This is an optimization exercise on Yosys and OpenROAD, whose aim is small area, not a production implementation.
At most, simulation tests tie the RTL to the original design; equivalence was not proved.
Some runs may be left out. An edit can pass the tests and still lose a function that they never use.
For run 2, only the layout was checked, not whether the RTL still works.

==> flow/design.v <==
module MulSq (
    input         sq,
    input  [31:0] a,
    input  [31:0] b,
    input  [31:0] x,
    input  [31:0] y,
    output [31:0] p
);
  wire [31:0] xu, yu, xl, yl;
  genvar r, c;
  generate
    for (r = 0; r < 32; r = r + 1) begin : g_op
      assign xu[r] = sq ? x[r] : a[r];
      assign yl[r] = sq ? y[r] : b[r];
      if (r == 0) begin : g_z
        assign yu[r] = b[r];
        assign xl[r] = a[r];
      end else begin : g_nz
        assign yu[r] = sq ? x[r-1] : b[r];
        assign xl[r] = sq ? y[r-1] : a[r];
      end
    end
  endgenerate
  wire [31:0] row[0:31];
  generate
    for (r = 0; r < 32; r = r + 1) begin : g_row
      for (c = 0; c < 32; c = c + 1) begin : g_bit
        if (c < r) begin : g_lo
          assign row[r][c] = 1'b0;
        end else if (c - r >= r + 2) begin : g_u
          assign row[r][c] = xu[r] & yu[c-r];
        end else if (r >= (c - r) + 2) begin : g_l
          assign row[r][c] = xl[r] & yl[c-r];
        end else if (c - r == r) begin : g_d
          assign row[r][c] = sq ? (x[r] ^ y[r]) : (a[r] & b[r]);
        end else if (c - r == r + 1) begin : g_e
          assign row[r][c] = sq ? (x[r] & y[r]) : (a[r] & b[r+1]);
        end else begin : g_f
          assign row[r][c] = ~sq & a[r] & b[r-1];
        end
      end
    end
  endgenerate
  assign p = row[0] + row[1] + row[2] + row[3] + row[4] + row[5] + row[6] + row[7]
           + row[8] + row[9] + row[10] + row[11] + row[12] + row[13] + row[14] + row[15]
           + row[16] + row[17] + row[18] + row[19] + row[20] + row[21] + row[22] + row[23]
           + row[24] + row[25] + row[26] + row[27] + row[28] + row[29] + row[30] + row[31];
endmodule
module riscv_kernel #(
    parameter AddressWidth_imem = 32'd6,
    parameter AddressWidth_dmem = 32'd5,
    parameter imem_size = 32'd40,
    parameter DataWidth = 32'd32
) (
    input ap_clk,
    input ap_rst,
    input ap_start,
    output ap_done,
    output ap_idle,
    output [AddressWidth_imem-1:0] imem_address0,
    output imem_ce0,
    input [DataWidth-1:0] imem_q0,
    output [AddressWidth_dmem-1:0] dmem_address0,
    output dmem_ce0,
    output dmem_we0,
    output [DataWidth-1:0] dmem_d0,
    output [63:0] dmem_vecd,
    input [DataWidth-1:0] dmem_q0,
    input [63:0] dmem_vecq,
    output dmem_vec_en
);
  wire clk = ap_clk;
  wire rst = ap_rst;
  reg        started;
  reg        idle_r;
  reg [31:0] pc;
  reg        vD;
  reg [31:2] instD;
  reg        vE;
  reg [31:2] instE;
  reg [31:0] pcE;
  reg [63:0] vecE;
  reg        wrM;        
  reg        loadM, storeM, vstoreM, vloadM;
  reg [ 2:0] f3M;
  reg [ 4:0] rdM;
  reg [31:0] aluM;
  reg [63:0] dataM;
  reg [31:0] rf[1:31];
  reg [31:0] vr[0:3];
  wire [4:0] opD  = instD[6:2];
  wire [4:0] rs1D = instD[19:15];
  wire [4:0] rs2D = instD[24:20];
  wire jalD = vD & (opD == 5'b11011);
  wire [31:0] immJ = {{12{instD[31]}}, instD[19:12], instD[20], instD[30:21], 1'b0};
  wire [31:0] pcD = pc - 32'd4;
  wire [1:0] vrs0D = rs2D[1:0];
  wire [1:0] vrs1D = rs2D[1:0] + 2'd1;
  wire [1:0] vwa0 = rdM[1:0];
  wire [1:0] vwa1 = rdM[1:0] + 2'd1;
  wire [4:0] opE  = instE[6:2];
  wire [2:0] f3E  = instE[14:12];
  wire [4:0] rdE  = instE[11:7];
  wire [4:0] rs1E = instE[19:15];
  wire [4:0] rs2E = instE[24:20];
  wire isLoadE   = opE == 5'b00000;
  wire isOpImmE  = opE == 5'b00100;
  wire isAuipcE  = opE == 5'b00101;
  wire isStoreE  = opE == 5'b01000;
  wire isOpE     = opE == 5'b01100;
  wire isLuiE    = opE == 5'b01101;
  wire isVecE    = opE == 5'b10000;
  wire isBranchE = opE == 5'b11000;
  wire isJalrE   = opE == 5'b11001;
  wire isJalE    = opE == 5'b11011;
  wire isVsqE    = isVecE & (f3E == 3'b001);
  wire isVloadE  = isVecE & (f3E == 3'b010);
  wire isVstoreE = isVecE & (f3E == 3'b100);
  wire isMulE    = isOpE & instE[25];
  wire writesE   = isLoadE | isOpImmE | isAuipcE | isOpE | isLuiE | isJalrE | isJalE | isVsqE;
  wire [31:0] immI = {{20{instE[31]}}, instE[31:20]};
  wire [31:0] immS = {{20{instE[31]}}, instE[31:25], instE[11:7]};
  wire [31:0] immB = {{20{instE[31]}}, instE[7], instE[30:25], instE[11:8], 1'b0};
  wire [31:0] immU = {instE[31:12], 12'b0};
  wire [31:0] immE = (isStoreE | isVstoreE) ? immS :
                     (isLuiE | isAuipcE)   ? immU : immI;
  wire loaduse = vE & isLoadE & ((rdE == rs1D) | (rdE == rs2D));
  wire hold    = ~started | loaduse;
  wire [32*32-1:0] rflat;
  assign rflat[31:0] = 32'b0;
  genvar gi;
  generate
    for (gi = 1; gi < 32; gi = gi + 1) begin : g_rflat
      assign rflat[gi*32 +: 32] = rf[gi];
    end
  endgenerate
  wire [31:0] rd1 = rflat[rs1E*32 +: 32];
  wire [31:0] rd2 = rflat[rs2E*32 +: 32];
  wire fwd1 = wrM & (rdM == rs1E);
  wire fwd2 = wrM & (rdM == rs2E);
  wire [31:0] opA = fwd1 ? aluM : rd1;
  wire [31:0] opB = fwd2 ? aluM : rd2;
  wire [31:0] op1 = isAuipcE ? pcE : isLuiE ? 32'b0 : opA;
  wire [31:0] op2 = (isOpE | isBranchE) ? opB : immE;
  wire isSltE = (isOpE | isOpImmE) & (f3E[2:1] == 2'b01);
  wire subE   = isBranchE | isSltE | (isOpE & instE[30] & (f3E == 3'b000));
  wire [32:0] sum = {1'b0, op1} + {1'b0, subE ? ~op2 : op2} + {32'b0, subE};
  wire eq  = op1 == op2;
  wire ltu = ~sum[32];
  wire lt  = (op1[31] ^ op2[31]) ? op1[31] : sum[31];
  reg takeE;
  always @(*) begin
    case (f3E)
      3'b000:  takeE = eq;
      3'b001:  takeE = ~eq;
      3'b100:  takeE = lt;
      3'b101:  takeE = ~lt;
      3'b110:  takeE = ltu;
      3'b111:  takeE = ~ltu;
      default: takeE = 1'b0;
    endcase
  end
  wire branchE = vE & isBranchE & takeE;
  wire jalrE   = vE & isJalrE;
  wire [31:0] pcAdd = pcE + (isBranchE ? immB : 32'd4);
  wire [4:0] sh = op2[4:0];
  wire sra = instE[30];
  wire [31:0] shl = op1 << sh;
  wire [31:0] shr = $signed({sra & op1[31], op1}) >>> sh;
  wire fwdV = vloadM & (rdM == rs2E);
  wire [31:0] lane0 = fwdV ? dmem_vecq[31:0]  : vecE[31:0];
  wire [31:0] lane1 = fwdV ? dmem_vecq[63:32] : vecE[63:32];
  wire [31:0] prod;
  MulSq u_mul (
      .sq(isVecE),
      .a (opA),
      .b (opB),
      .x (lane0),
      .y (lane1),
      .p (prod)
  );
  reg [31:0] resE;
  always @(*) begin
    if (isJalE | isJalrE) resE = pcAdd;
    else if (isVsqE | isMulE) resE = prod;
    else if (isOpE | isOpImmE) begin
      case (f3E)
        3'b001:  resE = shl;
        3'b010:  resE = {31'b0, lt};
        3'b011:  resE = {31'b0, ltu};
        3'b100:  resE = op1 ^ op2;
        3'b101:  resE = shr;
        3'b110:  resE = op1 | op2;
        3'b111:  resE = op1 & op2;
        default: resE = sum[31:0];
      endcase
    end else resE = sum[31:0];
  end
  wire [1:0] ba = aluM[1:0];
  wire [31:0] stData = f3M[1] ? dataM[31:0] : f3M[0] ? {16'b0, dataM[15:0]} : {24'b0, dataM[7:0]};
  assign dmem_d0 = stData << {ba, 3'b000};
  assign dmem_vecd = dataM;
  assign dmem_address0 = aluM[6:2];
  assign dmem_we0 = storeM | vstoreM;
  assign dmem_vec_en = vstoreM;
  assign dmem_ce0 = 1'b1;
  wire [31:0] qs = dmem_q0 >> {ba, 3'b000};
  reg  [31:0] ldData;
  always @(*) begin
    case (f3M[1:0])
      2'b00:   ldData = {{24{qs[7] & ~f3M[2]}}, qs[7:0]};
      2'b01:   ldData = ba[0] ? 32'b0 : {{16{qs[15] & ~f3M[2]}}, qs[15:0]};
      default: ldData = dmem_q0;
    endcase
  end
  wire [31:0] wbData = loadM ? ldData : aluM;
  always @(posedge clk) begin
    if (rst) started <= 1'b0;
    else if (ap_start) started <= 1'b1;
    if (rst) idle_r <= 1'b0;
    else if (pc[7:2] == imem_size - 1) idle_r <= 1'b1;
    if (rst) pc <= 32'b0;
    else if (!hold) begin
      if (branchE) pc <= pcAdd;
      else if (jalrE) pc <= sum[31:0];
      else if (jalD) pc <= pcD + immJ;
      else pc <= pc + 32'd4;
    end
    if (!hold) instD <= imem_q0[31:2];
    if (rst) vD <= 1'b0;
    else if (!hold) vD <= ~(branchE | jalrE | jalD);
    instE <= instD;
    pcE   <= pcD;
    vecE  <= {vr[vrs1D], vr[vrs0D]};
    vE    <= ~rst & vD & ~hold & ~branchE & ~jalrE;
    aluM    <= resE;
    dataM   <= {vecE[63:32], isVecE ? vecE[31:0] : opB};
    rdM     <= rdE;
    f3M     <= f3E;
    wrM     <= ~rst & vE & writesE & (rdE != 5'd0);
    loadM   <= vE & isLoadE;
    storeM  <= ~rst & vE & isStoreE;
    vstoreM <= ~rst & vE & isVstoreE;
    vloadM  <= ~rst & vE & isVloadE;
  end
  generate
    for (gi = 1; gi < 32; gi = gi + 1) begin : g_rf
      always @(posedge clk) begin
        if (rst) rf[gi] <= 32'b0;
        else if (wrM && rdM == gi) rf[gi] <= wbData;
      end
    end
    for (gi = 0; gi < 4; gi = gi + 1) begin : g_vr
      always @(posedge clk) begin
        if (rst) vr[gi] <= 32'b0;
        else if (vloadM && vwa0 == gi) vr[gi] <= dmem_vecq[31:0];
        else if (vloadM && vwa1 == gi) vr[gi] <= dmem_vecq[63:32];
      end
    end
  endgenerate
  assign imem_address0 = pc[7:2];
  assign imem_ce0 = 1'b1;
  assign ap_done = pc[7:2] == imem_size;
  assign ap_idle = idle_r;
endmodule
==> flow/run.sh <==
#!/bin/bash
# synth_recipe.tcl (not shown) runs the flow's synth.tcl, then flattens the netlist and writes it again
# the make line also repeats each setting of config.mk as NAME=value (left out here)
make -C /OpenROAD-flow-scripts/flow DESIGN_CONFIG=/design/flow/config.mk WORK_HOME=/design/flow/orfs CLKGATE_MAP_FILE= SYNTH_SCRIPT=/design/flow/synth_recipe.tcl finish
==> flow/config.mk <==
export PLATFORM = sky130hd
export DESIGN_NAME = riscv_kernel
export DESIGN_NICKNAME = riscv_kernel
export VERILOG_FILES = /design/flow/design.v
export SDC_FILE = /design/flow/constraint.sdc
export NUM_CORES = 4
export LEC_CHECK = 0
export CAP_MARGIN = 20
export CORE_MARGIN = 2
export CORE_UTILIZATION = 40
export SLEW_MARGIN = 20
==> flow/constraint.sdc <==
create_clock -name core_clock -period 15.0 [get_ports {ap_clk}]
set_input_delay 3.0000 -clock core_clock [delete_from_list [all_inputs] [get_ports {ap_clk}]]
set_output_delay 3.0000 -clock core_clock [all_outputs]
set_load 0.01 [all_outputs]
Figure 1. Selected gate families (run 1).
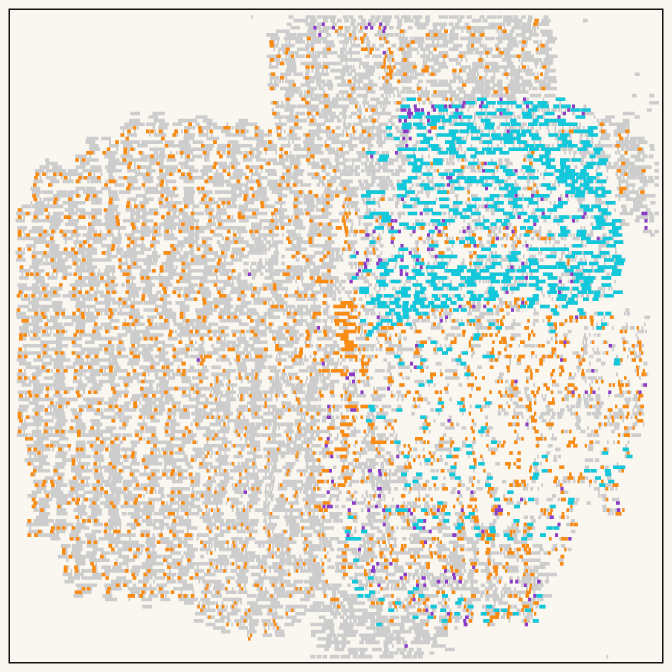
adder and majority cells: in cyan, cells 709. AND and OR gates: in purple, cells 248. inverting AOI/OAI gates: in orange, cells 2103, where spread over the die.
commonest non-fill, non-tap cell in the layout: nor2_1
multi-input logic portion of the cell area: 58.28%
Finished Layout Cells: 13500

Figure 2. M2 wires (run 1).
Bar = 100 um.
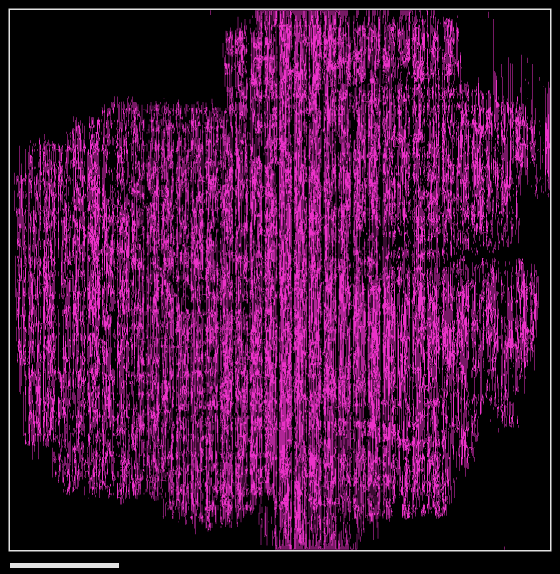
The wires run mostly vertical. 9005 nets have wire on it. The layer holds 44% of the routed length.

Figure 3. Pin map (run 1).
Pins as bars across the die edge, other pins in grey.
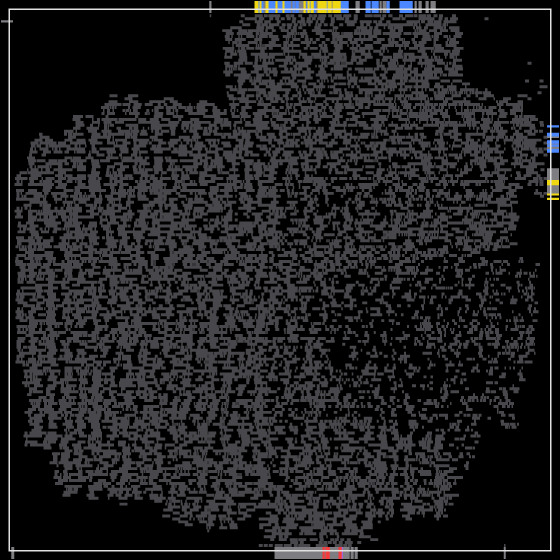
`dmem_address0`: in red, pins 5, direction output, edge bottom. `dmem_d0`: in yellow, pins 32, direction output, edge 27 top, 5 right. `ap_rst`: in purple, pins 1, direction input, edge bottom. `dmem_vecq`: in blue, pins 64, direction input, edge 56 top, 8 right.
All pins by edge: 131 top, 81 bottom, 31 right, 1 left.

Figure 4. Track usage over the die (run 1).
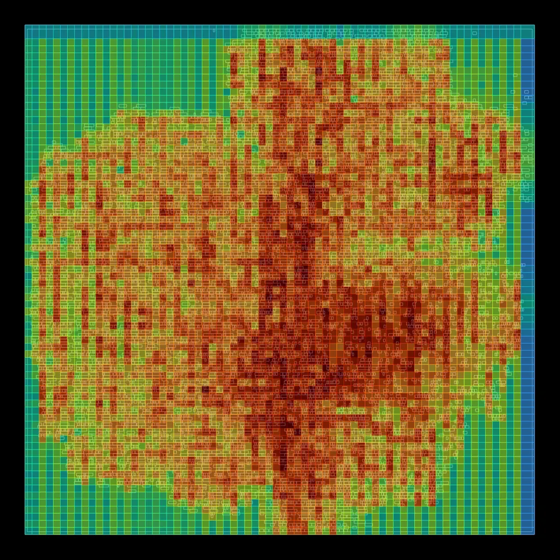
GRT Overall Usage: 32.11%
fin util: 44.71%
grt peak-use layer: met2
WL per Instance: 29.91 um

==> impl_metrics.toml, run 1 <==
[global_route]
grt_pass1_vias = 81440
grt_max_degree = 232
grt_overflow = 0
antenna_found_initial = 26
grt_pass1_wl_um = 579800

[finish]
fin_nets = 11000
multi_input_area_sq_mm = 0.06274
regArea_sq_mm = 0.02878
drive_gt1_share_pct = 14.55
final_cell_mix = "nor2_1 (1435), dfxtp_1 (1382), nand2_1 (1013), a211oi_1 (821), mux4_2 (631)"
fin_area_sq_mm = 0.1076
syn2layout_area_growth_pct = 11.04

[placed_design]
numPortBuffers = 239
dpl_cell_area_sq_mm = 0.1020
gp_congestion = 1.040
post-place-ws_ns = 2.702
hpwl_um = 287900

[synth]
synth.distinct_cells = 104
avgSynthCellArea_sq_um = 9.271
synth_flop_cell = "dfxtp_1"
synth_edf_count = 30
netlist_instances = 10460
ys_async_sr_fraction_pct = 0
netlist_area_sq_mm = 0.09695
ys_seq_elements = 1421
synth-seq-area-share_pct = 29.65

[cts]
cts_htree_levels = 4
clock-sinks = 1421
holdBufCountCts = 0
cts_inserted_buffers = 162
ctsResizeCount = 0
clk_pin_slew_ns = 0.06
clock_path_buffers = 3
insertion_delay_ns = 0.86

[die]
ios = 244
core_area_sq_mm = 0.2408
dieArea_sq_mm = 0.2463
start_util_pct = 40.27
fp.dieH_um = 496.3
row_count = 180

[timing]
post-route-min-period_ns = 11.94
final_hold_viol_count = 0
tightest_slew_ns = 1.285
fin_skew_ns = 0.07971
finalSetupTns_ns = 0
holdWs_ns = 0.3332
clock.fmax_ghz = 0.08375
post-route-period-util_pct = 79.60
grt_setup_unrepaired = "no"
setup_slack_ns = 3.060
slew_headroom_pct = 14.32
finalMaxSlewViolations = 0

[routing]
finalWirelength_um = 403700
drc = 0
first_pass_iters = 8
wl_met2_um = 179400
drt_iter0_drc = 9721
num_vias = 84430
routed.top_layer = "met5"
drt-met1-wl_um = 158100
via_per_inst = 6.255
wl_met3_um = 37390

[setup_path]
critical_path_class = "reg -> reg"
critPathMostFrequentCell = "xnor2_1"
arrival_ns = 12.66
rrSetupSlack_ns = 3.06
rr_startpoint = "instE[20]"
critical_path_required_ns = 15.72
crit_start = "instE[20]"
critPathMaxStageDelay_ns = 0.81
ff2ff_path_depth = 31
critPathMaxFanout = 44
crit_slowest_cell = "buf_4"
cp-start-kind = "flop"

[outcome]
outcome = "finished clean"

[job]
maxCapViolations = 0

[hold_path]
holdCritPathClass = "reg -> reg"
whs_path_depth = 0
hp-start = "vecE[63]"
## run 1: cells in the mapped netlist (202+ instances only)
cell type,instances,area share [%]
nor2_1,1470,5.7
dfxtp_1,1391,29
nand2_1,1017,3.9
a211oi_1,826,6.4
clkbuf_1,699,2.7
mux4_2,631,15
a21oi_1,548,2.8
inv_1,529,2.0
fa_1,417,8.6
ha_1,292,3.8
o21ai_0,232,1.2
nand3_1,202,1.0
## run 1: per-layer routing
metal | up-vias | global-route usage, %
met3 | 1080 | 6.673
met5 | - | 0
met1 | 42000 | 41.66
li1 | 36790 | -
met4 | 12 | 19.97
met2 | 4550 | 48.96
## run 1: area by class of cell
cell class / count / area share [%]
antenna: 19 / 0.04417
clock buffer: 234 / 4.343
clock inverter: 63 / 0.8055
inverter: 540 / 1.888
multi-input combinational: 7530 / 58.28
sequential: 1421 / 26.73
tap: 3185 / 3.702
timing repair buffer: 505 / 4.206
## run 1: kinds of logic after synthesis
kind of cell	after synthesis	share of synthesized area, %
compound gates	2346	16.66
xor+xnor	269	2.517
fa+ha+maj	709	12.38
buf+inv	1507	6.498
flops	1421	29.65
mux	926	17.83
other cells	1	0.003868
simple gates	3278	14.45
## run 1: sequential cells by signal, summed over array words and instances (netlist names), 3 cells and up
| signal | count |
|---|---|
| aluM | 32 |
| dataM | 64 |
| f3M | 3 |
| instD | 30 |
| instE | 30 |
| pc | 32 |
| pcE | 32 |
| rdM | 5 |
| rf | 992 |
| vecE | 64 |
| vr | 128 |
## run 1: final timing paths
| path | end |
|---|---|
| setup / recovery | aluM[31] |
| hold / removal | dataM[63] |
| setup reg to reg | aluM[31] |
| hold reg to reg | dataM[63] |
## run 1: worst max-delay path, delay by kind of cell, from the launching register on
| family | cells | cell delay (ns) |
|---|---|---|
| buffers and inverters | 4 | 1.68 |
| muxes | 3 | 1.72 |
| xor gates and xnor gates | 11 | 2.46 |
| adders and majority gates | 8 | 3.69 |
| DFF | 1 | 0.77 |
| and+or+nand+nor | 2 | 0.37 |
| AOI/OAI and AO/OA | 3 | 1.03 |
--- run 2 (changed files replaced; the others as in run 1) ---
==> flow/design.v <==
module ALU(
    input [31:0] Operand1,
    input [31:0] Operand2,
    input [3:0] AluType,
    output reg [31:0] AluOut,
	output reg [31:0] AluToPC
);
    wire [63:0] Product;
    assign Product = Operand1 * Operand2;
	always@(*) begin
		case (AluType)
			4'b0000: AluToPC = Operand1 + Operand2;
			4'b1000: AluToPC = Operand1 - Operand2;
			4'b0111: AluToPC = Operand1 & Operand2;
			4'b0110 : AluToPC = Operand1 | Operand2;
			4'b0100: AluToPC = Operand1 ^ Operand2;
			4'b0010: begin
					if(Operand1[31] == Operand2[31]) 
						AluToPC = (Operand1 < Operand2) ? 32'b1 : 32'b0;
					else 
						AluToPC = (Operand1[31] < Operand2[31]) ? 32'b0 : 32'b1; 
                  end
			4'b0011: AluToPC = (Operand1 < Operand2) ? 32'b1 : 32'b0;
			4'b0001: AluToPC = Operand1 << Operand2[4:0];
			4'b0101: AluToPC = Operand1 >> Operand2[4:0];
			4'b1101: AluToPC = $signed(Operand1) >>> Operand2[4:0]; 
			4'b1010: AluToPC = Operand2;
			default: AluToPC = 32'h0;
		endcase
	end
	always@(*) begin
		case (AluType)
			4'b1011: AluOut = Product[31:0];
			default: AluOut = AluToPC;
		endcase
	end
endmodule
module BranchDecision(
    input [2:0] BranchType,
    input [31:0] Operand1,
    input [31:0] Operand2,
    output reg BranchJump
);
	always@(*) begin
		case (BranchType)
			3'b000: BranchJump = 1'b0; 
			3'b110: BranchJump = Operand1 == Operand2 ? 1'b1 : 1'b0; 
			3'b111: BranchJump = Operand1 != Operand2 ? 1'b1 : 1'b0;
			3'b010: BranchJump = $signed(Operand1) < $signed(Operand2) ? 1'b1 : 1'b0;
			3'b011: BranchJump = $signed(Operand1) >= $signed(Operand2) ? 1'b1 : 1'b0;
			3'b100: BranchJump = Operand1 < Operand2 ? 1'b1 : 1'b0; 
			3'b101: BranchJump = Operand1 >= Operand2 ? 1'b1 : 1'b0; 
			default: BranchJump = 1'b0;
		endcase
	end
endmodule
module ControlSignal(
    input [6:0] Opcode,
    input [2:0] Funct3,
    input [6:0] Funct7,
    output reg JalD, 
    output reg JalrD, 
    output reg [2:0] RegWriteD,
    output reg MemToRegD, 
    output reg [3:0] MemWriteD, 
    output reg LoadNpcD, 
    output reg [1:0] RegReadD, 
    output reg [2:0] BranchTypeD, 
    output reg [3:0] AluTypeD, 
    output reg AluSrc1D, 
    output reg [1:0] AluSrc2D, 
    output reg [2:0] ImmType, 
	output reg VecRegWriteD,
    output reg VecSrcSel,
	output reg MemWriteVecD
);
	always@(*) begin
		JalD         =  Opcode == 7'b1101111;  
		JalrD        =  Opcode == 7'b1100111;  
		RegWriteD = Opcode == 7'b1000011 ? (Funct3 == 3'b001 ? 3'b011 : 3'b000) : (Opcode == 7'b0000011 ? Funct3 + 3'b001 : (Opcode == 7'b0100011 || Opcode == 7'b1100011 ? 3'b000 : 3'b011));
		VecRegWriteD =  (Opcode == 7'b1000011 && Funct3 == 3'b010) ? 1'b1 : 1'b0;
		MemWriteVecD =  Opcode == 7'b1000011 && Funct3 == 3'b100;
		MemToRegD    =  Opcode == 7'b0000011;  
		MemWriteD    =  Opcode == 7'b0100011 ? 4'b1111 >> (3'b100 - (3'b001 << Funct3)) : 4'b0000; 
		LoadNpcD     =  Opcode == 7'b1101111 || Opcode == 7'b1100111;  
		RegReadD[1]  =  Opcode != 7'b0110111 && Opcode != 7'b0010111 && Opcode != 7'b1101111;  
		RegReadD[0]  =  Opcode == 7'b0100011 || Opcode == 7'b0110011 || Opcode == 7'b1100011;  
		BranchTypeD  =  Opcode == 7'b1100011 ? Funct3 - 3'b010 : 3'b000;  
		AluSrc1D     =  Opcode == 7'b0010111; 
		AluSrc2D[1]  =  Opcode != 7'b0110011 && Opcode != 7'b1100011 && ~(Opcode == 7'b0010011 && (Funct3 == 3'b001 || Funct3 == 3'b101)); 
		AluSrc2D[0]  =  Opcode == 7'b0010011 && (Funct3 == 3'b001 || Funct3 == 3'b101);
		VecSrcSel = Opcode == 7'b1000011 && Funct3 == 3'b001;
		case(Opcode)
			7'b0000011:   ImmType = 3'd1;
			7'b0100011:  ImmType = 3'd2;
			7'b0010011: ImmType = 3'd1;
			7'b0110111:    ImmType = 3'd4;
			7'b0010111:  ImmType = 3'd4;
			7'b1100011: ImmType = 3'd3;
			7'b1101111:    ImmType = 3'd5;
			7'b1100111:   ImmType = 3'd1;
			7'b1000011: ImmType = Funct3 == 3'b010 ? 3'd1 : 3'd2;
			default:    ImmType = 3'b000;
		endcase
		case(Opcode) 
			7'b0110011: AluTypeD = {1'b0 ,Funct3} + (Funct7 == 7'b0000001 ? 4'b1011 : (Funct7 == 7'b0100000 ? 4'b1000 : 4'b0000));
			7'b0010011: AluTypeD = {1'b0 ,Funct3} + (Funct7 == 7'b0100000 && Funct3 == 3'b101 ? 4'b1000 : 4'b0000);
			7'b0110111:    AluTypeD = 4'b1010;
			7'b1000011: AluTypeD = Funct3 == 3'b001 ? 4'b1111 : 4'b0000;
			default:    AluTypeD = 4'b0000;
		endcase
	end
endmodule
module DataProcess(
    input [31:0] din,
    input [1:0] LoadedBytesSelect,
    input [2:0] RegWriteW,
    output reg [31:0] dout
);    
	always@(*) begin
		case(RegWriteW)
			3'b000: dout = 32'h00000000;
			3'b001: 
				case(LoadedBytesSelect)
					2'b00: dout = {{24{din[7]}}, din[7:0]};
					2'b01: dout = {{24{din[15]}}, din[15:8]};
					2'b10: dout = {{24{din[23]}}, din[23:16]};
					2'b11: dout = {{24{din[31]}}, din[31:24]};
					default: dout = 32'h00000000;
				endcase
			3'b010:
				case(LoadedBytesSelect)
					2'b00: dout = {{16{din[15]}}, din[15:0]};
					2'b10: dout = {{16{din[31]}}, din[31:16]};
					default: dout = 32'h00000000;
				endcase
			3'b011:
				dout = din;
			3'b101:
				case(LoadedBytesSelect)
					2'b00: dout = {{24{1'b0}}, din[7:0]};
					2'b01: dout = {{24{1'b0}}, din[15:8]};
					2'b10: dout = {{24{1'b0}}, din[23:16]};
					2'b11: dout = {{24{1'b0}}, din[31:24]};
					default: dout = 32'h00000000;
				endcase
			3'b110:
				case(LoadedBytesSelect)
					2'b00: dout = {{16{1'b0}}, din[15:0]};
					2'b10: dout = {{16{1'b0}}, din[31:16]};
					default: dout = 32'h00000000;
				endcase
			default: dout = 32'h00000000;
		endcase
	end
endmodule
module HazardSolving(
    input rst,
	input start,
    input BranchE, 
	input JalrE,
	input JalD, 
    input [4:0] Rs1D, 
	input [4:0] Rs2D,
	input [4:0] Rs1E,
	input [4:0] Rs2E,
	input [4:0] RdE,
	input [4:0] RdM,
	input [4:0] RdW,
    input [1:0] RegReadE,
    input MemToRegE,
    input [2:0] RegWriteM, 
    input [2:0] RegWriteW,
    output reg StallF, FlushF, StallD, FlushD, StallE, FlushE, StallM, FlushM, StallW, FlushW,
    output reg [1:0] Forward1E, 
    output reg [1:0] Forward2E
);
	always@(*) begin
		FlushF <= rst; 
		FlushD <= rst || (BranchE || JalrE || JalD);
		FlushE <= rst || (MemToRegE && (RdE == Rs1D || RdE == Rs2D)) || (BranchE || JalrE);
		FlushM <= rst;
		FlushW <= rst;
		StallF <= (~rst && (MemToRegE && (RdE == Rs1D || RdE == Rs2D))) || (~rst && ~start);
		StallD <= (~rst && (MemToRegE && (RdE == Rs1D || RdE == Rs2D))) || (~rst && ~start);
		StallE <= ~rst && ~start; 
		StallM <= ~rst && ~start; 
		StallW <= ~rst && ~start; 
	end
	always@(*) begin
		Forward1E[0] <= RdW != 0 && |RegWriteW && RegReadE[1] && (RdW == Rs1E) && ~(|RegWriteM && RegReadE[1] && (RdM == Rs1E));
		Forward1E[1] <= RdM != 0 && |RegWriteM && RegReadE[1] && (RdM == Rs1E);
		Forward2E[0] <= RdW != 0 && |RegWriteW && RegReadE[0] && (RdW == Rs2E) && ~(|RegWriteM && RegReadE[0] && (RdM == Rs2E));
		Forward2E[1] <= RdM != 0 && |RegWriteM && RegReadE[0] && (RdM == Rs2E);
	end
endmodule
module ImmOperand(
    input [31:7] Instpart,
    input [2:0] ImmType,
    output reg [31:0] Out
);
	always@(*) begin
		case(ImmType)
			3'd1: Out <= { {21{Instpart[31]}}, Instpart[30:20] };
			3'd2: Out <= { {21{Instpart[31]}}, Instpart[30:25], Instpart[11:7] };
			3'd3: Out <= { {20{Instpart[31]}}, Instpart[7], Instpart[30:25], Instpart[11:8], 1'b0 };
			3'd4: Out <= { Instpart[31:12], {12{1'b0}} };
			3'd5: Out <= { {12{Instpart[31]}}, Instpart[19:12], Instpart[20], Instpart[30:21], 1'b0 };
			default: Out <= 32'h0;
		endcase
	end
endmodule
module IFIDreg(
    input clk,
    input en,
    input clear,
    input [31:0] PC_IF, 
    input [31:0] DataInstF, 
    output reg [31:0] DataInstD,
    output reg [31:0] PC_ID
);
    always @(posedge clk) begin
        if(en) begin
            PC_ID <= clear ? 32'b0 : PC_IF;
            DataInstD <= clear ? 32'b0 : DataInstF;
        end
        else begin
            PC_ID <= PC_ID;
            DataInstD <= DataInstD;
        end
    end
endmodule
module IDEXreg (
    input clk,
    input en,
    input clear,
    input [31:0] PC_ID,
    input [31:0] JalNPC,
    input [31:0] ImmD,
    input [4:0] RdD,
    input [4:0] Rs1D,
    input [4:0] Rs2D,
    input [31:0] RegOut1D,
    input [31:0] RegOut2D,
    input [31:0] VecRegOut1D,
    input [31:0] VecRegOut2D,
    input JalrD,
    input [2:0] RegWriteD,
    input MemToRegD,
    input [3:0] MemWriteD,
    input LoadNpcD,
    input [1:0] RegReadD,
    input [2:0] BranchTypeD,
    input [3:0] AluTypeD,
    input AluSrc1D,
    input [1:0] AluSrc2D,
    input VecSrcSelD,
    input VecRegWriteD,
    input MemWriteVecD,
    output reg [31:0] PC_EX,
    output reg [31:0] BrNPC,
    output reg [31:0] ImmE,
    output reg [4:0] RdE,
    output reg [4:0] Rs1E,
    output reg [4:0] Rs2E,
    output reg [31:0] RegOut1E,
    output reg [31:0] RegOut2E,
    output reg [31:0] VecRegOut1E,
    output reg [31:0] VecRegOut2E,
    output reg JalrE,
    output reg [2:0] RegWriteE,
    output reg MemToRegE,
    output reg [3:0] MemWriteE,
    output reg LoadNpcE,
    output reg [1:0] RegReadE,
    output reg [2:0] BranchTypeE,
    output reg [3:0] AluTypeE,
    output reg AluSrc1E,
    output reg [1:0] AluSrc2E,
    output reg VecSrcSelE,
    output reg VecRegWriteE,
    output reg MemWriteVecE
);
    always @(posedge clk) begin
        if (en)
            if (clear) begin
                PC_EX <= 32'b0;
                BrNPC <= 32'b0;
                ImmE <= 32'b0;
                RdE <= 32'b0;
                Rs1E <= 5'b0;
                Rs2E <= 5'b0;
                RegOut1E <= 32'b0;
                RegOut2E <= 32'b0;
                VecRegOut1E <= 32'b0;
                VecRegOut2E <= 32'b0;
                JalrE <= 1'b0;
                RegWriteE <= 1'b0;
                MemToRegE <= 1'b0;
                MemWriteE <= 1'b0;
                LoadNpcE <= 1'b0;
                RegReadE <= 2'b00;
                BranchTypeE <= 3'b0;
                AluTypeE <= 5'b0;
                AluSrc1E <= 1'b0;
                AluSrc2E <= 2'b0;
                VecSrcSelE <= 1'b0;
                VecRegWriteE <= 1'b0;
                MemWriteVecE <= 1'b0;
            end
            else begin
                PC_EX <= PC_ID;
                BrNPC <= JalNPC;
                ImmE <= ImmD;
                RdE <= RdD;
                Rs1E <= Rs1D;
                Rs2E <= Rs2D;
                RegOut1E <= RegOut1D;
                RegOut2E <= RegOut2D;
                VecRegOut1E <= VecRegOut1D;
                VecRegOut2E <= VecRegOut2D;
                JalrE <= JalrD;
                RegWriteE <= RegWriteD;
                MemToRegE <= MemToRegD;
                MemWriteE <= MemWriteD;
                LoadNpcE <= LoadNpcD;
                RegReadE <= RegReadD;
                BranchTypeE <= BranchTypeD;
                AluTypeE <= AluTypeD;
                AluSrc1E <= AluSrc1D;
                AluSrc2E <= AluSrc2D;
                VecSrcSelE <= VecSrcSelD;
                VecRegWriteE <= VecRegWriteD;
                MemWriteVecE <= MemWriteVecD;
            end
        else begin
            PC_EX <= PC_EX;
            BrNPC <= BrNPC;
            ImmE <= ImmE;
            RdE <= RdE;
            Rs1E <= Rs1E;
            Rs2E <= Rs2E;
            RegOut1E <= RegOut1E;
            RegOut2E <= RegOut2E;
            VecRegOut1E <= VecRegOut1D;
            VecRegOut2E <= VecRegOut2E;
            JalrE <= JalrE;
            RegWriteE <= RegWriteE;
            MemToRegE <= MemToRegE;
            MemWriteE <= MemWriteE;
            LoadNpcE <= LoadNpcE;
            RegReadE <= RegReadE;
            BranchTypeE <= BranchTypeE;
            AluTypeE <= AluTypeE;
            AluSrc1E <= AluSrc1E;
            AluSrc2E <= AluSrc2E;
            VecSrcSelE <= VecSrcSelE;
            VecRegWriteE <= VecRegWriteE;
            MemWriteVecE <= MemWriteVecE;
        end
    end
endmodule
module EXMEMreg (
    input clk,
    input en,
    input clear,
    input [31:0] PC_EX,
    input [31:0] AluOutE,
    input [31:0] ForwardData2,
    input [31:0] VecRegOut1E,
    input [31:0] VecRegOut2E,
    input [4:0] RdE,
    input [2:0] RegWriteE,
    input MemToRegE,
    input [3:0] MemWriteE,
    input LoadNpcE,
    input VecSrcSelE,
    input VecRegWriteE,
    input MemWriteVecE,
    output reg [31:0] PC_MEM,
    output reg [31:0] AluOutM,
    output reg [31:0] StoreDataM,
    output reg [4:0] RdM,
    output reg [2:0] RegWriteM,
    output reg MemToRegM,
    output reg [3:0] MemWriteM,
    output reg [63:0] VecRegWriteData,
    output reg LoadNpcM,
    output reg VecSrcSelM,
    output reg VecRegWriteM,
    output reg MemWriteVecM
);
    always @(posedge clk) begin
        if (en) begin
            AluOutM <= clear ? 32'b0 : AluOutE;
            StoreDataM <= clear ? 32'b0 : ForwardData2;
            RdM <= clear ? 5'h0 : RdE;
            PC_MEM <= clear ? 32'b0 : PC_EX;
            RegWriteM <= clear ? 3'b0 : RegWriteE;
            MemToRegM <= clear ? 1'b0 : MemToRegE;
            MemWriteM <= clear ? 4'b0 : MemWriteE;
            LoadNpcM <= clear ? 1'b0 : LoadNpcE;
            VecRegWriteData <= clear ? 64'b0 : {VecRegOut2E, VecRegOut1E};
            VecSrcSelM <= clear ? 64'b0 : VecSrcSelE;
            VecRegWriteM <= clear ? 64'b0 : VecRegWriteE;
            MemWriteVecM <= clear ? 1'b0 : MemWriteVecE;
        end 
        else begin
            AluOutM <= AluOutM;
            StoreDataM <= StoreDataM;
            RdM <= RdM;
            PC_MEM <= PC_MEM;
            RegWriteM <= RegWriteM;
            MemToRegM <= MemToRegM;
            MemWriteM <= MemWriteM;
            LoadNpcM <= LoadNpcM;
            VecRegWriteData <= VecRegWriteData;
            VecSrcSelM <= VecSrcSelM;
            VecRegWriteM <= VecRegWriteM;
            MemWriteVecM <= MemWriteVecM;
        end
    end
endmodule
module MEMWBreg (
    input clk,
    input en,
    input clear,
    input [31:0] AluOutM,
    input [31:0] RamDataM,
    input [63:0] VecDataM,
    output reg [63:0] VecDataW,
    output reg [31:0] RamDataW,
    output reg [1:0] LoadedBytesSelect,
    input  [31:0] ResultM,
    output reg  [31:0] ResultW,
    input  [ 4:0] RdM,
    output reg  [ 4:0] RdW,
    input [2:0] RegWriteM,
    output reg [2:0] RegWriteW,
    input MemToRegM,
    output reg MemToRegW,
    input VecRegWriteM,
    output reg VecRegWriteW
);
    always @(posedge clk) begin
        if (en) begin
            LoadedBytesSelect <= clear ? 2'b00 : AluOutM[1:0];
            RegWriteW <= clear ? 3'b0 : RegWriteM;
            MemToRegW <= clear ? 1'b0 : MemToRegM;
            ResultW <= clear ? 0 : ResultM;
            RdW <= clear ? 5'b0 : RdM;
            RamDataW <= clear ? 32'b0 : RamDataM;
            VecDataW <= VecDataM;
            VecRegWriteW <= clear ? 1'b0 : VecRegWriteM;
        end
        else begin
            LoadedBytesSelect <= LoadedBytesSelect;
            RegWriteW <= RegWriteW;
            MemToRegW <= MemToRegW;
            ResultW <= ResultW;
            RdW <= RdW;
            RamDataW <= RamDataM;
            VecDataW <= VecDataW;
            VecRegWriteW <= VecRegWriteW;
        end
    end
endmodule
module PCGenerator(
    input clk,
    input clear,
    input en,
    input [31:0] PC_IF, 
    input [31:0] JalTarget,
    input [31:0] JalrTarget,
    input [31:0] BranchTarget,
    input JalD,
    input BranchE,
    input JalrE,
    output reg [31:0] PC_Out
);
    always @(posedge clk) begin
        if(clear)
            PC_Out <= 32'd0;
        else if(en) begin
            if(BranchE)
		         PC_Out <= BranchTarget;
            else if(JalrE)
			     PC_Out <= JalrTarget;
		    else if(JalD) 
			     PC_Out <= JalTarget;
		    else
			     PC_Out <= PC_IF + 32'd4;
	    end
	    else 
	       PC_Out <= PC_Out;
	end
endmodule
module RegisterFile(
    input clk,
    input rst,
    input [4:0] Address1,
    input [4:0] Address2,
    input [4:0] Address3,
    input RegWriteEN3,
    input [31:0] RegDataW3,
    output wire [31:0] RegDataR1,
    output wire [31:0] RegDataR2
);
    reg [31:0] RegFile[31:1];
    integer i;
    always@(posedge clk) begin
        if(rst) begin
            for(i=1; i<32; i=i+1)
                RegFile[i] <= 32'b0;
        end
        else if( (RegWriteEN3 == 1'b1) && (Address3 != 5'b0) )
            RegFile[Address3] <= RegDataW3;
    end
    wire wr = RegWriteEN3 && (Address3 != 5'b0);
    assign RegDataR1 = (Address1==5'b0) ? 32'b0 : ((wr && Address1 == Address3) ? RegDataW3 : RegFile[Address1]);
    assign RegDataR2 = (Address2==5'b0) ? 32'b0 : ((wr && Address2 == Address3) ? RegDataW3 : RegFile[Address2]);
endmodule
module VecALU(
    input [31:0] Operand1,
    input [31:0] Operand2,
    input Vec_en,
    input [3:0] AluType,
    output [31:0] AluOut
);
    reg [31:0] a;
    reg [31:0] b;
    assign AluOut = a + b;
    always @(*) begin
        if(Vec_en) begin
            a = Operand1 * Operand1;
            b = Operand2 * Operand2;
        end
        else begin
            a = 32'b0;
            b = 32'b0;
        end
    end
endmodule
module Vec_reg(
    input clk,
    input rst,
    input [1:0] AddressR,
    input [1:0] AddressW,
    input RegWriteEN,
    input [63:0] RegDataW,
    output wire [31:0] RegDataR1,
    output wire [31:0] RegDataR2
);
    reg [31:0] RegFile[3:0];
    integer i;
    wire [1:0] AddressW1 = AddressW + 2'd1;
    wire [1:0] AddressR1 = AddressR + 2'd1;
    always@(posedge clk) begin
        if(rst)
            for(i=0; i<4; i=i+1)
                RegFile[i] <= 32'b0;
        else if(RegWriteEN == 1'b1) begin
                RegFile[AddressW] <= RegDataW[31:0];
                RegFile[AddressW1] <= RegDataW[63:32];
            end
    end
    assign RegDataR1 = (RegWriteEN && AddressR == AddressW) ? RegDataW[31:0] :
                       (RegWriteEN && AddressR == AddressW1) ? RegDataW[63:32] : RegFile[AddressR];
    assign RegDataR2 = (RegWriteEN && AddressR1 == AddressW) ? RegDataW[31:0] :
                       (RegWriteEN && AddressR1 == AddressW1) ? RegDataW[63:32] : RegFile[AddressR1];
endmodule
module riscv_kernel #(
    parameter AddressWidth_imem = 32'd6,   
    parameter AddressWidth_dmem = 32'd5,   
    parameter imem_size = 32'd40,
    parameter DataWidth = 32'd32
) (
    input ap_clk,
    input ap_rst,
    input ap_start,
    output ap_done,
    output ap_idle,
    output [AddressWidth_imem-1:0] imem_address0,
    output imem_ce0,
    input [DataWidth-1:0] imem_q0,
    output [AddressWidth_dmem-1:0] dmem_address0,
    output dmem_ce0,
    output dmem_we0,
    output [DataWidth-1:0] dmem_d0,
    output [63:0] dmem_vecd,
    input [DataWidth-1:0] dmem_q0,
    input [63:0] dmem_vecq,
    output dmem_vec_en
);
  wire StallF, FlushF, StallD, FlushD, StallE, FlushE, StallM, FlushM, StallW, FlushW;
  wire [31:0] PC_In;
  wire [31:0] PC_IF;
  wire [31:0] Inst;
  wire [31:0] PC_ID;
  wire JalD, JalrD, LoadNpcD, MemToRegD, AluSrc1D;
  wire [ 2:0] RegWriteD;
  wire [ 3:0] MemWriteD;
  wire [ 1:0] RegReadD;
  wire [ 2:0] BranchTypeD;
  wire [ 3:0] AluTypeD;
  wire [ 1:0] AluSrc2D;
  wire [ 2:0] RegWriteW;
  wire [ 4:0] RdW;
  wire [31:0] RegWriteData;
  wire [31:0] RamDataW_Ext;
  wire [ 2:0] ImmType;
  wire [31:0] ImmD;
  wire [31:0] JalNPC;
  wire [31:0] BrNPC;
  wire [31:0] ImmE;
  wire [6:0] OpcodeD, Funct7D;
  wire [2:0] Funct3D;
  wire [4:0] Rs1D, Rs2D, RdD;
  wire [4:0] Rs1E, Rs2E, RdE;
  wire [31:0] RegOut1D;
  wire [31:0] RegOut1E;
  wire [31:0] RegOut2D;
  wire [31:0] RegOut2E;
  wire [31:0] VecRegOut1D;
  wire [31:0] VecRegOut2D;
  wire [31:0] VecRegOut1E;
  wire [31:0] VecRegOut2E;
  wire JalrE;
  wire [2:0] RegWriteE;
  wire MemToRegE;
  wire [3:0] MemWriteE;
  wire LoadNpcE;
  wire [1:0] RegReadE;
  wire [2:0] BranchTypeE;
  wire [3:0] AluTypeE;
  wire AluSrc1E;
  wire [1:0] AluSrc2E;
  wire [31:0] Operand1;
  wire [31:0] Operand2;
  wire BranchE;
  wire [31:0] AluOutE;
  wire [31:0] AluOutM;
  wire [31:0] ForwardData1;
  wire [31:0] ForwardData2;
  wire [31:0] PC_EX;
  wire [31:0] StoreDataM;
  wire [4:0] RdM;
  wire [31:0] PC_MEM;
  wire [2:0] RegWriteM;
  wire MemToRegM;
  wire [3:0] MemWriteM;
  wire LoadNpcM;
  wire [31:0] RamDataW;
  wire [63:0] VecDataW;
  wire [31:0] ResultM;
  wire [31:0] ResultW;
  wire MemToRegW;
  wire [1:0] Forward1E;
  wire [1:0] Forward2E;
  wire [1:0] LoadedBytesSelect;
  wire [31:0] AluToPC;
  wire [63:0] VecData_raw;
  reg  kernel_start_reg;
  wire clk = ap_clk;
  wire rst = ap_rst;
  PCGenerator PCGenerator (
      .clk(clk),
      .clear(FlushF),
      .en(~StallF),
      .PC_IF(PC_In),
      .JalrTarget(AluToPC),
      .JalTarget(JalNPC),
      .BranchTarget(BrNPC),
      .BranchE(BranchE),
      .JalD(JalD),
      .JalrE(JalrE),
      .PC_Out(PC_In)
  );
  wire [31:0] DataInstF;
  assign imem_address0 = PC_In[(AddressWidth_imem+1):2];
  assign imem_ce0 = 1'b1;
  assign DataInstF = imem_q0;
  IFIDreg IFIDreg (
      .clk(clk),
      .en(~StallD),
      .clear(FlushD),
      .DataInstF(DataInstF),
      .DataInstD(Inst),
      .PC_IF(PC_In),
      .PC_ID(PC_ID)
  );
  assign {Funct7D, Rs2D, Rs1D, Funct3D, RdD, OpcodeD} = Inst;
  assign JalNPC = ImmD + PC_ID;
  wire VecSrcSelD, VecSrcSelE, VecSrcSelM;
  wire VecRegWriteD, VecRegWriteE, VecRegWriteM, VecRegWriteW;
  wire MemWriteVecD, MemWriteVecE, MemWriteVecM;
  ControlSignal ControlSignal (
      .Opcode(OpcodeD),
      .Funct3(Funct3D),
      .Funct7(Funct7D),
      .JalD(JalD),
      .JalrD(JalrD),
      .RegWriteD(RegWriteD),
      .VecRegWriteD(VecRegWriteD),
      .MemToRegD(MemToRegD),
      .MemWriteD(MemWriteD),
      .LoadNpcD(LoadNpcD),
      .RegReadD(RegReadD),
      .BranchTypeD(BranchTypeD),
      .AluTypeD(AluTypeD),
      .AluSrc1D(AluSrc1D),
      .AluSrc2D(AluSrc2D),
      .ImmType(ImmType),
      .VecSrcSel(VecSrcSelD),
      .MemWriteVecD(MemWriteVecD)
  );
  ImmOperand ImmOperand (
      .Instpart(Inst[31:7]),
      .ImmType(ImmType),
      .Out(ImmD)
  );
  RegisterFile RegisterFile (
      .clk(clk),
      .rst(rst),
      .Address1(Rs1D),
      .Address2(Rs2D),
      .Address3(RdW),
      .RegWriteEN3(|RegWriteW),
      .RegDataW3(RegWriteData),
      .RegDataR1(RegOut1D),
      .RegDataR2(RegOut2D)
  );
  Vec_reg Vec_registerfile (
      .clk(clk),
      .rst(rst),
      .AddressR(Rs2D[1:0]),
      .AddressW(RdW[1:0]),
      .RegWriteEN(VecRegWriteW),
      .RegDataW(VecDataW),
      .RegDataR1(VecRegOut1D),
      .RegDataR2(VecRegOut2D)
  );
  IDEXreg IDEXreg (
      .clk(clk),
      .en(~StallE),
      .clear(FlushE),
      .PC_ID(PC_ID),
      .PC_EX(PC_EX),
      .JalNPC(JalNPC),
      .BrNPC(BrNPC),
      .ImmD(ImmD),
      .ImmE(ImmE),
      .RdD(RdD),
      .RdE(RdE),
      .Rs1D(Rs1D),
      .Rs1E(Rs1E),
      .Rs2D(Rs2D),
      .Rs2E(Rs2E),
      .RegOut1D(RegOut1D),
      .RegOut1E(RegOut1E),
      .RegOut2D(RegOut2D),
      .RegOut2E(RegOut2E),
      .VecRegOut1D(VecRegOut1D),
      .VecRegOut1E(VecRegOut1E),
      .VecRegOut2D(VecRegOut2D),
      .VecRegOut2E(VecRegOut2E),
      .JalrD(JalrD),
      .JalrE(JalrE),
      .RegWriteD(RegWriteD),
      .RegWriteE(RegWriteE),
      .MemToRegD(MemToRegD),
      .MemToRegE(MemToRegE),
      .MemWriteD(MemWriteD),
      .MemWriteE(MemWriteE),
      .LoadNpcD(LoadNpcD),
      .LoadNpcE(LoadNpcE),
      .RegReadD(RegReadD),
      .RegReadE(RegReadE),
      .BranchTypeD(BranchTypeD),
      .BranchTypeE(BranchTypeE),
      .AluTypeD(AluTypeD),
      .AluTypeE(AluTypeE),
      .AluSrc1D(AluSrc1D),
      .AluSrc1E(AluSrc1E),
      .AluSrc2D(AluSrc2D),
      .AluSrc2E(AluSrc2E),
      .VecSrcSelD(VecSrcSelD),
      .VecSrcSelE(VecSrcSelE),
      .VecRegWriteD(VecRegWriteD),
      .VecRegWriteE(VecRegWriteE),
      .MemWriteVecD(MemWriteVecD),
      .MemWriteVecE(MemWriteVecE)
  );
  wire [31:0] VecRegSrc1;
  wire [31:0] VecRegSrc2;
  wire [31:0] VecAluOutE;
  assign VecRegSrc1 = VecRegWriteM && RdM == Rs2E ? VecData_raw[31:0] : VecRegOut1E;
  assign VecRegSrc2 = VecRegWriteM && RdM == Rs2E ? VecData_raw[63:32] : VecRegOut2E;
  assign ForwardData1 = Forward1E[1] ? (AluOutM) : (Forward1E[0] ? RegWriteData : RegOut1E);
  assign Operand1 = AluSrc1E ? PC_EX : ForwardData1;
  assign ForwardData2 = Forward2E[1] ? (AluOutM) : (Forward2E[0] ? RegWriteData : RegOut2E);
  assign Operand2 = AluSrc2E[1] ? (ImmE) : (AluSrc2E[0] ? Rs2E : ForwardData2);
  VecALU u_VecALU (
      .Operand1(VecRegSrc1),
      .Operand2(VecRegSrc2),
      .AluType (),
      .Vec_en  (VecSrcSelE),
      .AluOut  (VecAluOutE)
  );
  ALU ALU (
      .Operand1(Operand1),
      .Operand2(Operand2),
      .AluType (AluTypeE),
      .AluOut  (AluOutE),
      .AluToPC (AluToPC)
  );
  BranchDecision BranchDecision (
      .BranchType(BranchTypeE),
      .Operand1  (Operand1),
      .Operand2  (Operand2),
      .BranchJump(BranchE)
  );
  wire [31:0] AluOut_muxed = VecSrcSelE ? VecAluOutE : AluOutE;
  EXMEMreg EXMEMreg (
      .clk(clk),
      .en(~StallM),
      .clear(FlushM),
      .AluOutE(AluOut_muxed),
      .AluOutM(AluOutM),
      .VecRegOut1E(VecRegOut1E),
      .VecRegOut2E(VecRegOut2E),
      .ForwardData2(ForwardData2),
      .StoreDataM(StoreDataM),
      .RdE(RdE),
      .RdM(RdM),
      .PC_EX(PC_EX),
      .PC_MEM(PC_MEM),
      .RegWriteE(RegWriteE),
      .RegWriteM(RegWriteM),
      .MemToRegE(MemToRegE),
      .MemToRegM(MemToRegM),
      .MemWriteE(MemWriteE),
      .MemWriteM(MemWriteM),
      .LoadNpcE(LoadNpcE),
      .LoadNpcM(LoadNpcM),
      .VecRegWriteData(dmem_vecd),
      .VecSrcSelE(VecSrcSelE),
      .VecSrcSelM(VecSrcSelM),
      .VecRegWriteE(VecRegWriteE),
      .VecRegWriteM(VecRegWriteM),
      .MemWriteVecE(MemWriteVecE),
      .MemWriteVecM(MemWriteVecM)
  );
  assign ResultM = LoadNpcM ? (PC_MEM + 4) : AluOutM;
  wire [31:0] RamData_raw;
  wire [31:0] din;
  wire [ 3:0] WriteEN;
  assign din = StoreDataM << ({3'b000, AluOutM[1:0]} << 3'd3);
  assign WriteEN = MemWriteM << AluOutM[1:0];
  assign dmem_vec_en = MemWriteVecM;
  wire [31:0] d0;
  assign d0[31:24] = WriteEN[3] ? din[31:24] : 8'b0;
  assign d0[23:16] = WriteEN[2] ? din[23:16] : 8'b0;
  assign d0[15:8] = WriteEN[1] ? din[15:8] : 8'b0;
  assign d0[7:0] = WriteEN[0] ? din[7:0] : 8'b0;
  assign dmem_address0 = AluOutM[(AddressWidth_dmem+1):2];
  assign dmem_ce0 = 1'b1;
  assign dmem_we0 = |WriteEN || MemWriteVecM;
  assign dmem_d0 = d0;
  assign RamData_raw = dmem_q0;
  assign VecData_raw = dmem_vecq;
  MEMWBreg MEMWBreg (
      .clk(clk),
      .en(~StallW),
      .clear(FlushW),
      .AluOutM(AluOutM),
      .RamDataM(RamData_raw),
      .VecDataM(VecData_raw),
      .VecDataW(VecDataW),
      .RamDataW(RamDataW),
      .LoadedBytesSelect(LoadedBytesSelect),
      .ResultM(ResultM),
      .ResultW(ResultW),
      .RdM(RdM),
      .RdW(RdW),
      .RegWriteM(RegWriteM),
      .RegWriteW(RegWriteW),
      .MemToRegM(MemToRegM),
      .MemToRegW(MemToRegW),
      .VecRegWriteM(VecRegWriteM),
      .VecRegWriteW(VecRegWriteW)
  );
  DataProcess DataProcess (
      .din(RamDataW),
      .LoadedBytesSelect(LoadedBytesSelect),
      .RegWriteW(RegWriteW),
      .dout(RamDataW_Ext)
  );
  assign RegWriteData = ~MemToRegW ? ResultW : RamDataW_Ext;
  HazardSolving HazardSolving (
      .rst(rst),
      .start(kernel_start_reg),
      .BranchE(BranchE),
      .JalrE(JalrE),
      .JalD(JalD),
      .Rs1D(Rs1D),
      .Rs2D(Rs2D),
      .Rs1E(Rs1E),
      .Rs2E(Rs2E),
      .RegReadE(RegReadE),
      .MemToRegE(MemToRegE),
      .RdE(RdE),
      .RdM(RdM),
      .RegWriteM(RegWriteM),
      .RdW(RdW),
      .RegWriteW(RegWriteW),
      .StallF(StallF),
      .FlushF(FlushF),
      .StallD(StallD),
      .FlushD(FlushD),
      .StallE(StallE),
      .FlushE(FlushE),
      .StallM(StallM),
      .FlushM(FlushM),
      .StallW(StallW),
      .FlushW(FlushW),
      .Forward1E(Forward1E),
      .Forward2E(Forward2E)
  );
  wire kernel_done = PC_In[(AddressWidth_imem+1):2] == (imem_size);
  reg  kernel_done_reg;
  reg  kernel_idle_reg;
  always @(posedge clk) begin
    if (rst) kernel_idle_reg <= 1'b0;
    else if (PC_In[(AddressWidth_imem+1):2] == (imem_size - 1)) kernel_idle_reg <= 1'b1;
    else kernel_idle_reg <= kernel_idle_reg;
  end
  always @(posedge clk) begin
    if (rst) kernel_start_reg <= 1'b0;
    else if (ap_start) kernel_start_reg <= 1'b1;
    else kernel_start_reg <= kernel_start_reg;
  end
  assign ap_done = kernel_done;
  assign ap_idle = kernel_idle_reg;
endmodule
Figure 5. Track usage over the die (run 2).
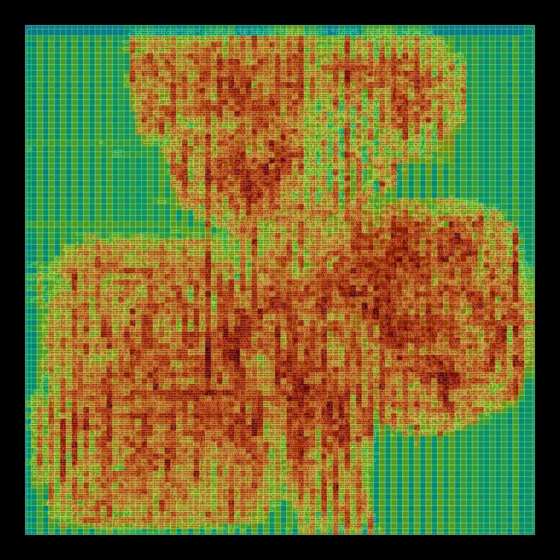
met2 Track Usage GR: 45.02%
met1 usage: 38.29%
grt met3 use: 6.521%
GRT Overall Usage: 29.32%
fin util: 44.18%

Figure 6. M2 wires (run 2).
Bar = 200 um.
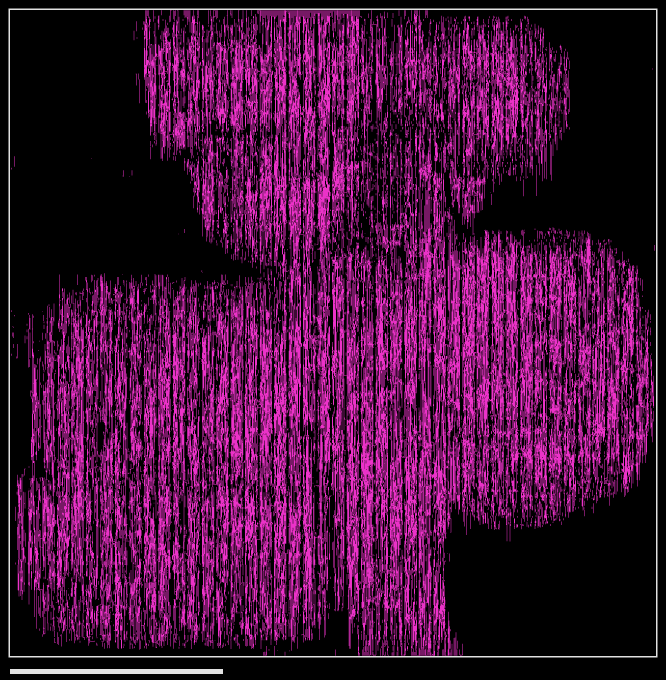
The layer carries 244 mm of wire. 12292 nets have wire on it. The longest straight run is 147 um. The layer holds 45% of the routed length. The wires run mostly vertical.
Routed WL: 542800 um
DR vias: 106800

==> run 2 against run 1 <==
Synthesized cell count increased by 23%. Clock skew increased by 0.036 ns. Critical path type unchanged.
==> impl_metrics.toml, run 2 <==
[synth]
netlist_area_sq_mm = 0.1447
avgSynthCellArea_sq_um = 11.25
yosys-top-cells-area = "edfxtp_1 (36%), fa_1 (16%), mux4_2 (11%), nor2_1 (5.5%), ha_1 (4.7%)"
synth-simple-area-share_pct = 11.83
netlist_instances = 12860
synth_edf_count = 1732
synth_xor_area_share_pct = 2.049
synthMuxAreaShare_pct = 13.53
synthAdderAreaFrac_pct = 20.60
synth_common_cells = "nor2_1 (2119), edfxtp_1 (1732), inv_1 (1367)"
ys_async_sr_fraction_pct = 0
synth_top_family_by_area = "adder cells"
ys_seq_elements = 1832
synth-seq-area-share_pct = 37.33
synth_area_leader_cell = "edfxtp_1"
synth_compound_area_share_pct = 8.452
synthDominantCellAreaShare_pct = 35.95
synth.distinct_cells = 120
synth_flop_cell = "edfxtp_1"

[setup_path]
crit_start = "MEMWBreg.RdW[1]"
crit_end = "EXMEMreg.AluOutM[31]"
timing.rr.end = "EXMEMreg.AluOutM[31]"
rrSetupSlack_ns = 2.18
critical_path_class = "reg -> reg"
critPathMaxFanout = 13
critPathMaxStageDelay_ns = 0.83
cp-start-kind = "flop"
arrival_ns = 13.47
crit_slowest_cell = "nor4_1"
critical_path_required_ns = 15.65
rr_startpoint = "MEMWBreg.RdW[1]"
ff2ff_path_depth = 35
critPathMostFrequentCell = "fa_1"

[cts]
postCtsSetupBuffers = 0
clk_pin_slew_ns = 0.06
holdBufCountCts = 0
cts_inserted_buffers = 191
insertion_delay_ns = 0.92
cts_htree_levels = 4
ctsResizeCount = 0
clock_path_buffers = 4
clock-sinks = 1832

[finish]
largestRegisters = "RegisterFile.RegFile: 1024 flops, Vec_registerfile.RegFile: 128 flops"
final_cells = 17710
fin_area_sq_mm = 0.1588
largest_reg_flops = 1024
drive_gt1_share_pct = 12.83
fin_nets = 14580
final_common_cell = "nor2_1"
largest_register = "RegisterFile.RegFile"

[timing]
holdWs_ns = 0.4758
post-route-min-period_ns = 12.82
final_hold_viol_count = 0
grt_setup_unrepaired = "no"
tightest_slew_ns = 1.310
setup_slack_ns = 2.181
fin_skew_ns = 0.1153
post-route-period-util_pct = 85.46
finalMaxSlewViolations = 0
clock.fmax_ghz = 0.07801
finalSetupTns_ns = 0
slew_headroom_pct = 12.13

[placed_design]
hpwl_um = 381800
dpl_cell_area_sq_mm = 0.1528
gp_congestion = 1.015
post-place-ws_ns = 1.622
numPortBuffers = 241

[routing]
wl_met3_um = 58880
drc = 0
first_pass_iters = 9
wl_met2_um = 243600
via_per_inst = 6.030
drt-met1-wl_um = 203500
routed.top_layer = "met5"

[die]
start_util_pct = 40.25
ios = 244
row_count = 220
dieArea_sq_mm = 0.3665
core_area_sq_mm = 0.3595
fp.dieH_um = 605.4

[job]
maxCapViolations = 0

[global_route]
grt_pass1_vias = 106600
grt_pass1_wl_um = 772800
grt_overflow = 0
grt_max_degree = 188

[outcome]
outcome = "finished clean"
-- run 2: cell count changes after synthesis, moves of 558 or more --
cell and change:
a211oi_1 -558, dfxtp_1 -1291, edfxtp_1 +1702, fa_1 +729, inv_1 +838, nor2_1 +649
-- run 2: cell families after synthesis --
logic type / after synthesis
other: 2
adder cells (fa/ha/maj): 1694
multiplexers: 1065
AO/OA/AOI/OAI: 1696
AND/OR/NAND/NOR: 3922
buffers and inverters: 2322
flip-flops: 1832
XOR/XNOR: 325
-- run 2: final cells by class --
class | instances | area, sq um
clock inverter | 93 | 815.8
sequential | 1832 | 54010
tap | 4773 | 5972
fill | 33740 | 200700
inverter | 1412 | 5306
timing repair buffer | 579 | 5042
multi-input combinational | 8736 | 82500
antenna | 42 | 105.1
clock buffer | 244 | 5065
-- run 2: per-layer routing --
layer	GRT usage, %	vias to the layer above
met5	0	-
met4	16.90	12
met3	6.521	1299
met2	45.02	6512
met1	38.29	54390
li1	-	44590
-- run 2: how the worst min path moves through the flow --
stage / to / cells past startpoint / from
floorplan: PCGenerator.PC_Out[12] / 2 / IDEXreg.BrNPC[12]
global placement: PCGenerator.PC_Out[12] / 2 / IDEXreg.BrNPC[12]
detailed placement: PCGenerator.PC_Out[25] / 2 / IDEXreg.BrNPC[25]
CTS: PCGenerator.PC_Out[12] / 2 / IDEXreg.BrNPC[12]
global route: PCGenerator.PC_Out[29] / 2 / IDEXreg.BrNPC[29]
finish: PCGenerator.PC_Out[12] / 2 / IDEXreg.BrNPC[12]
-- run 2: metrics by stage --
| step | utilization [%] |
|---|---|
| floorplan | - |
| global placement | 42.50 |
| detailed placement | 42.50 |
| CTS | 44.13 |
| global route | 44.18 |
| finish | 44.18 |
-- run 2: critical path, delay by kind of cell, from the launching register on --
family          cells  cell delay (ns)
fa+ha+maj          11             4.70
buf+inv             5             0.80
compound gates     15             4.33
simple gates        3             1.75
xor+xnor            1             0.68
flops               1             0.32
Figure 7. Pin map (run 2).
Pins as bars across the die edge, other pins in grey.
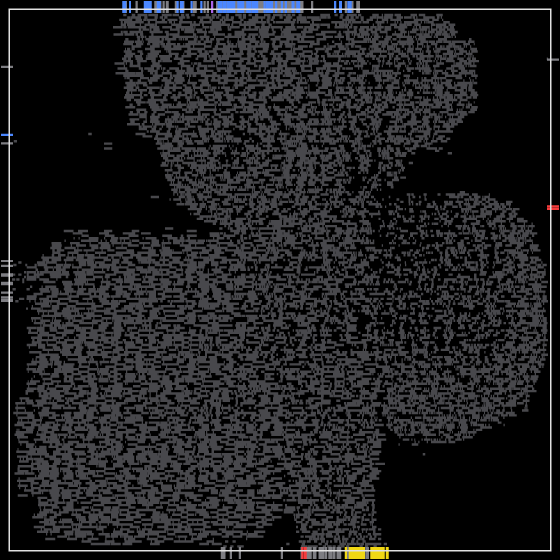

==> run 3: too many edits to list; what changed since run 2 <==
flow/design.v: 945 -> 1728 lines; modules unchanged: 0
  MulSq: new, 1485 lines
  riscv_kernel: edited, 374 -> 243 lines
  removed: ALU, BranchDecision, ControlSignal, DataProcess, HazardSolving, ImmOperand, IFIDreg, IDEXreg, EXMEMreg, MEMWBreg, PCGenerator, RegisterFile, VecALU, Vec_reg
==> module riscv_kernel as of run 3 <==
module riscv_kernel #(
    parameter AddressWidth_imem = 32'd6,
    parameter AddressWidth_dmem = 32'd5,
    parameter imem_size = 32'd40,
    parameter DataWidth = 32'd32
) (
    input ap_clk,
    input ap_rst,
    input ap_start,
    output ap_done,
    output ap_idle,
    output [AddressWidth_imem-1:0] imem_address0,
    output imem_ce0,
    input [DataWidth-1:0] imem_q0,
    output [AddressWidth_dmem-1:0] dmem_address0,
    output dmem_ce0,
    output dmem_we0,
    output [DataWidth-1:0] dmem_d0,
    output [63:0] dmem_vecd,
    input [DataWidth-1:0] dmem_q0,
    input [63:0] dmem_vecq,
    output dmem_vec_en
);
  wire clk = ap_clk;
  wire rst = ap_rst;
  reg        started;
  reg        idle_r;
  reg [31:0] pc;
  reg        vD;
  reg [31:2] instD;
  reg        vE;
  reg [31:2] instE;
  reg [31:0] tE;         
  reg [63:0] vecE;
  reg        wrM;        
  reg        loadM, storeM, vstoreM, vloadM;
  reg [ 2:0] f3M;
  reg [ 4:0] rdM;
  reg [31:0] aluM;
  reg [63:0] dataM;
  reg [31:0] rf[1:31];
  reg [31:0] vr[0:3];
  wire [4:0] opD  = instD[6:2];
  wire [4:0] rs1D = instD[19:15];
  wire [4:0] rs2D = instD[24:20];
  wire jalD = vD & (opD == 5'b11011);
  wire [31:0] immJ = {{12{instD[31]}}, instD[19:12], instD[20], instD[30:21], 1'b0};
  wire [31:0] pcD = pc - 32'd4;
  wire isLuiD   = opD == 5'b01101;
  wire isAuipcD = opD == 5'b00101;
  wire isBrD    = opD == 5'b11000;
  wire isLinkD  = opD[4] & opD[0];           
  wire [31:0] immBD = {{20{instD[31]}}, instD[7], instD[30:25], instD[11:8], 1'b0};
  wire [31:0] immUD = {instD[31:12], 12'b0};
  wire [31:0] tgtD = (isLuiD ? 32'b0 : pcD) +
                     ((isLuiD | isAuipcD) ? immUD : isBrD ? immBD : immJ);
  wire [1:0] vrs0D = rs2D[1:0];
  wire [1:0] vrs1D = rs2D[1:0] + 2'd1;
  wire [1:0] vwa0 = rdM[1:0];
  wire [1:0] vwa1 = rdM[1:0] + 2'd1;
  wire [4:0] opE  = instE[6:2];
  wire [2:0] f3E  = instE[14:12];
  wire [4:0] rdE  = instE[11:7];
  wire [4:0] rs1E = instE[19:15];
  wire [4:0] rs2E = instE[24:20];
  wire isLoadE   = opE == 5'b00000;
  wire isOpImmE  = opE == 5'b00100;
  wire isAuipcE  = opE == 5'b00101;
  wire isStoreE  = opE == 5'b01000;
  wire isOpE     = opE == 5'b01100;
  wire isLuiE    = opE == 5'b01101;
  wire isVecE    = opE == 5'b10000;
  wire isBranchE = opE == 5'b11000;
  wire isJalrE   = opE == 5'b11001;
  wire isJalE    = opE == 5'b11011;
  wire isVsqE    = isVecE & (f3E == 3'b001);
  wire isVloadE  = isVecE & (f3E == 3'b010);
  wire isVstoreE = isVecE & (f3E == 3'b100);
  wire isMulE    = isOpE & instE[25];
  wire writesE   = isLoadE | isOpImmE | isAuipcE | isOpE | isLuiE | isJalrE | isJalE | isVsqE;
  wire [31:0] immI = {{20{instE[31]}}, instE[31:20]};
  wire [31:0] immS = {{20{instE[31]}}, instE[31:25], instE[11:7]};
  wire [31:0] immE = (isStoreE | isVstoreE) ? immS : immI;
  wire loaduse = vE & isLoadE & ((rdE == rs1D) | (rdE == rs2D));
  wire hold    = ~started | loaduse;
  wire [31:0] mulS, mulC;    
  wire [32*32-1:0] rflat;
  assign rflat[31:0] = 32'b0;
  genvar gi;
  generate
    for (gi = 1; gi < 32; gi = gi + 1) begin : g_rflat
      assign rflat[gi*32 +: 32] = rf[gi];
    end
  endgenerate
  reg [31:0] rd1, rd2;
  integer k;
  always @(*) begin
    rd1 = 32'b0;
    rd2 = 32'b0;
    for (k = 1; k < 32; k = k + 1) begin
      rd1 = rd1 | (rflat[k*32 +: 32] & {32{rs1E == k}});
      rd2 = rd2 | (rflat[k*32 +: 32] & {32{rs2E == k}});
    end
  end
  wire fwd1 = wrM & (rdM == rs1E);
  wire fwd2 = wrM & (rdM == rs2E);
  wire [31:0] opA = fwd1 ? aluM : rd1;
  wire [31:0] opB = fwd2 ? aluM : rd2;
  wire [31:0] op1 = opA;
  wire [31:0] op2 = (isOpE | isBranchE) ? opB : immE;
  wire isShiftE = (isOpE | isOpImmE) & (f3E[1:0] == 2'b01);
  wire shRight  = f3E[2];
  wire [4:0] sh = op2[4:0];
  wire [31:0] sgn = {32{shRight & instE[30] & opA[31]}};
  wire [31:0] opAx = opA ^ sgn;
  reg  [31:0] opArev;
  integer ri;
  always @(*) for (ri = 0; ri < 32; ri = ri + 1) opArev[ri] = opAx[31-ri];
  wire [31:0] mulA = (isShiftE & shRight) ? opArev : opA;
  wire [31:0] mulB = isShiftE ? (32'd1 << sh) : opB;
  wire isSltE = (isOpE | isOpImmE) & (f3E[2:1] == 2'b01);
  wire subE   = isBranchE | isSltE | (isOpE & instE[30] & (f3E == 3'b000));
  wire mulOpE = isVsqE | isMulE | isShiftE;
  wire [31:0] addA = mulOpE ? mulS : op1;
  wire [31:0] addB = mulOpE ? mulC : subE ? ~op2 : op2;
  wire [31:0] sum = addA + addB + {31'b0, subE};
  wire eq  = sum == 32'b0;
  wire ltu = (op1[31] ^ op2[31]) ? op2[31] : sum[31];
  wire lt  = (op1[31] ^ op2[31]) ? op1[31] : sum[31];
  reg takeE;
  always @(*) begin
    case (f3E)
      3'b000:  takeE = eq;
      3'b001:  takeE = ~eq;
      3'b100:  takeE = lt;
      3'b101:  takeE = ~lt;
      3'b110:  takeE = ltu;
      3'b111:  takeE = ~ltu;
      default: takeE = 1'b0;
    endcase
  end
  wire branchE = vE & isBranchE & takeE;
  wire jalrE   = vE & isJalrE;
  wire fwdV = vloadM & (rdM == rs2E);
  wire [31:0] lane0 = fwdV ? dmem_vecq[31:0]  : vecE[31:0];
  wire [31:0] lane1 = fwdV ? dmem_vecq[63:32] : vecE[63:32];
  wire [31:0] prod = sum;
  MulSq u_mul (
      .sq(isVecE),
      .a (mulA),
      .b (mulB),
      .x (lane0),
      .y (lane1),
      .ps(mulS),
      .pc(mulC)
  );
  reg [31:0] prodRev;
  always @(*) for (ri = 0; ri < 32; ri = ri + 1) prodRev[ri] = prod[31-ri];
  wire [31:0] shr = prodRev ^ sgn;
  reg [31:0] resE;
  always @(*) begin
    if (isJalE | isJalrE | isLuiE | isAuipcE) resE = tE;
    else if (isVsqE | isMulE) resE = prod;
    else if (isOpE | isOpImmE) begin
      case (f3E)
        3'b001:  resE = prod;
        3'b010:  resE = {31'b0, lt};
        3'b011:  resE = {31'b0, ltu};
        3'b100:  resE = op1 ^ op2;
        3'b101:  resE = shr;
        3'b110:  resE = op1 | op2;
        3'b111:  resE = op1 & op2;
        default: resE = sum[31:0];
      endcase
    end else resE = sum[31:0];
  end
  wire [1:0] ba = aluM[1:0];
  wire [31:0] stData = f3M[1] ? dataM[31:0] : f3M[0] ? {16'b0, dataM[15:0]} : {24'b0, dataM[7:0]};
  assign dmem_d0 = stData << {ba, 3'b000};
  assign dmem_vecd = dataM;
  assign dmem_address0 = aluM[6:2];
  assign dmem_we0 = storeM | vstoreM;
  assign dmem_vec_en = vstoreM;
  assign dmem_ce0 = 1'b1;
  wire [31:0] qs = dmem_q0 >> {ba, 3'b000};
  reg  [31:0] ldData;
  always @(*) begin
    case (f3M[1:0])
      2'b00:   ldData = {{24{qs[7] & ~f3M[2]}}, qs[7:0]};
      2'b01:   ldData = ba[0] ? 32'b0 : {{16{qs[15] & ~f3M[2]}}, qs[15:0]};
      default: ldData = dmem_q0;
    endcase
  end
  wire [31:0] wbData = loadM ? ldData : aluM;
  wire [31:0] wbGated = wbData & {32{~rst}};
  always @(posedge clk) begin
    if (rst) started <= 1'b0;
    else if (ap_start) started <= 1'b1;
    if (rst) idle_r <= 1'b0;
    else if (pc[7:2] == imem_size - 1) idle_r <= 1'b1;
    if (rst) pc <= 32'b0;
    else if (!hold) begin
      if (branchE) pc <= tE;
      else if (jalrE) pc <= sum[31:0];
      else if (jalD) pc <= tgtD;
      else pc <= pc + 32'd4;
    end
    if (!hold) instD <= imem_q0[31:2];
    if (rst) vD <= 1'b0;
    else if (!hold) vD <= ~(branchE | jalrE | jalD);
    instE <= instD;
    tE    <= isLinkD ? pc : tgtD;
    vecE  <= {vr[vrs1D], vr[vrs0D]};
    vE    <= ~rst & vD & ~hold & ~branchE & ~jalrE;
    aluM    <= resE;
    dataM   <= {vecE[63:32], isVecE ? vecE[31:0] : opB};
    rdM     <= rdE;
    f3M     <= f3E;
    wrM     <= ~rst & vE & writesE & (rdE != 5'd0);
    loadM   <= vE & isLoadE;
    storeM  <= ~rst & vE & isStoreE;
    vstoreM <= ~rst & vE & isVstoreE;
    vloadM  <= ~rst & vE & isVloadE;
  end
  generate
    for (gi = 1; gi < 32; gi = gi + 1) begin : g_rf
      always @(posedge clk) begin
        if (rst | (wrM && rdM == gi)) rf[gi] <= wbGated;
      end
    end
    for (gi = 0; gi < 4; gi = gi + 1) begin : g_vr
      always @(posedge clk) begin
        if (rst) vr[gi] <= 32'b0;
        else if (vloadM && vwa0 == gi) vr[gi] <= dmem_vecq[31:0];
        else if (vloadM && vwa1 == gi) vr[gi] <= dmem_vecq[63:32];
      end
    end
  endgenerate
  assign imem_address0 = pc[7:2];
  assign imem_ce0 = 1'b1;
  assign ap_done = pc[7:2] == imem_size;
  assign ap_idle = idle_r;
endmodule
Figure 8. Pin map (run 3).
Pins as bars across the die edge, other pins in grey.
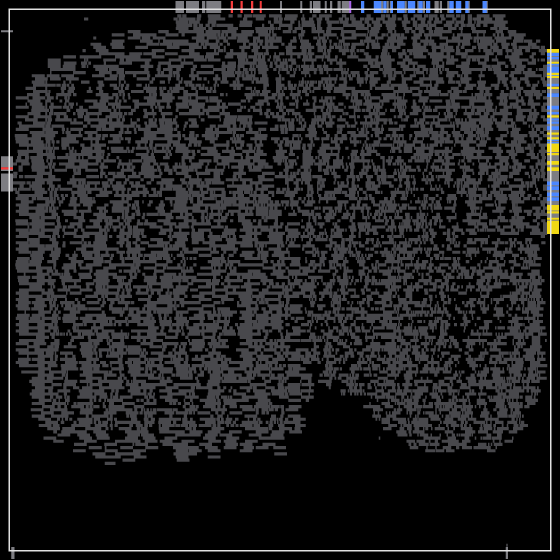
`dmem_address0`: in red, pins 5, direction output, edge 4 top, 1 left. `dmem_vecq`: in blue, pins 64, direction input, edge 35 top, 29 right. `ap_rst`: in purple, pins 1, direction input, edge top. `dmem_d0`: in yellow, pins 32, direction output, edge right.

Figure 9. Sizing map (run 3).
Bar = 100 um.
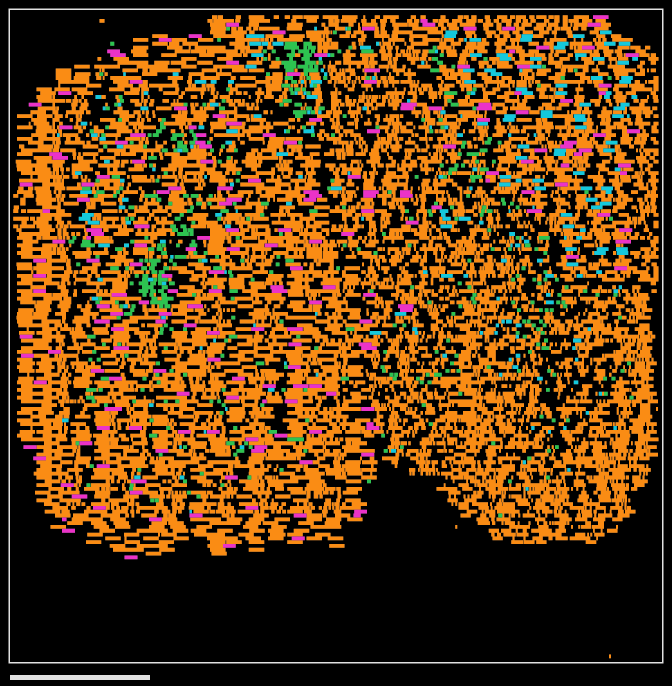
_6 and larger: in magenta, cells 205. _2 cells: in cyan, cells 254. _3 and _4 cells: in green, cells 512. _0 and _1 cells: in orange, cells 7502.

==> run 3 against run 2 <==
Design area decreased by 38%. Sequential share of layout area increased by 5.3 points. Flip-flop and latch count fell by 411. Global-route usage grew 8.3 points. Critical path type unchanged.
==> impl_metrics.toml, run 3 <==
[cts]
clk_pin_slew_ns = 0.06
insertion_delay_ns = 0.84
clock_path_buffers = 3
cts_inserted_buffers = 149
clock-sinks = 1421
ctsResizeCount = 0
holdBufCountCts = 0

[synth]
yosys-top-cells-area = "edfxtp_1 (36%), fa_1 (9.6%), dfxtp_1 (9.4%), a22oi_1 (6.1%), nand2_1 (3.5%)"
ys_seq_elements = 1421
synth.distinct_cells = 113
synth_edf_count = 1022
synth_common_cells = "edfxtp_1 (1022), nand2_1 (792), nor2_1 (709)"
synth_flop_cell = "edfxtp_1"
netlist_instances = 8147
netlist_area_sq_mm = 0.08543
synth-seq-area-share_pct = 45.28
synthDominantCellAreaShare_pct = 35.93
avgSynthCellArea_sq_um = 10.49
synth_area_leader_cell = "edfxtp_1"

[timing]
fin_skew_ns = 0.08479
slew_headroom_pct = 9.868
grt_setup_unrepaired = "no"
post-route-min-period_ns = 13.96
tightest_slew_ns = 1.338
finalMaxSlewViolations = 0
holdWs_ns = 0.3374
final_hold_viol_count = 0
clock.fmax_ghz = 0.07165
post-route-period-util_pct = 93.05

[finish]
largestRegisters = "rf: 992 flops, vr: 128 flops"
fin_nets = 9063
largest_reg_flops = 992
largest_register = "rf"
final_common_cell = "edfxtp_1"
final_cells = 11310
fin_area_sq_mm = 0.09830

[global_route]
grt_pass1_vias = 73650
grt_pass1_wl_um = 575000
grt_overflow = 0
grt_max_degree = 118

[placed_design]
hpwl_um = 277000
post-place-ws_ns = 1.604
dpl_cell_area_sq_mm = 0.09290
numPortBuffers = 239
gp_congestion = 1.046

[setup_path]
ff2ff_path_depth = 43
crit_slowest_cell = "dfxtp_1"
crit_end = "pc[30]"
critPathMaxStageDelay_ns = 0.77
critical_path_required_ns = 15.71
timing.rr.end = "pc[30]"
cp-start-kind = "flop"
rr_startpoint = "instE[20]"
rrSetupSlack_ns = 1.04
crit_start = "instE[20]"
critPathMostFrequentCell = "fa_1"
critPathMaxFanout = 26
arrival_ns = 14.66
critical_path_class = "reg -> reg"

[routing]
finalWirelength_um = 421900
ant_nets = 0
drc = 0
via_per_inst = 6.821
num_vias = 77120

[job]
maxCapViolations = 0

[die]
fp.dieH_um = 466.1
start_util_pct = 40.28
ios = 244
row_count = 169

[outcome]
outcome = "finished clean"
run 3: worst min path at each step:
stage / end / startpoint / slack [ns] / cells after the start
after detailed placement: dataM[63] / vecE[63] / 0.31 / 0
final: dataM[63] / vecE[63] / 0.34 / 0
after global placement: dataM[63] / vecE[63] / 0.32 / 0
after CTS: dataM[63] / vecE[63] / 0.34 / 0
after global routing: dataM[63] / vecE[63] / 0.34 / 0
after floorplan: dataM[63] / vecE[63] / 0.31 / 0
run 3: kinds of logic (layout without fill, tap and decap cells):
kind of cell / Yosys count / count (layout) / synth area share (%)
AO/OA/AOI/OAI: 1988 / 1988 / 16.35
XOR/XNOR: 271 / 271 / 2.941
adder cells (fa/ha/maj): 579 / 579 / 12.07
buffers and inverters: 1114 / 1439 / 5.274
flip-flops: 1421 / 1421 / 45.28
multiplexers: 283 / 283 / 4.526
other: 1 / 15 / 0.004390
AND/OR/NAND/NOR: 2490 / 2490 / 13.56
run 3: layer usage:
| metal | vias up | GRT usage (%) | part of all wire [%] |
|---|---|---|---|
| met2 | 7286 | 54.59 | 41 |
| met3 | 2121 | 15.12 | 15 |
| met5 | - | 0.3074 | 0.050 |
| met4 | 20 | 28.89 | 9.8 |
| li1 | 30200 | - | - |
| met1 | 37500 | 44.34 | 34 |
run 3: area by class of cell:
type	instances	area (sq um)
diodes	13	32.53
well taps	2821	3530
fillers	19440	113800
repair buffers	633	5478
clock inverters	87	1189
clock buffers	184	3963
multi-input cells	5613	43410
flip-flops and latches	1421	38690
inverters	535	2008
run 3: worst max-delay path: cells and delay by family, from the launching register on:
kind                       cells  cell delay, ns
xor gates and xnor gates       2            0.81
muxes                          1            0.12
DFF                            1            0.77
adders and majority gates      7            3.41
AOI/OAI and AO/OA             17            4.49
and+or+nand+nor               10            3.25
buffers and inverters          6            0.92
Figure 10. Track usage over the die (run 3).
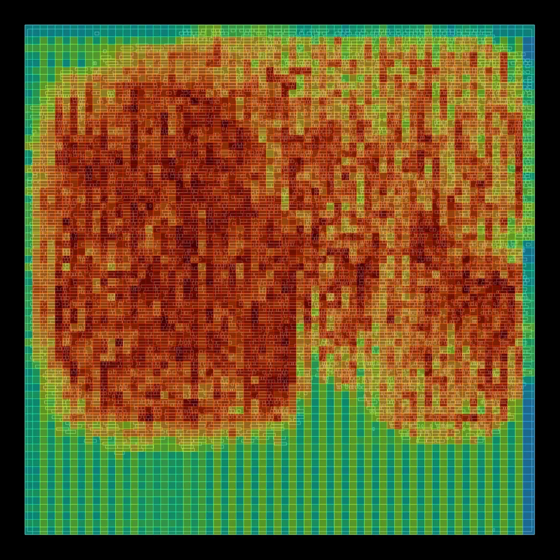

==> inputs of run 4 (changes only) <==
--- a/flow/design.v
+++ b/flow/design.v
@@ -1518,4 +1518,5 @@
   reg [31:0] tE;         
   reg [63:0] vecE;
+  reg [31:1] sel1E, sel2E;    
   reg        wrM;        
   reg        loadM, storeM, vstoreM, vloadM;
@@ -1526,4 +1527,25 @@
   reg [31:0] rf[1:31];
   reg [31:0] vr[0:3];
+  function [31:0] bkadd(input [31:0] a, input [31:0] b, input ci);
+    reg [31:0] g, p, gg, pp;
+    integer i, l;
+    begin
+      p = a ^ b;
+      g = (a & b);
+      g[0] = g[0] | (p[0] & ci);
+      gg = g; pp = p;
+      for (l = 1; l < 32; l = l * 2)
+        for (i = 2*l-1; i < 32; i = i + 2*l) begin
+          gg[i] = gg[i] | (pp[i] & gg[i-l]);
+          pp[i] = pp[i] & pp[i-l];
+        end
+      for (l = 8; l >= 1; l = l / 2)
+        for (i = 3*l-1; i < 32; i = i + 2*l) begin
+          gg[i] = gg[i] | (pp[i] & gg[i-l]);
+          pp[i] = pp[i] & pp[i-l];
+        end
+      bkadd = p ^ {gg[30:0], ci};
+    end
+  endfunction
   wire [4:0] opD  = instD[6:2];
   wire [4:0] rs1D = instD[19:15];
@@ -1538,10 +1560,14 @@
   wire [31:0] immBD = {{20{instD[31]}}, instD[7], instD[30:25], instD[11:8], 1'b0};
   wire [31:0] immUD = {instD[31:12], 12'b0};
-  wire [31:0] tgtD = (isLuiD ? 32'b0 : pcD) +
-                     ((isLuiD | isAuipcD) ? immUD : isBrD ? immBD : immJ);
+  wire [31:0] tgtD = bkadd(isLuiD ? 32'b0 : pcD,
+                           (isLuiD | isAuipcD) ? immUD : isBrD ? immBD : immJ, 1'b0);
   wire [1:0] vrs0D = rs2D[1:0];
   wire [1:0] vrs1D = rs2D[1:0] + 2'd1;
   wire [1:0] vwa0 = rdM[1:0];
   wire [1:0] vwa1 = rdM[1:0] + 2'd1;
+  function [31:1] dec5(input [4:0] a);
+    integer j;
+    for (j = 1; j < 32; j = j + 1) dec5[j] = (a == j);
+  endfunction
   wire [4:0] opE  = instE[6:2];
   wire [2:0] f3E  = instE[14:12];
@@ -1584,6 +1610,6 @@
     rd2 = 32'b0;
     for (k = 1; k < 32; k = k + 1) begin
-      rd1 = rd1 | (rflat[k*32 +: 32] & {32{rs1E == k}});
-      rd2 = rd2 | (rflat[k*32 +: 32] & {32{rs2E == k}});
+      rd1 = rd1 | (rflat[k*32 +: 32] & {32{sel1E[k]}});
+      rd2 = rd2 | (rflat[k*32 +: 32] & {32{sel2E[k]}});
     end
   end
@@ -1695,4 +1721,6 @@
     else if (!hold) vD <= ~(branchE | jalrE | jalD);
     instE <= instD;
+    sel1E <= dec5(rs1D);
+    sel2E <= dec5(rs2D);
     tE    <= isLinkD ? pc : tgtD;
     vecE  <= {vr[vrs1D], vr[vrs0D]};
==> flow/flow/run.sh (new file) <==
#!/bin/bash
set -euo pipefail
export BUFFER_PORTS_ARGS="-buffer_cell sky130_fd_sc_hd__buf_1"
bash standard.sh > standard.log 2>&1
==> flow/standard.sh (new file) <==
#!/bin/bash
# synth_recipe.tcl (not shown) runs the flow's synth.tcl, then flattens the netlist and writes it again
# the make line also repeats each setting of config.mk as NAME=value (left out here)
make -C /OpenROAD-flow-scripts/flow DESIGN_CONFIG=/design/flow/config.mk WORK_HOME=/design/flow/orfs CLKGATE_MAP_FILE= SYNTH_SCRIPT=/design/flow/synth_recipe.tcl "${@:-finish}"
--- a/flow/config.mk
+++ b/flow/config.mk
@@ -9,3 +9,6 @@
 export CORE_MARGIN = 2
 export CORE_UTILIZATION = 40
+export CTS_CLUSTER_DIAMETER = 100
+export CTS_CLUSTER_SIZE = 20
 export SLEW_MARGIN = 20
+export SYNTH_HIERARCHICAL = 1
removed: flow/run.sh
Figure 11. Track usage over the die (run 4).
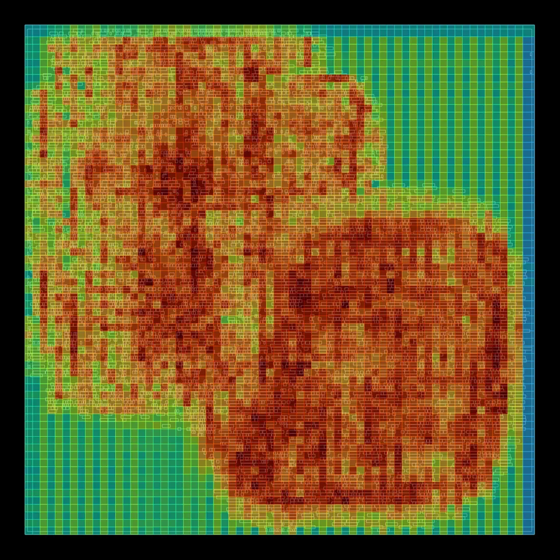
fin util: 43.89%
GRT Overall Usage: 36.39%
WL per Instance: 38.16 um
met1 usage: 47.61%

==> run 4 against run 3 <==
Critical endpoint is now pc[6]. Synthesized area barely moved. Flip-flop and latch count rose by 62. First-iteration DRC count rose by 3.1%. Highest routed layer unchanged.
==> impl_metrics.toml, run 4 <==
[timing]
post-route-period-util_pct = 92.33
post-route-min-period_ns = 13.85
fin_skew_ns = 0.07903
holdWs_ns = 0.3319
tightest_slew_ns = 1.340
clock.fmax_ghz = 0.07221
finalMaxSlewViolations = 0
slew_headroom_pct = 9.964
final_hold_viol_count = 0
grt_setup_unrepaired = "no"

[cts]
cts_tree = "built"
cts_inserted_buffers = 90
ctsResizeCount = 0
clock-sinks = 1483
clk_pin_slew_ns = 0.09
holdBufCountCts = 0
insertion_delay_ns = 0.83

[routing]
first_pass_iters = 13
finalWirelength_um = 408400
drc = 0
num_vias = 73680
ant_nets = 0

[finish]
largest_reg_flops = 992
final_common_cell = "edfxtp_1"
fin_nets = 8537
largestRegisters = "rf: 992 flops, vr: 128 flops"
largest_register = "rf"
final_cells = 10700
drive_gt1_share_pct = 11.05

[global_route]
grt_overflow = 0
grt_pass1_vias = 69460
grt_pass1_wl_um = 554000
grt_max_degree = 134

[setup_path]
cp-start-kind = "flop"
critical_path_required_ns = 15.70
arrival_ns = 14.55
critical_path_class = "reg -> reg"
critPathMaxStageDelay_ns = 0.96
worst-path-buf-inv = 1
timing.rr.end = "pc[6]"
critPathMostFrequentCell = "fa_1"
rr_startpoint = "sel2E[7]"
crit_slowest_cell = "nor3_2"
critPathMaxFanout = 40
ff2ff_path_depth = 36
rrSetupSlack_ns = 1.15
crit_family = "simple AND/OR/NAND/NOR gates"

[hold_path]
holdCritPathClass = "reg -> reg"
whs_path_depth = 0
hp-start = "vecE[63]"
hold_path_end = "dataM[63]"

[outcome]
outcome = "finished clean"

[synth]
netlist_instances = 7770
netlist_area_sq_mm = 0.08542
avgSynthCellArea_sq_um = 10.99

[placed_design]
place_inst = 10540
hpwl_um = 272400
gp_congestion = 1.051
numPortBuffers = 239

[die]
row_count = 169
fp.dieH_um = 466.1
ios = 244
start_util_pct = 40.28

[job]
maxCapViolations = 0
Figure 12. Selected gate families (run 4).
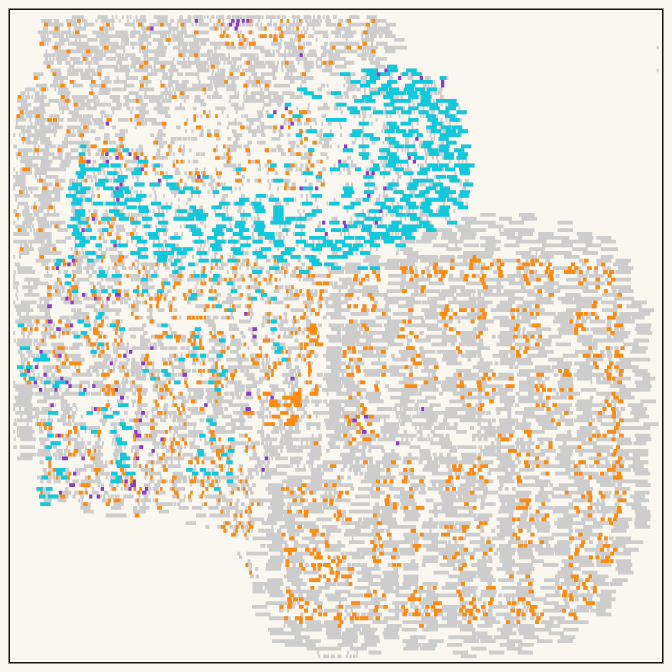
adder and majority cells: in cyan, cells 594. inverting AOI/OAI gates: in orange, cells 1551, where spread over the die. AND and OR gates: in purple, cells 127.

[run 4: cell count changes in the layout (fill, tap and decap cells not counted), sizes merged, moves of 70 or more]
cell and delta:
a22oi -279, a221oi +203, nand3 -122, a22o +189, buf +177, clkdlybuf4s50 -238
mux2 +97, inv -162, nor2 -70
[run 4: through the flow]
stage / cell area [sq um] / setup WS [ns]
2_1_floorplan: 85430 / 3.811
3_3_place_gp: 90180 / 1.784
3_5_place_dp: 90220 / 1.614
4_1_cts: 92960 / 1.581
5_1_grt: 93040 / 0.9305
6_report: 93080 / 1.151
[run 4: layout make-up]
| class | instances | area, sq um |
|---|---|---|
| fill | 19900 | 119000 |
| multi-input combinational | 5296 | 41930 |
| sequential | 1483 | 40010 |
| tap | 2821 | 3530 |
| timing repair buffer | 571 | 3443 |
| clock buffer | 125 | 2404 |
| inverter | 370 | 1398 |
| clock inverter | 22 | 332.8 |
| antenna | 16 | 40.04 |
[run 4: worst max-delay path by stage]
| stage | start | end | depth (start not counted) |
|---|---|---|---|
| floorplan | dmem_vecq[14] | pc[4] | 31 |
| global placement | rdM[0] | pc[5] | 34 |
| detailed placement | rdM[0] | pc[6] | 35 |
| CTS | rdM[0] | pc[6] | 35 |
| global route | rdM[0] | pc[5] | 35 |
| finish | sel2E[7] | pc[6] | 36 |
[run 4: layer usage]
metal / part of all wire [%] / global-route usage (%) / up-vias / wire length [um]
met2: 40 / 50.58 / 6833 / 163500
li1: - / - / 28740 / -
met3: 16 / 14.19 / 1766 / 64210
met4: 7.9 / 21.66 / 34 / 32430
met5: 0.16 / 0.4831 / - / 648
met1: 36 / 47.61 / 36310 / 147700
Figure 13. Sizing map (run 4).
Bar = 100 um.
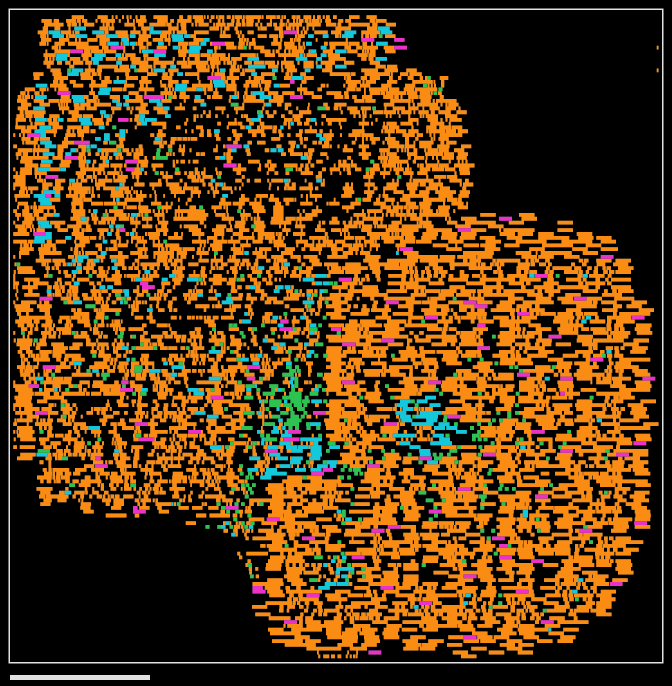

==> inputs of run 5 (changes only) <==
==> flow/run.sh (new file) <==
#!/bin/bash
# synth_recipe.tcl (not shown) runs the flow's synth.tcl, then flattens the netlist and writes it again
# the make line also repeats each setting of config.mk as NAME=value (left out here)
make -C /OpenROAD-flow-scripts/flow DESIGN_CONFIG=/design/flow/config.mk WORK_HOME=/design/flow/orfs CLKGATE_MAP_FILE= SYNTH_SCRIPT=/design/flow/synth_recipe.tcl finish
removed: flow/flow/run.sh
removed: flow/standard.sh
Figure 14. Sizing map (run 5).
Bar = 100 um.
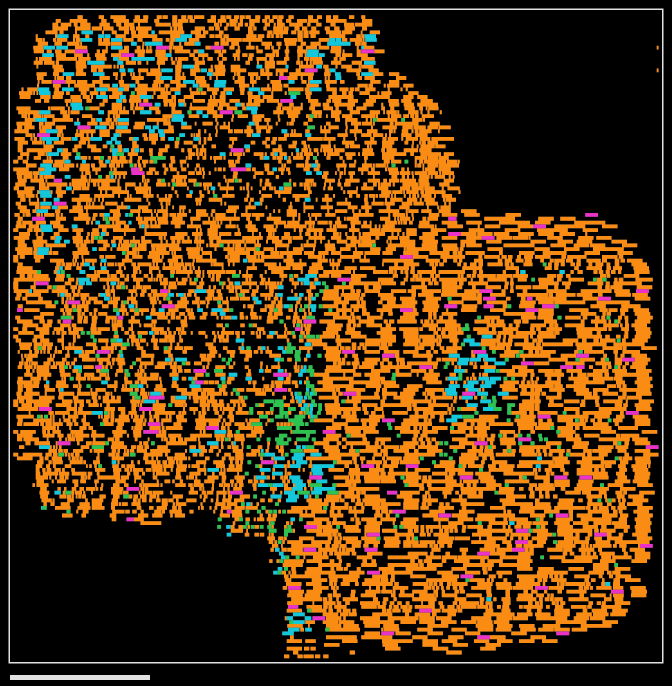
_3 and _4 cells: in green, cells 370. _0 and _1 cells: in orange, cells 7024. _6 and larger: in magenta, cells 113. _2 cells: in cyan, cells 365.

Figure 15. M2 wires (run 5).
Bar = 100 um.
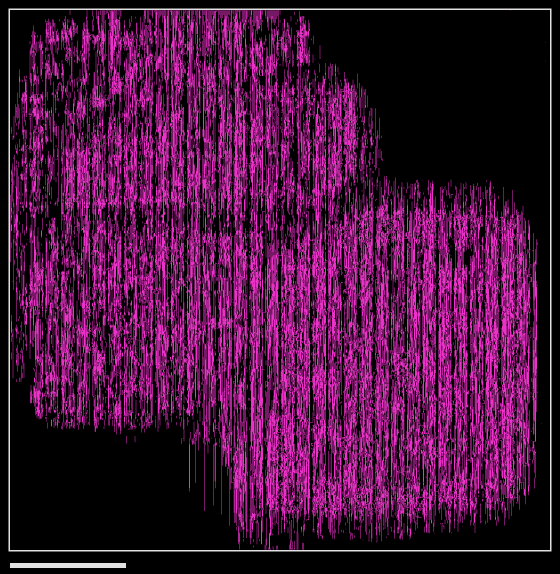
The wires run mostly vertical. The layer holds 40% of the routed length. The layer carries 162 mm of wire. 7254 nets have wire on it. The longest straight run is 168 um.
met2 Track Usage GR: 49.80%
Routed WL: 402100 um
DR vias: 73580

==> run 5 against run 4 <==
Wire length decreased by 1.6%. Maximum frequency increased by 2.4%. Design area up 1.5%. Still clean on timing, DRC and antenna. Critical endpoint is now pc[5]. First-iteration DRC count is 1.0% higher. Clock skew decreased by 0.020 ns. Highest routed layer unchanged. Hold slack better by 0.020 ns. Largest cell class unchanged. Critical path depth decreased by 2.
==> impl_metrics.toml, run 5 <==
[outcome]
outcome = "finished clean"

[timing]
post-route-period-util_pct = 90.16
holdWs_ns = 0.3517
post-route-min-period_ns = 13.52
finalMaxSlewViolations = 0
finalSetupTns_ns = 0
fin_skew_ns = 0.05924
slew_headroom_pct = 8.215
clock.fmax_ghz = 0.07394
setup_violations = 0
final_hold_viol_count = 0
grt_setup_unrepaired = "no"
tightest_slew_ns = 1.377

[routing]
first_pass_iters = 14
drt_iter0_drc = 14720
drc = 0
ant_nets = 0
routedWlPerCell_um = 37.56
via_per_inst = 6.873

[finish]
syn2layout_area_growth_pct = 10.59
largest_register = "rf"
fin_area_sq_mm = 0.09447
final_common_cell = "edfxtp_1"
utilization_pct = 44.54
drive_gt1_share_pct = 10.77
largest_reg_flops = 992
largestRegisters = "rf: 992 flops, vr: 128 flops"
fillers = 19830
final_cell_mix = "edfxtp_1 (1022), nand2_1 (814), nor2_1 (646), fa_1 (423), a22oi_1 (419)"
fin_nets = 8528

[cts]
cts-root-buf = "clkbuf_16"
postCtsSetupBuffers = 0
cts_inserted_buffers = 90
clock-sinks = 1483
ctsResizeCount = 0
holdBufCountCts = 0
insertion_delay_ns = 0.82
cts_tree = "built"
clock_path_buffers = 3
cts_htree_levels = 3
clk_pin_slew_ns = 0.09

[hold_path]
hp-start = "vecE[41]"
whs_path_depth = 0
holdCritPathClass = "reg -> reg"

[setup_path]
critPathMaxStageDelay_ns = 0.74
crit_start = "sel1E[30]"
critPathMostFrequentCell = "fa_1"
arrival_ns = 14.19
cp-start-kind = "flop"
crit_slowest_cell = "nor3_1"
critical_path_class = "reg -> reg"
rr_startpoint = "sel1E[30]"
critical_path_required_ns = 15.67
critPathMaxFanout = 40
ff2ff_path_depth = 34
endpoint_kind = "flop"

[die]
start_util_pct = 40.28
die_x_um = 466.1
fp.dieH_um = 466.1
dieArea_sq_mm = 0.2173
core_area_sq_mm = 0.2121
row_count = 169
ios = 244

[global_route]
grt_pass1_vias = 69300
grt_max_degree = 109
use_met1_pct = 45.91
antenna_found_initial = 22
grtUsageTotal_pct = 35.72
grt_use_met3_pct = 14.78
grt_overflow = 0
grt_pass1_wl_um = 546200
top_usage_layer = "met2"

[synth]
yosysWarnings = 9
netlist_area_sq_mm = 0.08542
avgSynthCellArea_sq_um = 10.99
netlist_instances = 7770

[placed_design]
hpwl_um = 266200
dpl_cell_area_sq_mm = 0.09156
gp_congestion = 1.053
numPortBuffers = 239

[job]
maxCapViolations = 0
-- run 5: through the flow --
step,instances,worst slack [ns]
4_1_cts,10690,1.865
3_3_place_gp,10530,1.847
6_report,10710,1.476
5_1_grt,10700,1.142
2_1_floorplan,7771,3.811
3_5_place_dp,10530,1.753
-- run 5: final timing paths --
path / to / slack [ns]
worst min register to register: dataM[41] / 0.35
worst max register to register: pc[5] / 1.48
worst max-delay path: pc[5] / 1.48
worst min-delay path: dataM[41] / 0.35
-- run 5: per-layer routing --
layer	routed length [um]	vias to the layer above
met3	64470	1693
met5	348	-
met1	143800	36280
met2	161500	6851
li1	-	28740
met4	31950	18
-- run 5: cell type report --
class                      count  area [sq um]  share of cell area [%]
clock buffer                 141          2485                   2.630
tap                         2821          3530                   3.736
multi-input combinational   5296         41850                   44.30
timing repair buffer         562          4831                   5.113
antenna                       12         30.03                 0.03179
inverter                     370          1398                   1.479
sequential                  1483         40010                   42.35
clock inverter                20         336.6                  0.3563
-- run 5: critical path, delay by kind of cell, from the launching register on --
kind,cells,cell delay [ns]
flops,1,0.65
mux,2,0.69
fa+ha+maj,8,4.08
compound gates,11,3.72
xor+xnor,1,0.26
buf+inv,2,0.52
simple gates,10,3.37
Figure 16. Pin map (run 5).
Pins as bars across the die edge, other pins in grey.
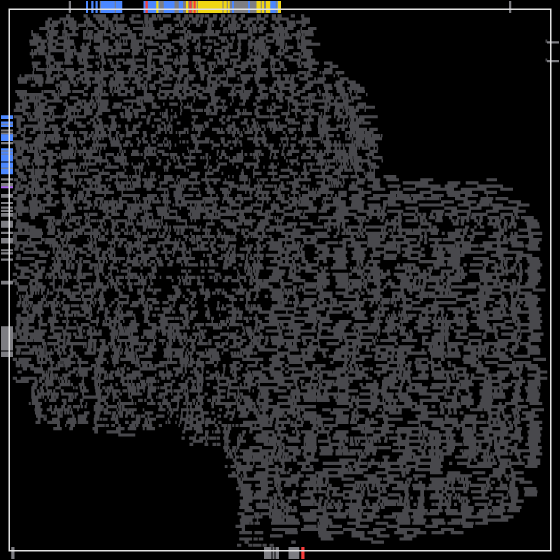

==> inputs of run 6 (changes only) <==
==> flow/flow/run.sh (new file) <==
#!/bin/bash
set -euo pipefail
export BUFFER_PORTS_ARGS="-buffer_cell sky130_fd_sc_hd__buf_1"
bash standard.sh > standard.log 2>&1
==> flow/standard.sh (new file) <==
#!/bin/bash
# synth_recipe.tcl (not shown) runs the flow's synth.tcl, then flattens the netlist and writes it again
# the make line also repeats each setting of config.mk as NAME=value (left out here)
make -C /OpenROAD-flow-scripts/flow DESIGN_CONFIG=/design/flow/config.mk WORK_HOME=/design/flow/orfs CLKGATE_MAP_FILE= SYNTH_SCRIPT=/design/flow/synth_recipe.tcl "${@:-finish}"
--- a/flow/config.mk
+++ b/flow/config.mk
@@ -8,7 +8,7 @@
 export CAP_MARGIN = 20
 export CORE_MARGIN = 2
-export CORE_UTILIZATION = 40
-export CTS_CLUSTER_DIAMETER = 100
-export CTS_CLUSTER_SIZE = 20
+export CORE_UTILIZATION = 55
+export CTS_CLUSTER_DIAMETER = 140
+export CTS_CLUSTER_SIZE = 25
 export SLEW_MARGIN = 20
 export SYNTH_HIERARCHICAL = 1
removed: flow/run.sh
Figure 17. Pin map (run 6).
Pins as bars across the die edge, other pins in grey.
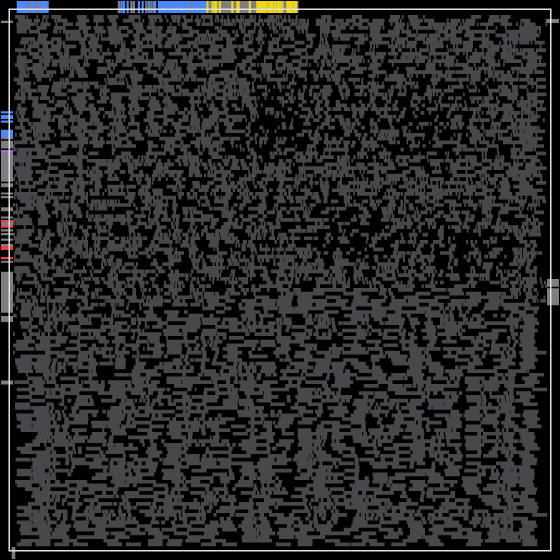
`dmem_address0`: in red, pins 5, direction output, edge left. `dmem_vecq`: in blue, pins 64, direction input, edge 56 top, 8 left. `ap_rst`: in purple, pins 1, direction input, edge left. `dmem_d0`: in yellow, pins 32, direction output, edge top.
All pins by edge: 150 top, 77 left, 15 right, 2 bottom.
Horiz. Die Dim: 398.1 um
Buffers on Ports: 239
die height: 398.1 um

==> run 6 against run 5 <==
Still clean. Global-route usage increased by 13 points. Register-to-register slack got worse by 0.30 ns. Cell count decreased by 7.6%. Wire length decreased by 1.6%. Largest cell class unchanged.
==> impl_metrics.toml, run 6 <==
[setup_path]
critPathMaxStageDelay_ns = 1.18
crit_slowest_cell = "dfxtp_2"
cp-start-kind = "flop"
critical_path_required_ns = 15.59
critical_path_class = "reg -> reg"
critPathMostFrequentCell = "fa_1"
crit_family = "adder cells"
endpoint_kind = "flop"
worst-path-buf-inv = 6
arrival_ns = 14.42
critPathMaxFanout = 16

[outcome]
outcome = "finished clean"

[timing]
final_hold_viol_count = 0
post-route-min-period_ns = 13.82
grt_setup_unrepaired = "no"
setup_violations = 0
tightest_slew_ns = 1.286
holdWs_ns = 0.3467
post-route-period-util_pct = 92.16
fin_skew_ns = 0.03950
finalMaxSlewViolations = 0
clock.fmax_ghz = 0.07234
finalSetupTns_ns = 0
slew_headroom_pct = 14.27

[die]
start_util_pct = 55.39
core_area_sq_mm = 0.1542
dieArea_sq_mm = 0.1585
row_count = 144
ios = 244

[placed_design]
hpwl_um = 261800
gp_congestion = 1.029

[job]
maxCapViolations = 0

[routing]
num_vias = 74490
first_pass_iters = 13
drt_iter0_drc = 16130
drc = 0
via_per_inst = 7.528
finalWirelength_um = 395600
ant_nets = 0
routedWlPerCell_um = 39.98

[global_route]
grtUsageTotal_pct = 48.64
grt_pass1_wl_um = 535600
antenna_found_initial = 26
grt_max_degree = 153
grt_pass1_vias = 68420
grt_overflow = 0

[synth]
netlist_area_sq_mm = 0.08542
yosysWarnings = 9
netlist_instances = 7770
avgSynthCellArea_sq_um = 10.99

[cts]
cts_inserted_buffers = 71
cts_htree_levels = 3
cts_tree = "built"
insertion_delay_ns = 0.76
ctsResizeCount = 0
clock-sinks = 1483
holdBufCountCts = 0
postCtsSetupBuffers = 0
clock_path_buffers = 3
clk_pin_slew_ns = 0.11
cts-root-buf = "clkbuf_16"

[hold_path]
holdCritPathClass = "reg -> reg"

[finish]
largest_register = "rf"
drive_gt1_share_pct = 10.31
largestRegisters = "rf: 992 flops, vr: 128 flops"
syn2layout_area_growth_pct = 6.919
fin_nets = 8503
final_cell_mix = "edfxtp_1 (1022), nand2_1 (814), nor2_1 (646), fa_1 (423), a22oi_1 (419)"
fillers = 13010
largest_reg_flops = 992
Figure 18. Selected gate families (run 6).
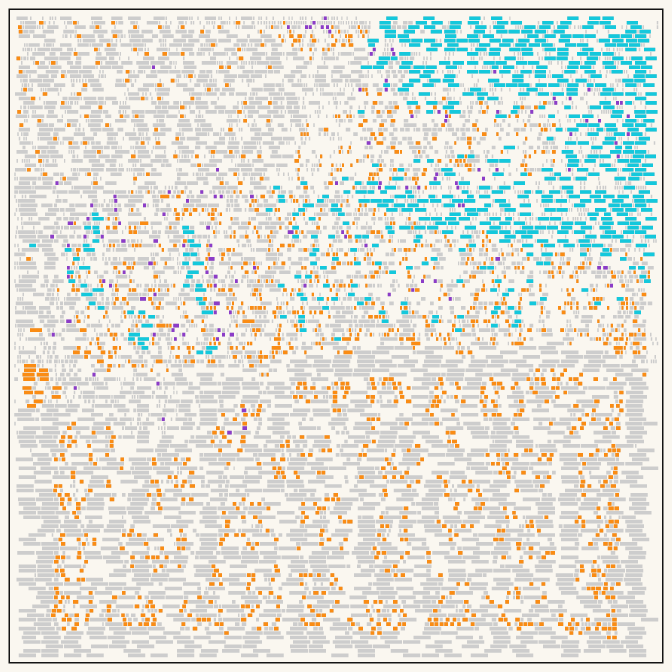
inverting AOI/OAI gates: in orange, cells 1551, where spread over the die. AND and OR gates: in purple, cells 127. adder and majority cells: in cyan, cells 594.
Finished Layout Cells: 9895
multi-input logic portion of the cell area: 45.85%
commonest non-fill, non-tap cell in the layout: edfxtp_1

==> run 6: changes by cell type in the layout (fill, tap and decap cells not counted), moves of 7 or more <==
cell	previous run	this run
buf_1	0	238
clkdlybuf4s50_1	238	0
diode_2	12	40
clkbuf_1	48	23
clkbuf_16	91	74
buf_4	322	314
nor3_1	108	115
nor3_2	7	0
==> run 6: layout make-up <==
cell class,instances,area [sq um],share of cell area [%]
flip-flops and latches,1483,40000,43.80
repair buffers,556,3306,3.619
inverters,370,1398,1.530
diodes,40,100.1,0.1096
clock buffers,97,1938,2.122
well taps,2044,2557,2.800
multi-input cells,5296,41870,45.85
clock inverters,9,158.9,0.1740
==> run 6: final timing paths <==
| kind | startpoint | slack (ns) | cells after the start | endpoint |
|---|---|---|---|---|
| worst max-delay path | sel2E[4] | 1.18 | 39 | pc[26] |
| worst min-delay path | vecE[63] | 0.35 | 0 | dataM[63] |
| worst max register to register | sel2E[4] | 1.18 | 39 | pc[26] |
| worst min register to register | vecE[63] | 0.35 | 0 | dataM[63] |
==> run 6: routing by layer <==
layer / wire length (um) / share of wire (%) / GRT usage (%)
met1: 143900 / 36 / 67.43
met4: 25310 / 6.4 / 23.54
met5: 512 / 0.13 / 1.604
met3: 76360 / 19 / 24.01
met2: 149400 / 38 / 62.39
==> run 6: worst reg2reg max path: cells and delay by family, from the launching register on <==
family | cells | cell delay [ns]
simple gates | 12 | 2.53
flops | 1 | 1.18
mux | 3 | 0.78
fa+ha+maj | 8 | 3.97
compound gates | 9 | 3.77
buf+inv | 6 | 0.91
xor+xnor | 1 | 0.53
==> run 6: per-stage QoR <==
| step | util, % | instance area [sq um] | worst slack [ns] | cells |
|---|---|---|---|---|
| floorplan | - | 85430 | 3.811 | 7771 |
| global placement | 57.74 | 89050 | 1.732 | 9747 |
| detailed placement | 57.76 | 89080 | 1.599 | 9748 |
| CTS | 59.12 | 91180 | 1.578 | 9854 |
| global route | 59.17 | 91250 | 0.8729 | 9862 |
| finish | 59.22 | 91340 | 1.176 | 9895 |

[what the ideal ports hide]
The results above use ideal ports. As a check the final layouts listed here were re-extracted and re-timed, cells and wires unchanged. Step 1, drivers: a clkbuf_16 drives ap_clk and a buf_2 each remaining input, both assumed. Step 2, shift: input delay + t, output delay - t, t = (earliest + latest rising clock arrival at the registers) / 2. This alone moves slack from input paths to output paths. Three values: ideal, step 1, step 2; two values: the first two.
| run | t (ns) | slack for setup (ns) | worst setup path after step 2 | worst slew at a driven data input, ns | cell pins on the clock port's net |
|---|---|---|---|---|---|
| run 1 | 0.912 | 3.060 / 3.060 / 2.471 | input to register | 0.15 | 1 |
| run 2 | 0.940 | 2.181 / 2.181 / 1.440 | input to register | 0.26 | 1 |
| run 3 | 0.889 | 1.043 / 1.043 / 1.043 | register to register | 0.13 | 1 |
| run 4 | 0.883 | 1.151 / 1.151 / 1.151 | register to register | 0.09 | 1 |
| run 5 | 0.872 | 1.476 / 1.476 / 1.476 | register to register | 0.10 | 1 |
| run 6 | 0.825 | 1.176 / 1.176 / 1.176 | register to register | 0.10 | 1 |
After both steps every run listed still meets setup and hold. The setup slack of run 2, which loses most, moves by 0.000 ns with the drivers and by -0.741 ns with both steps.
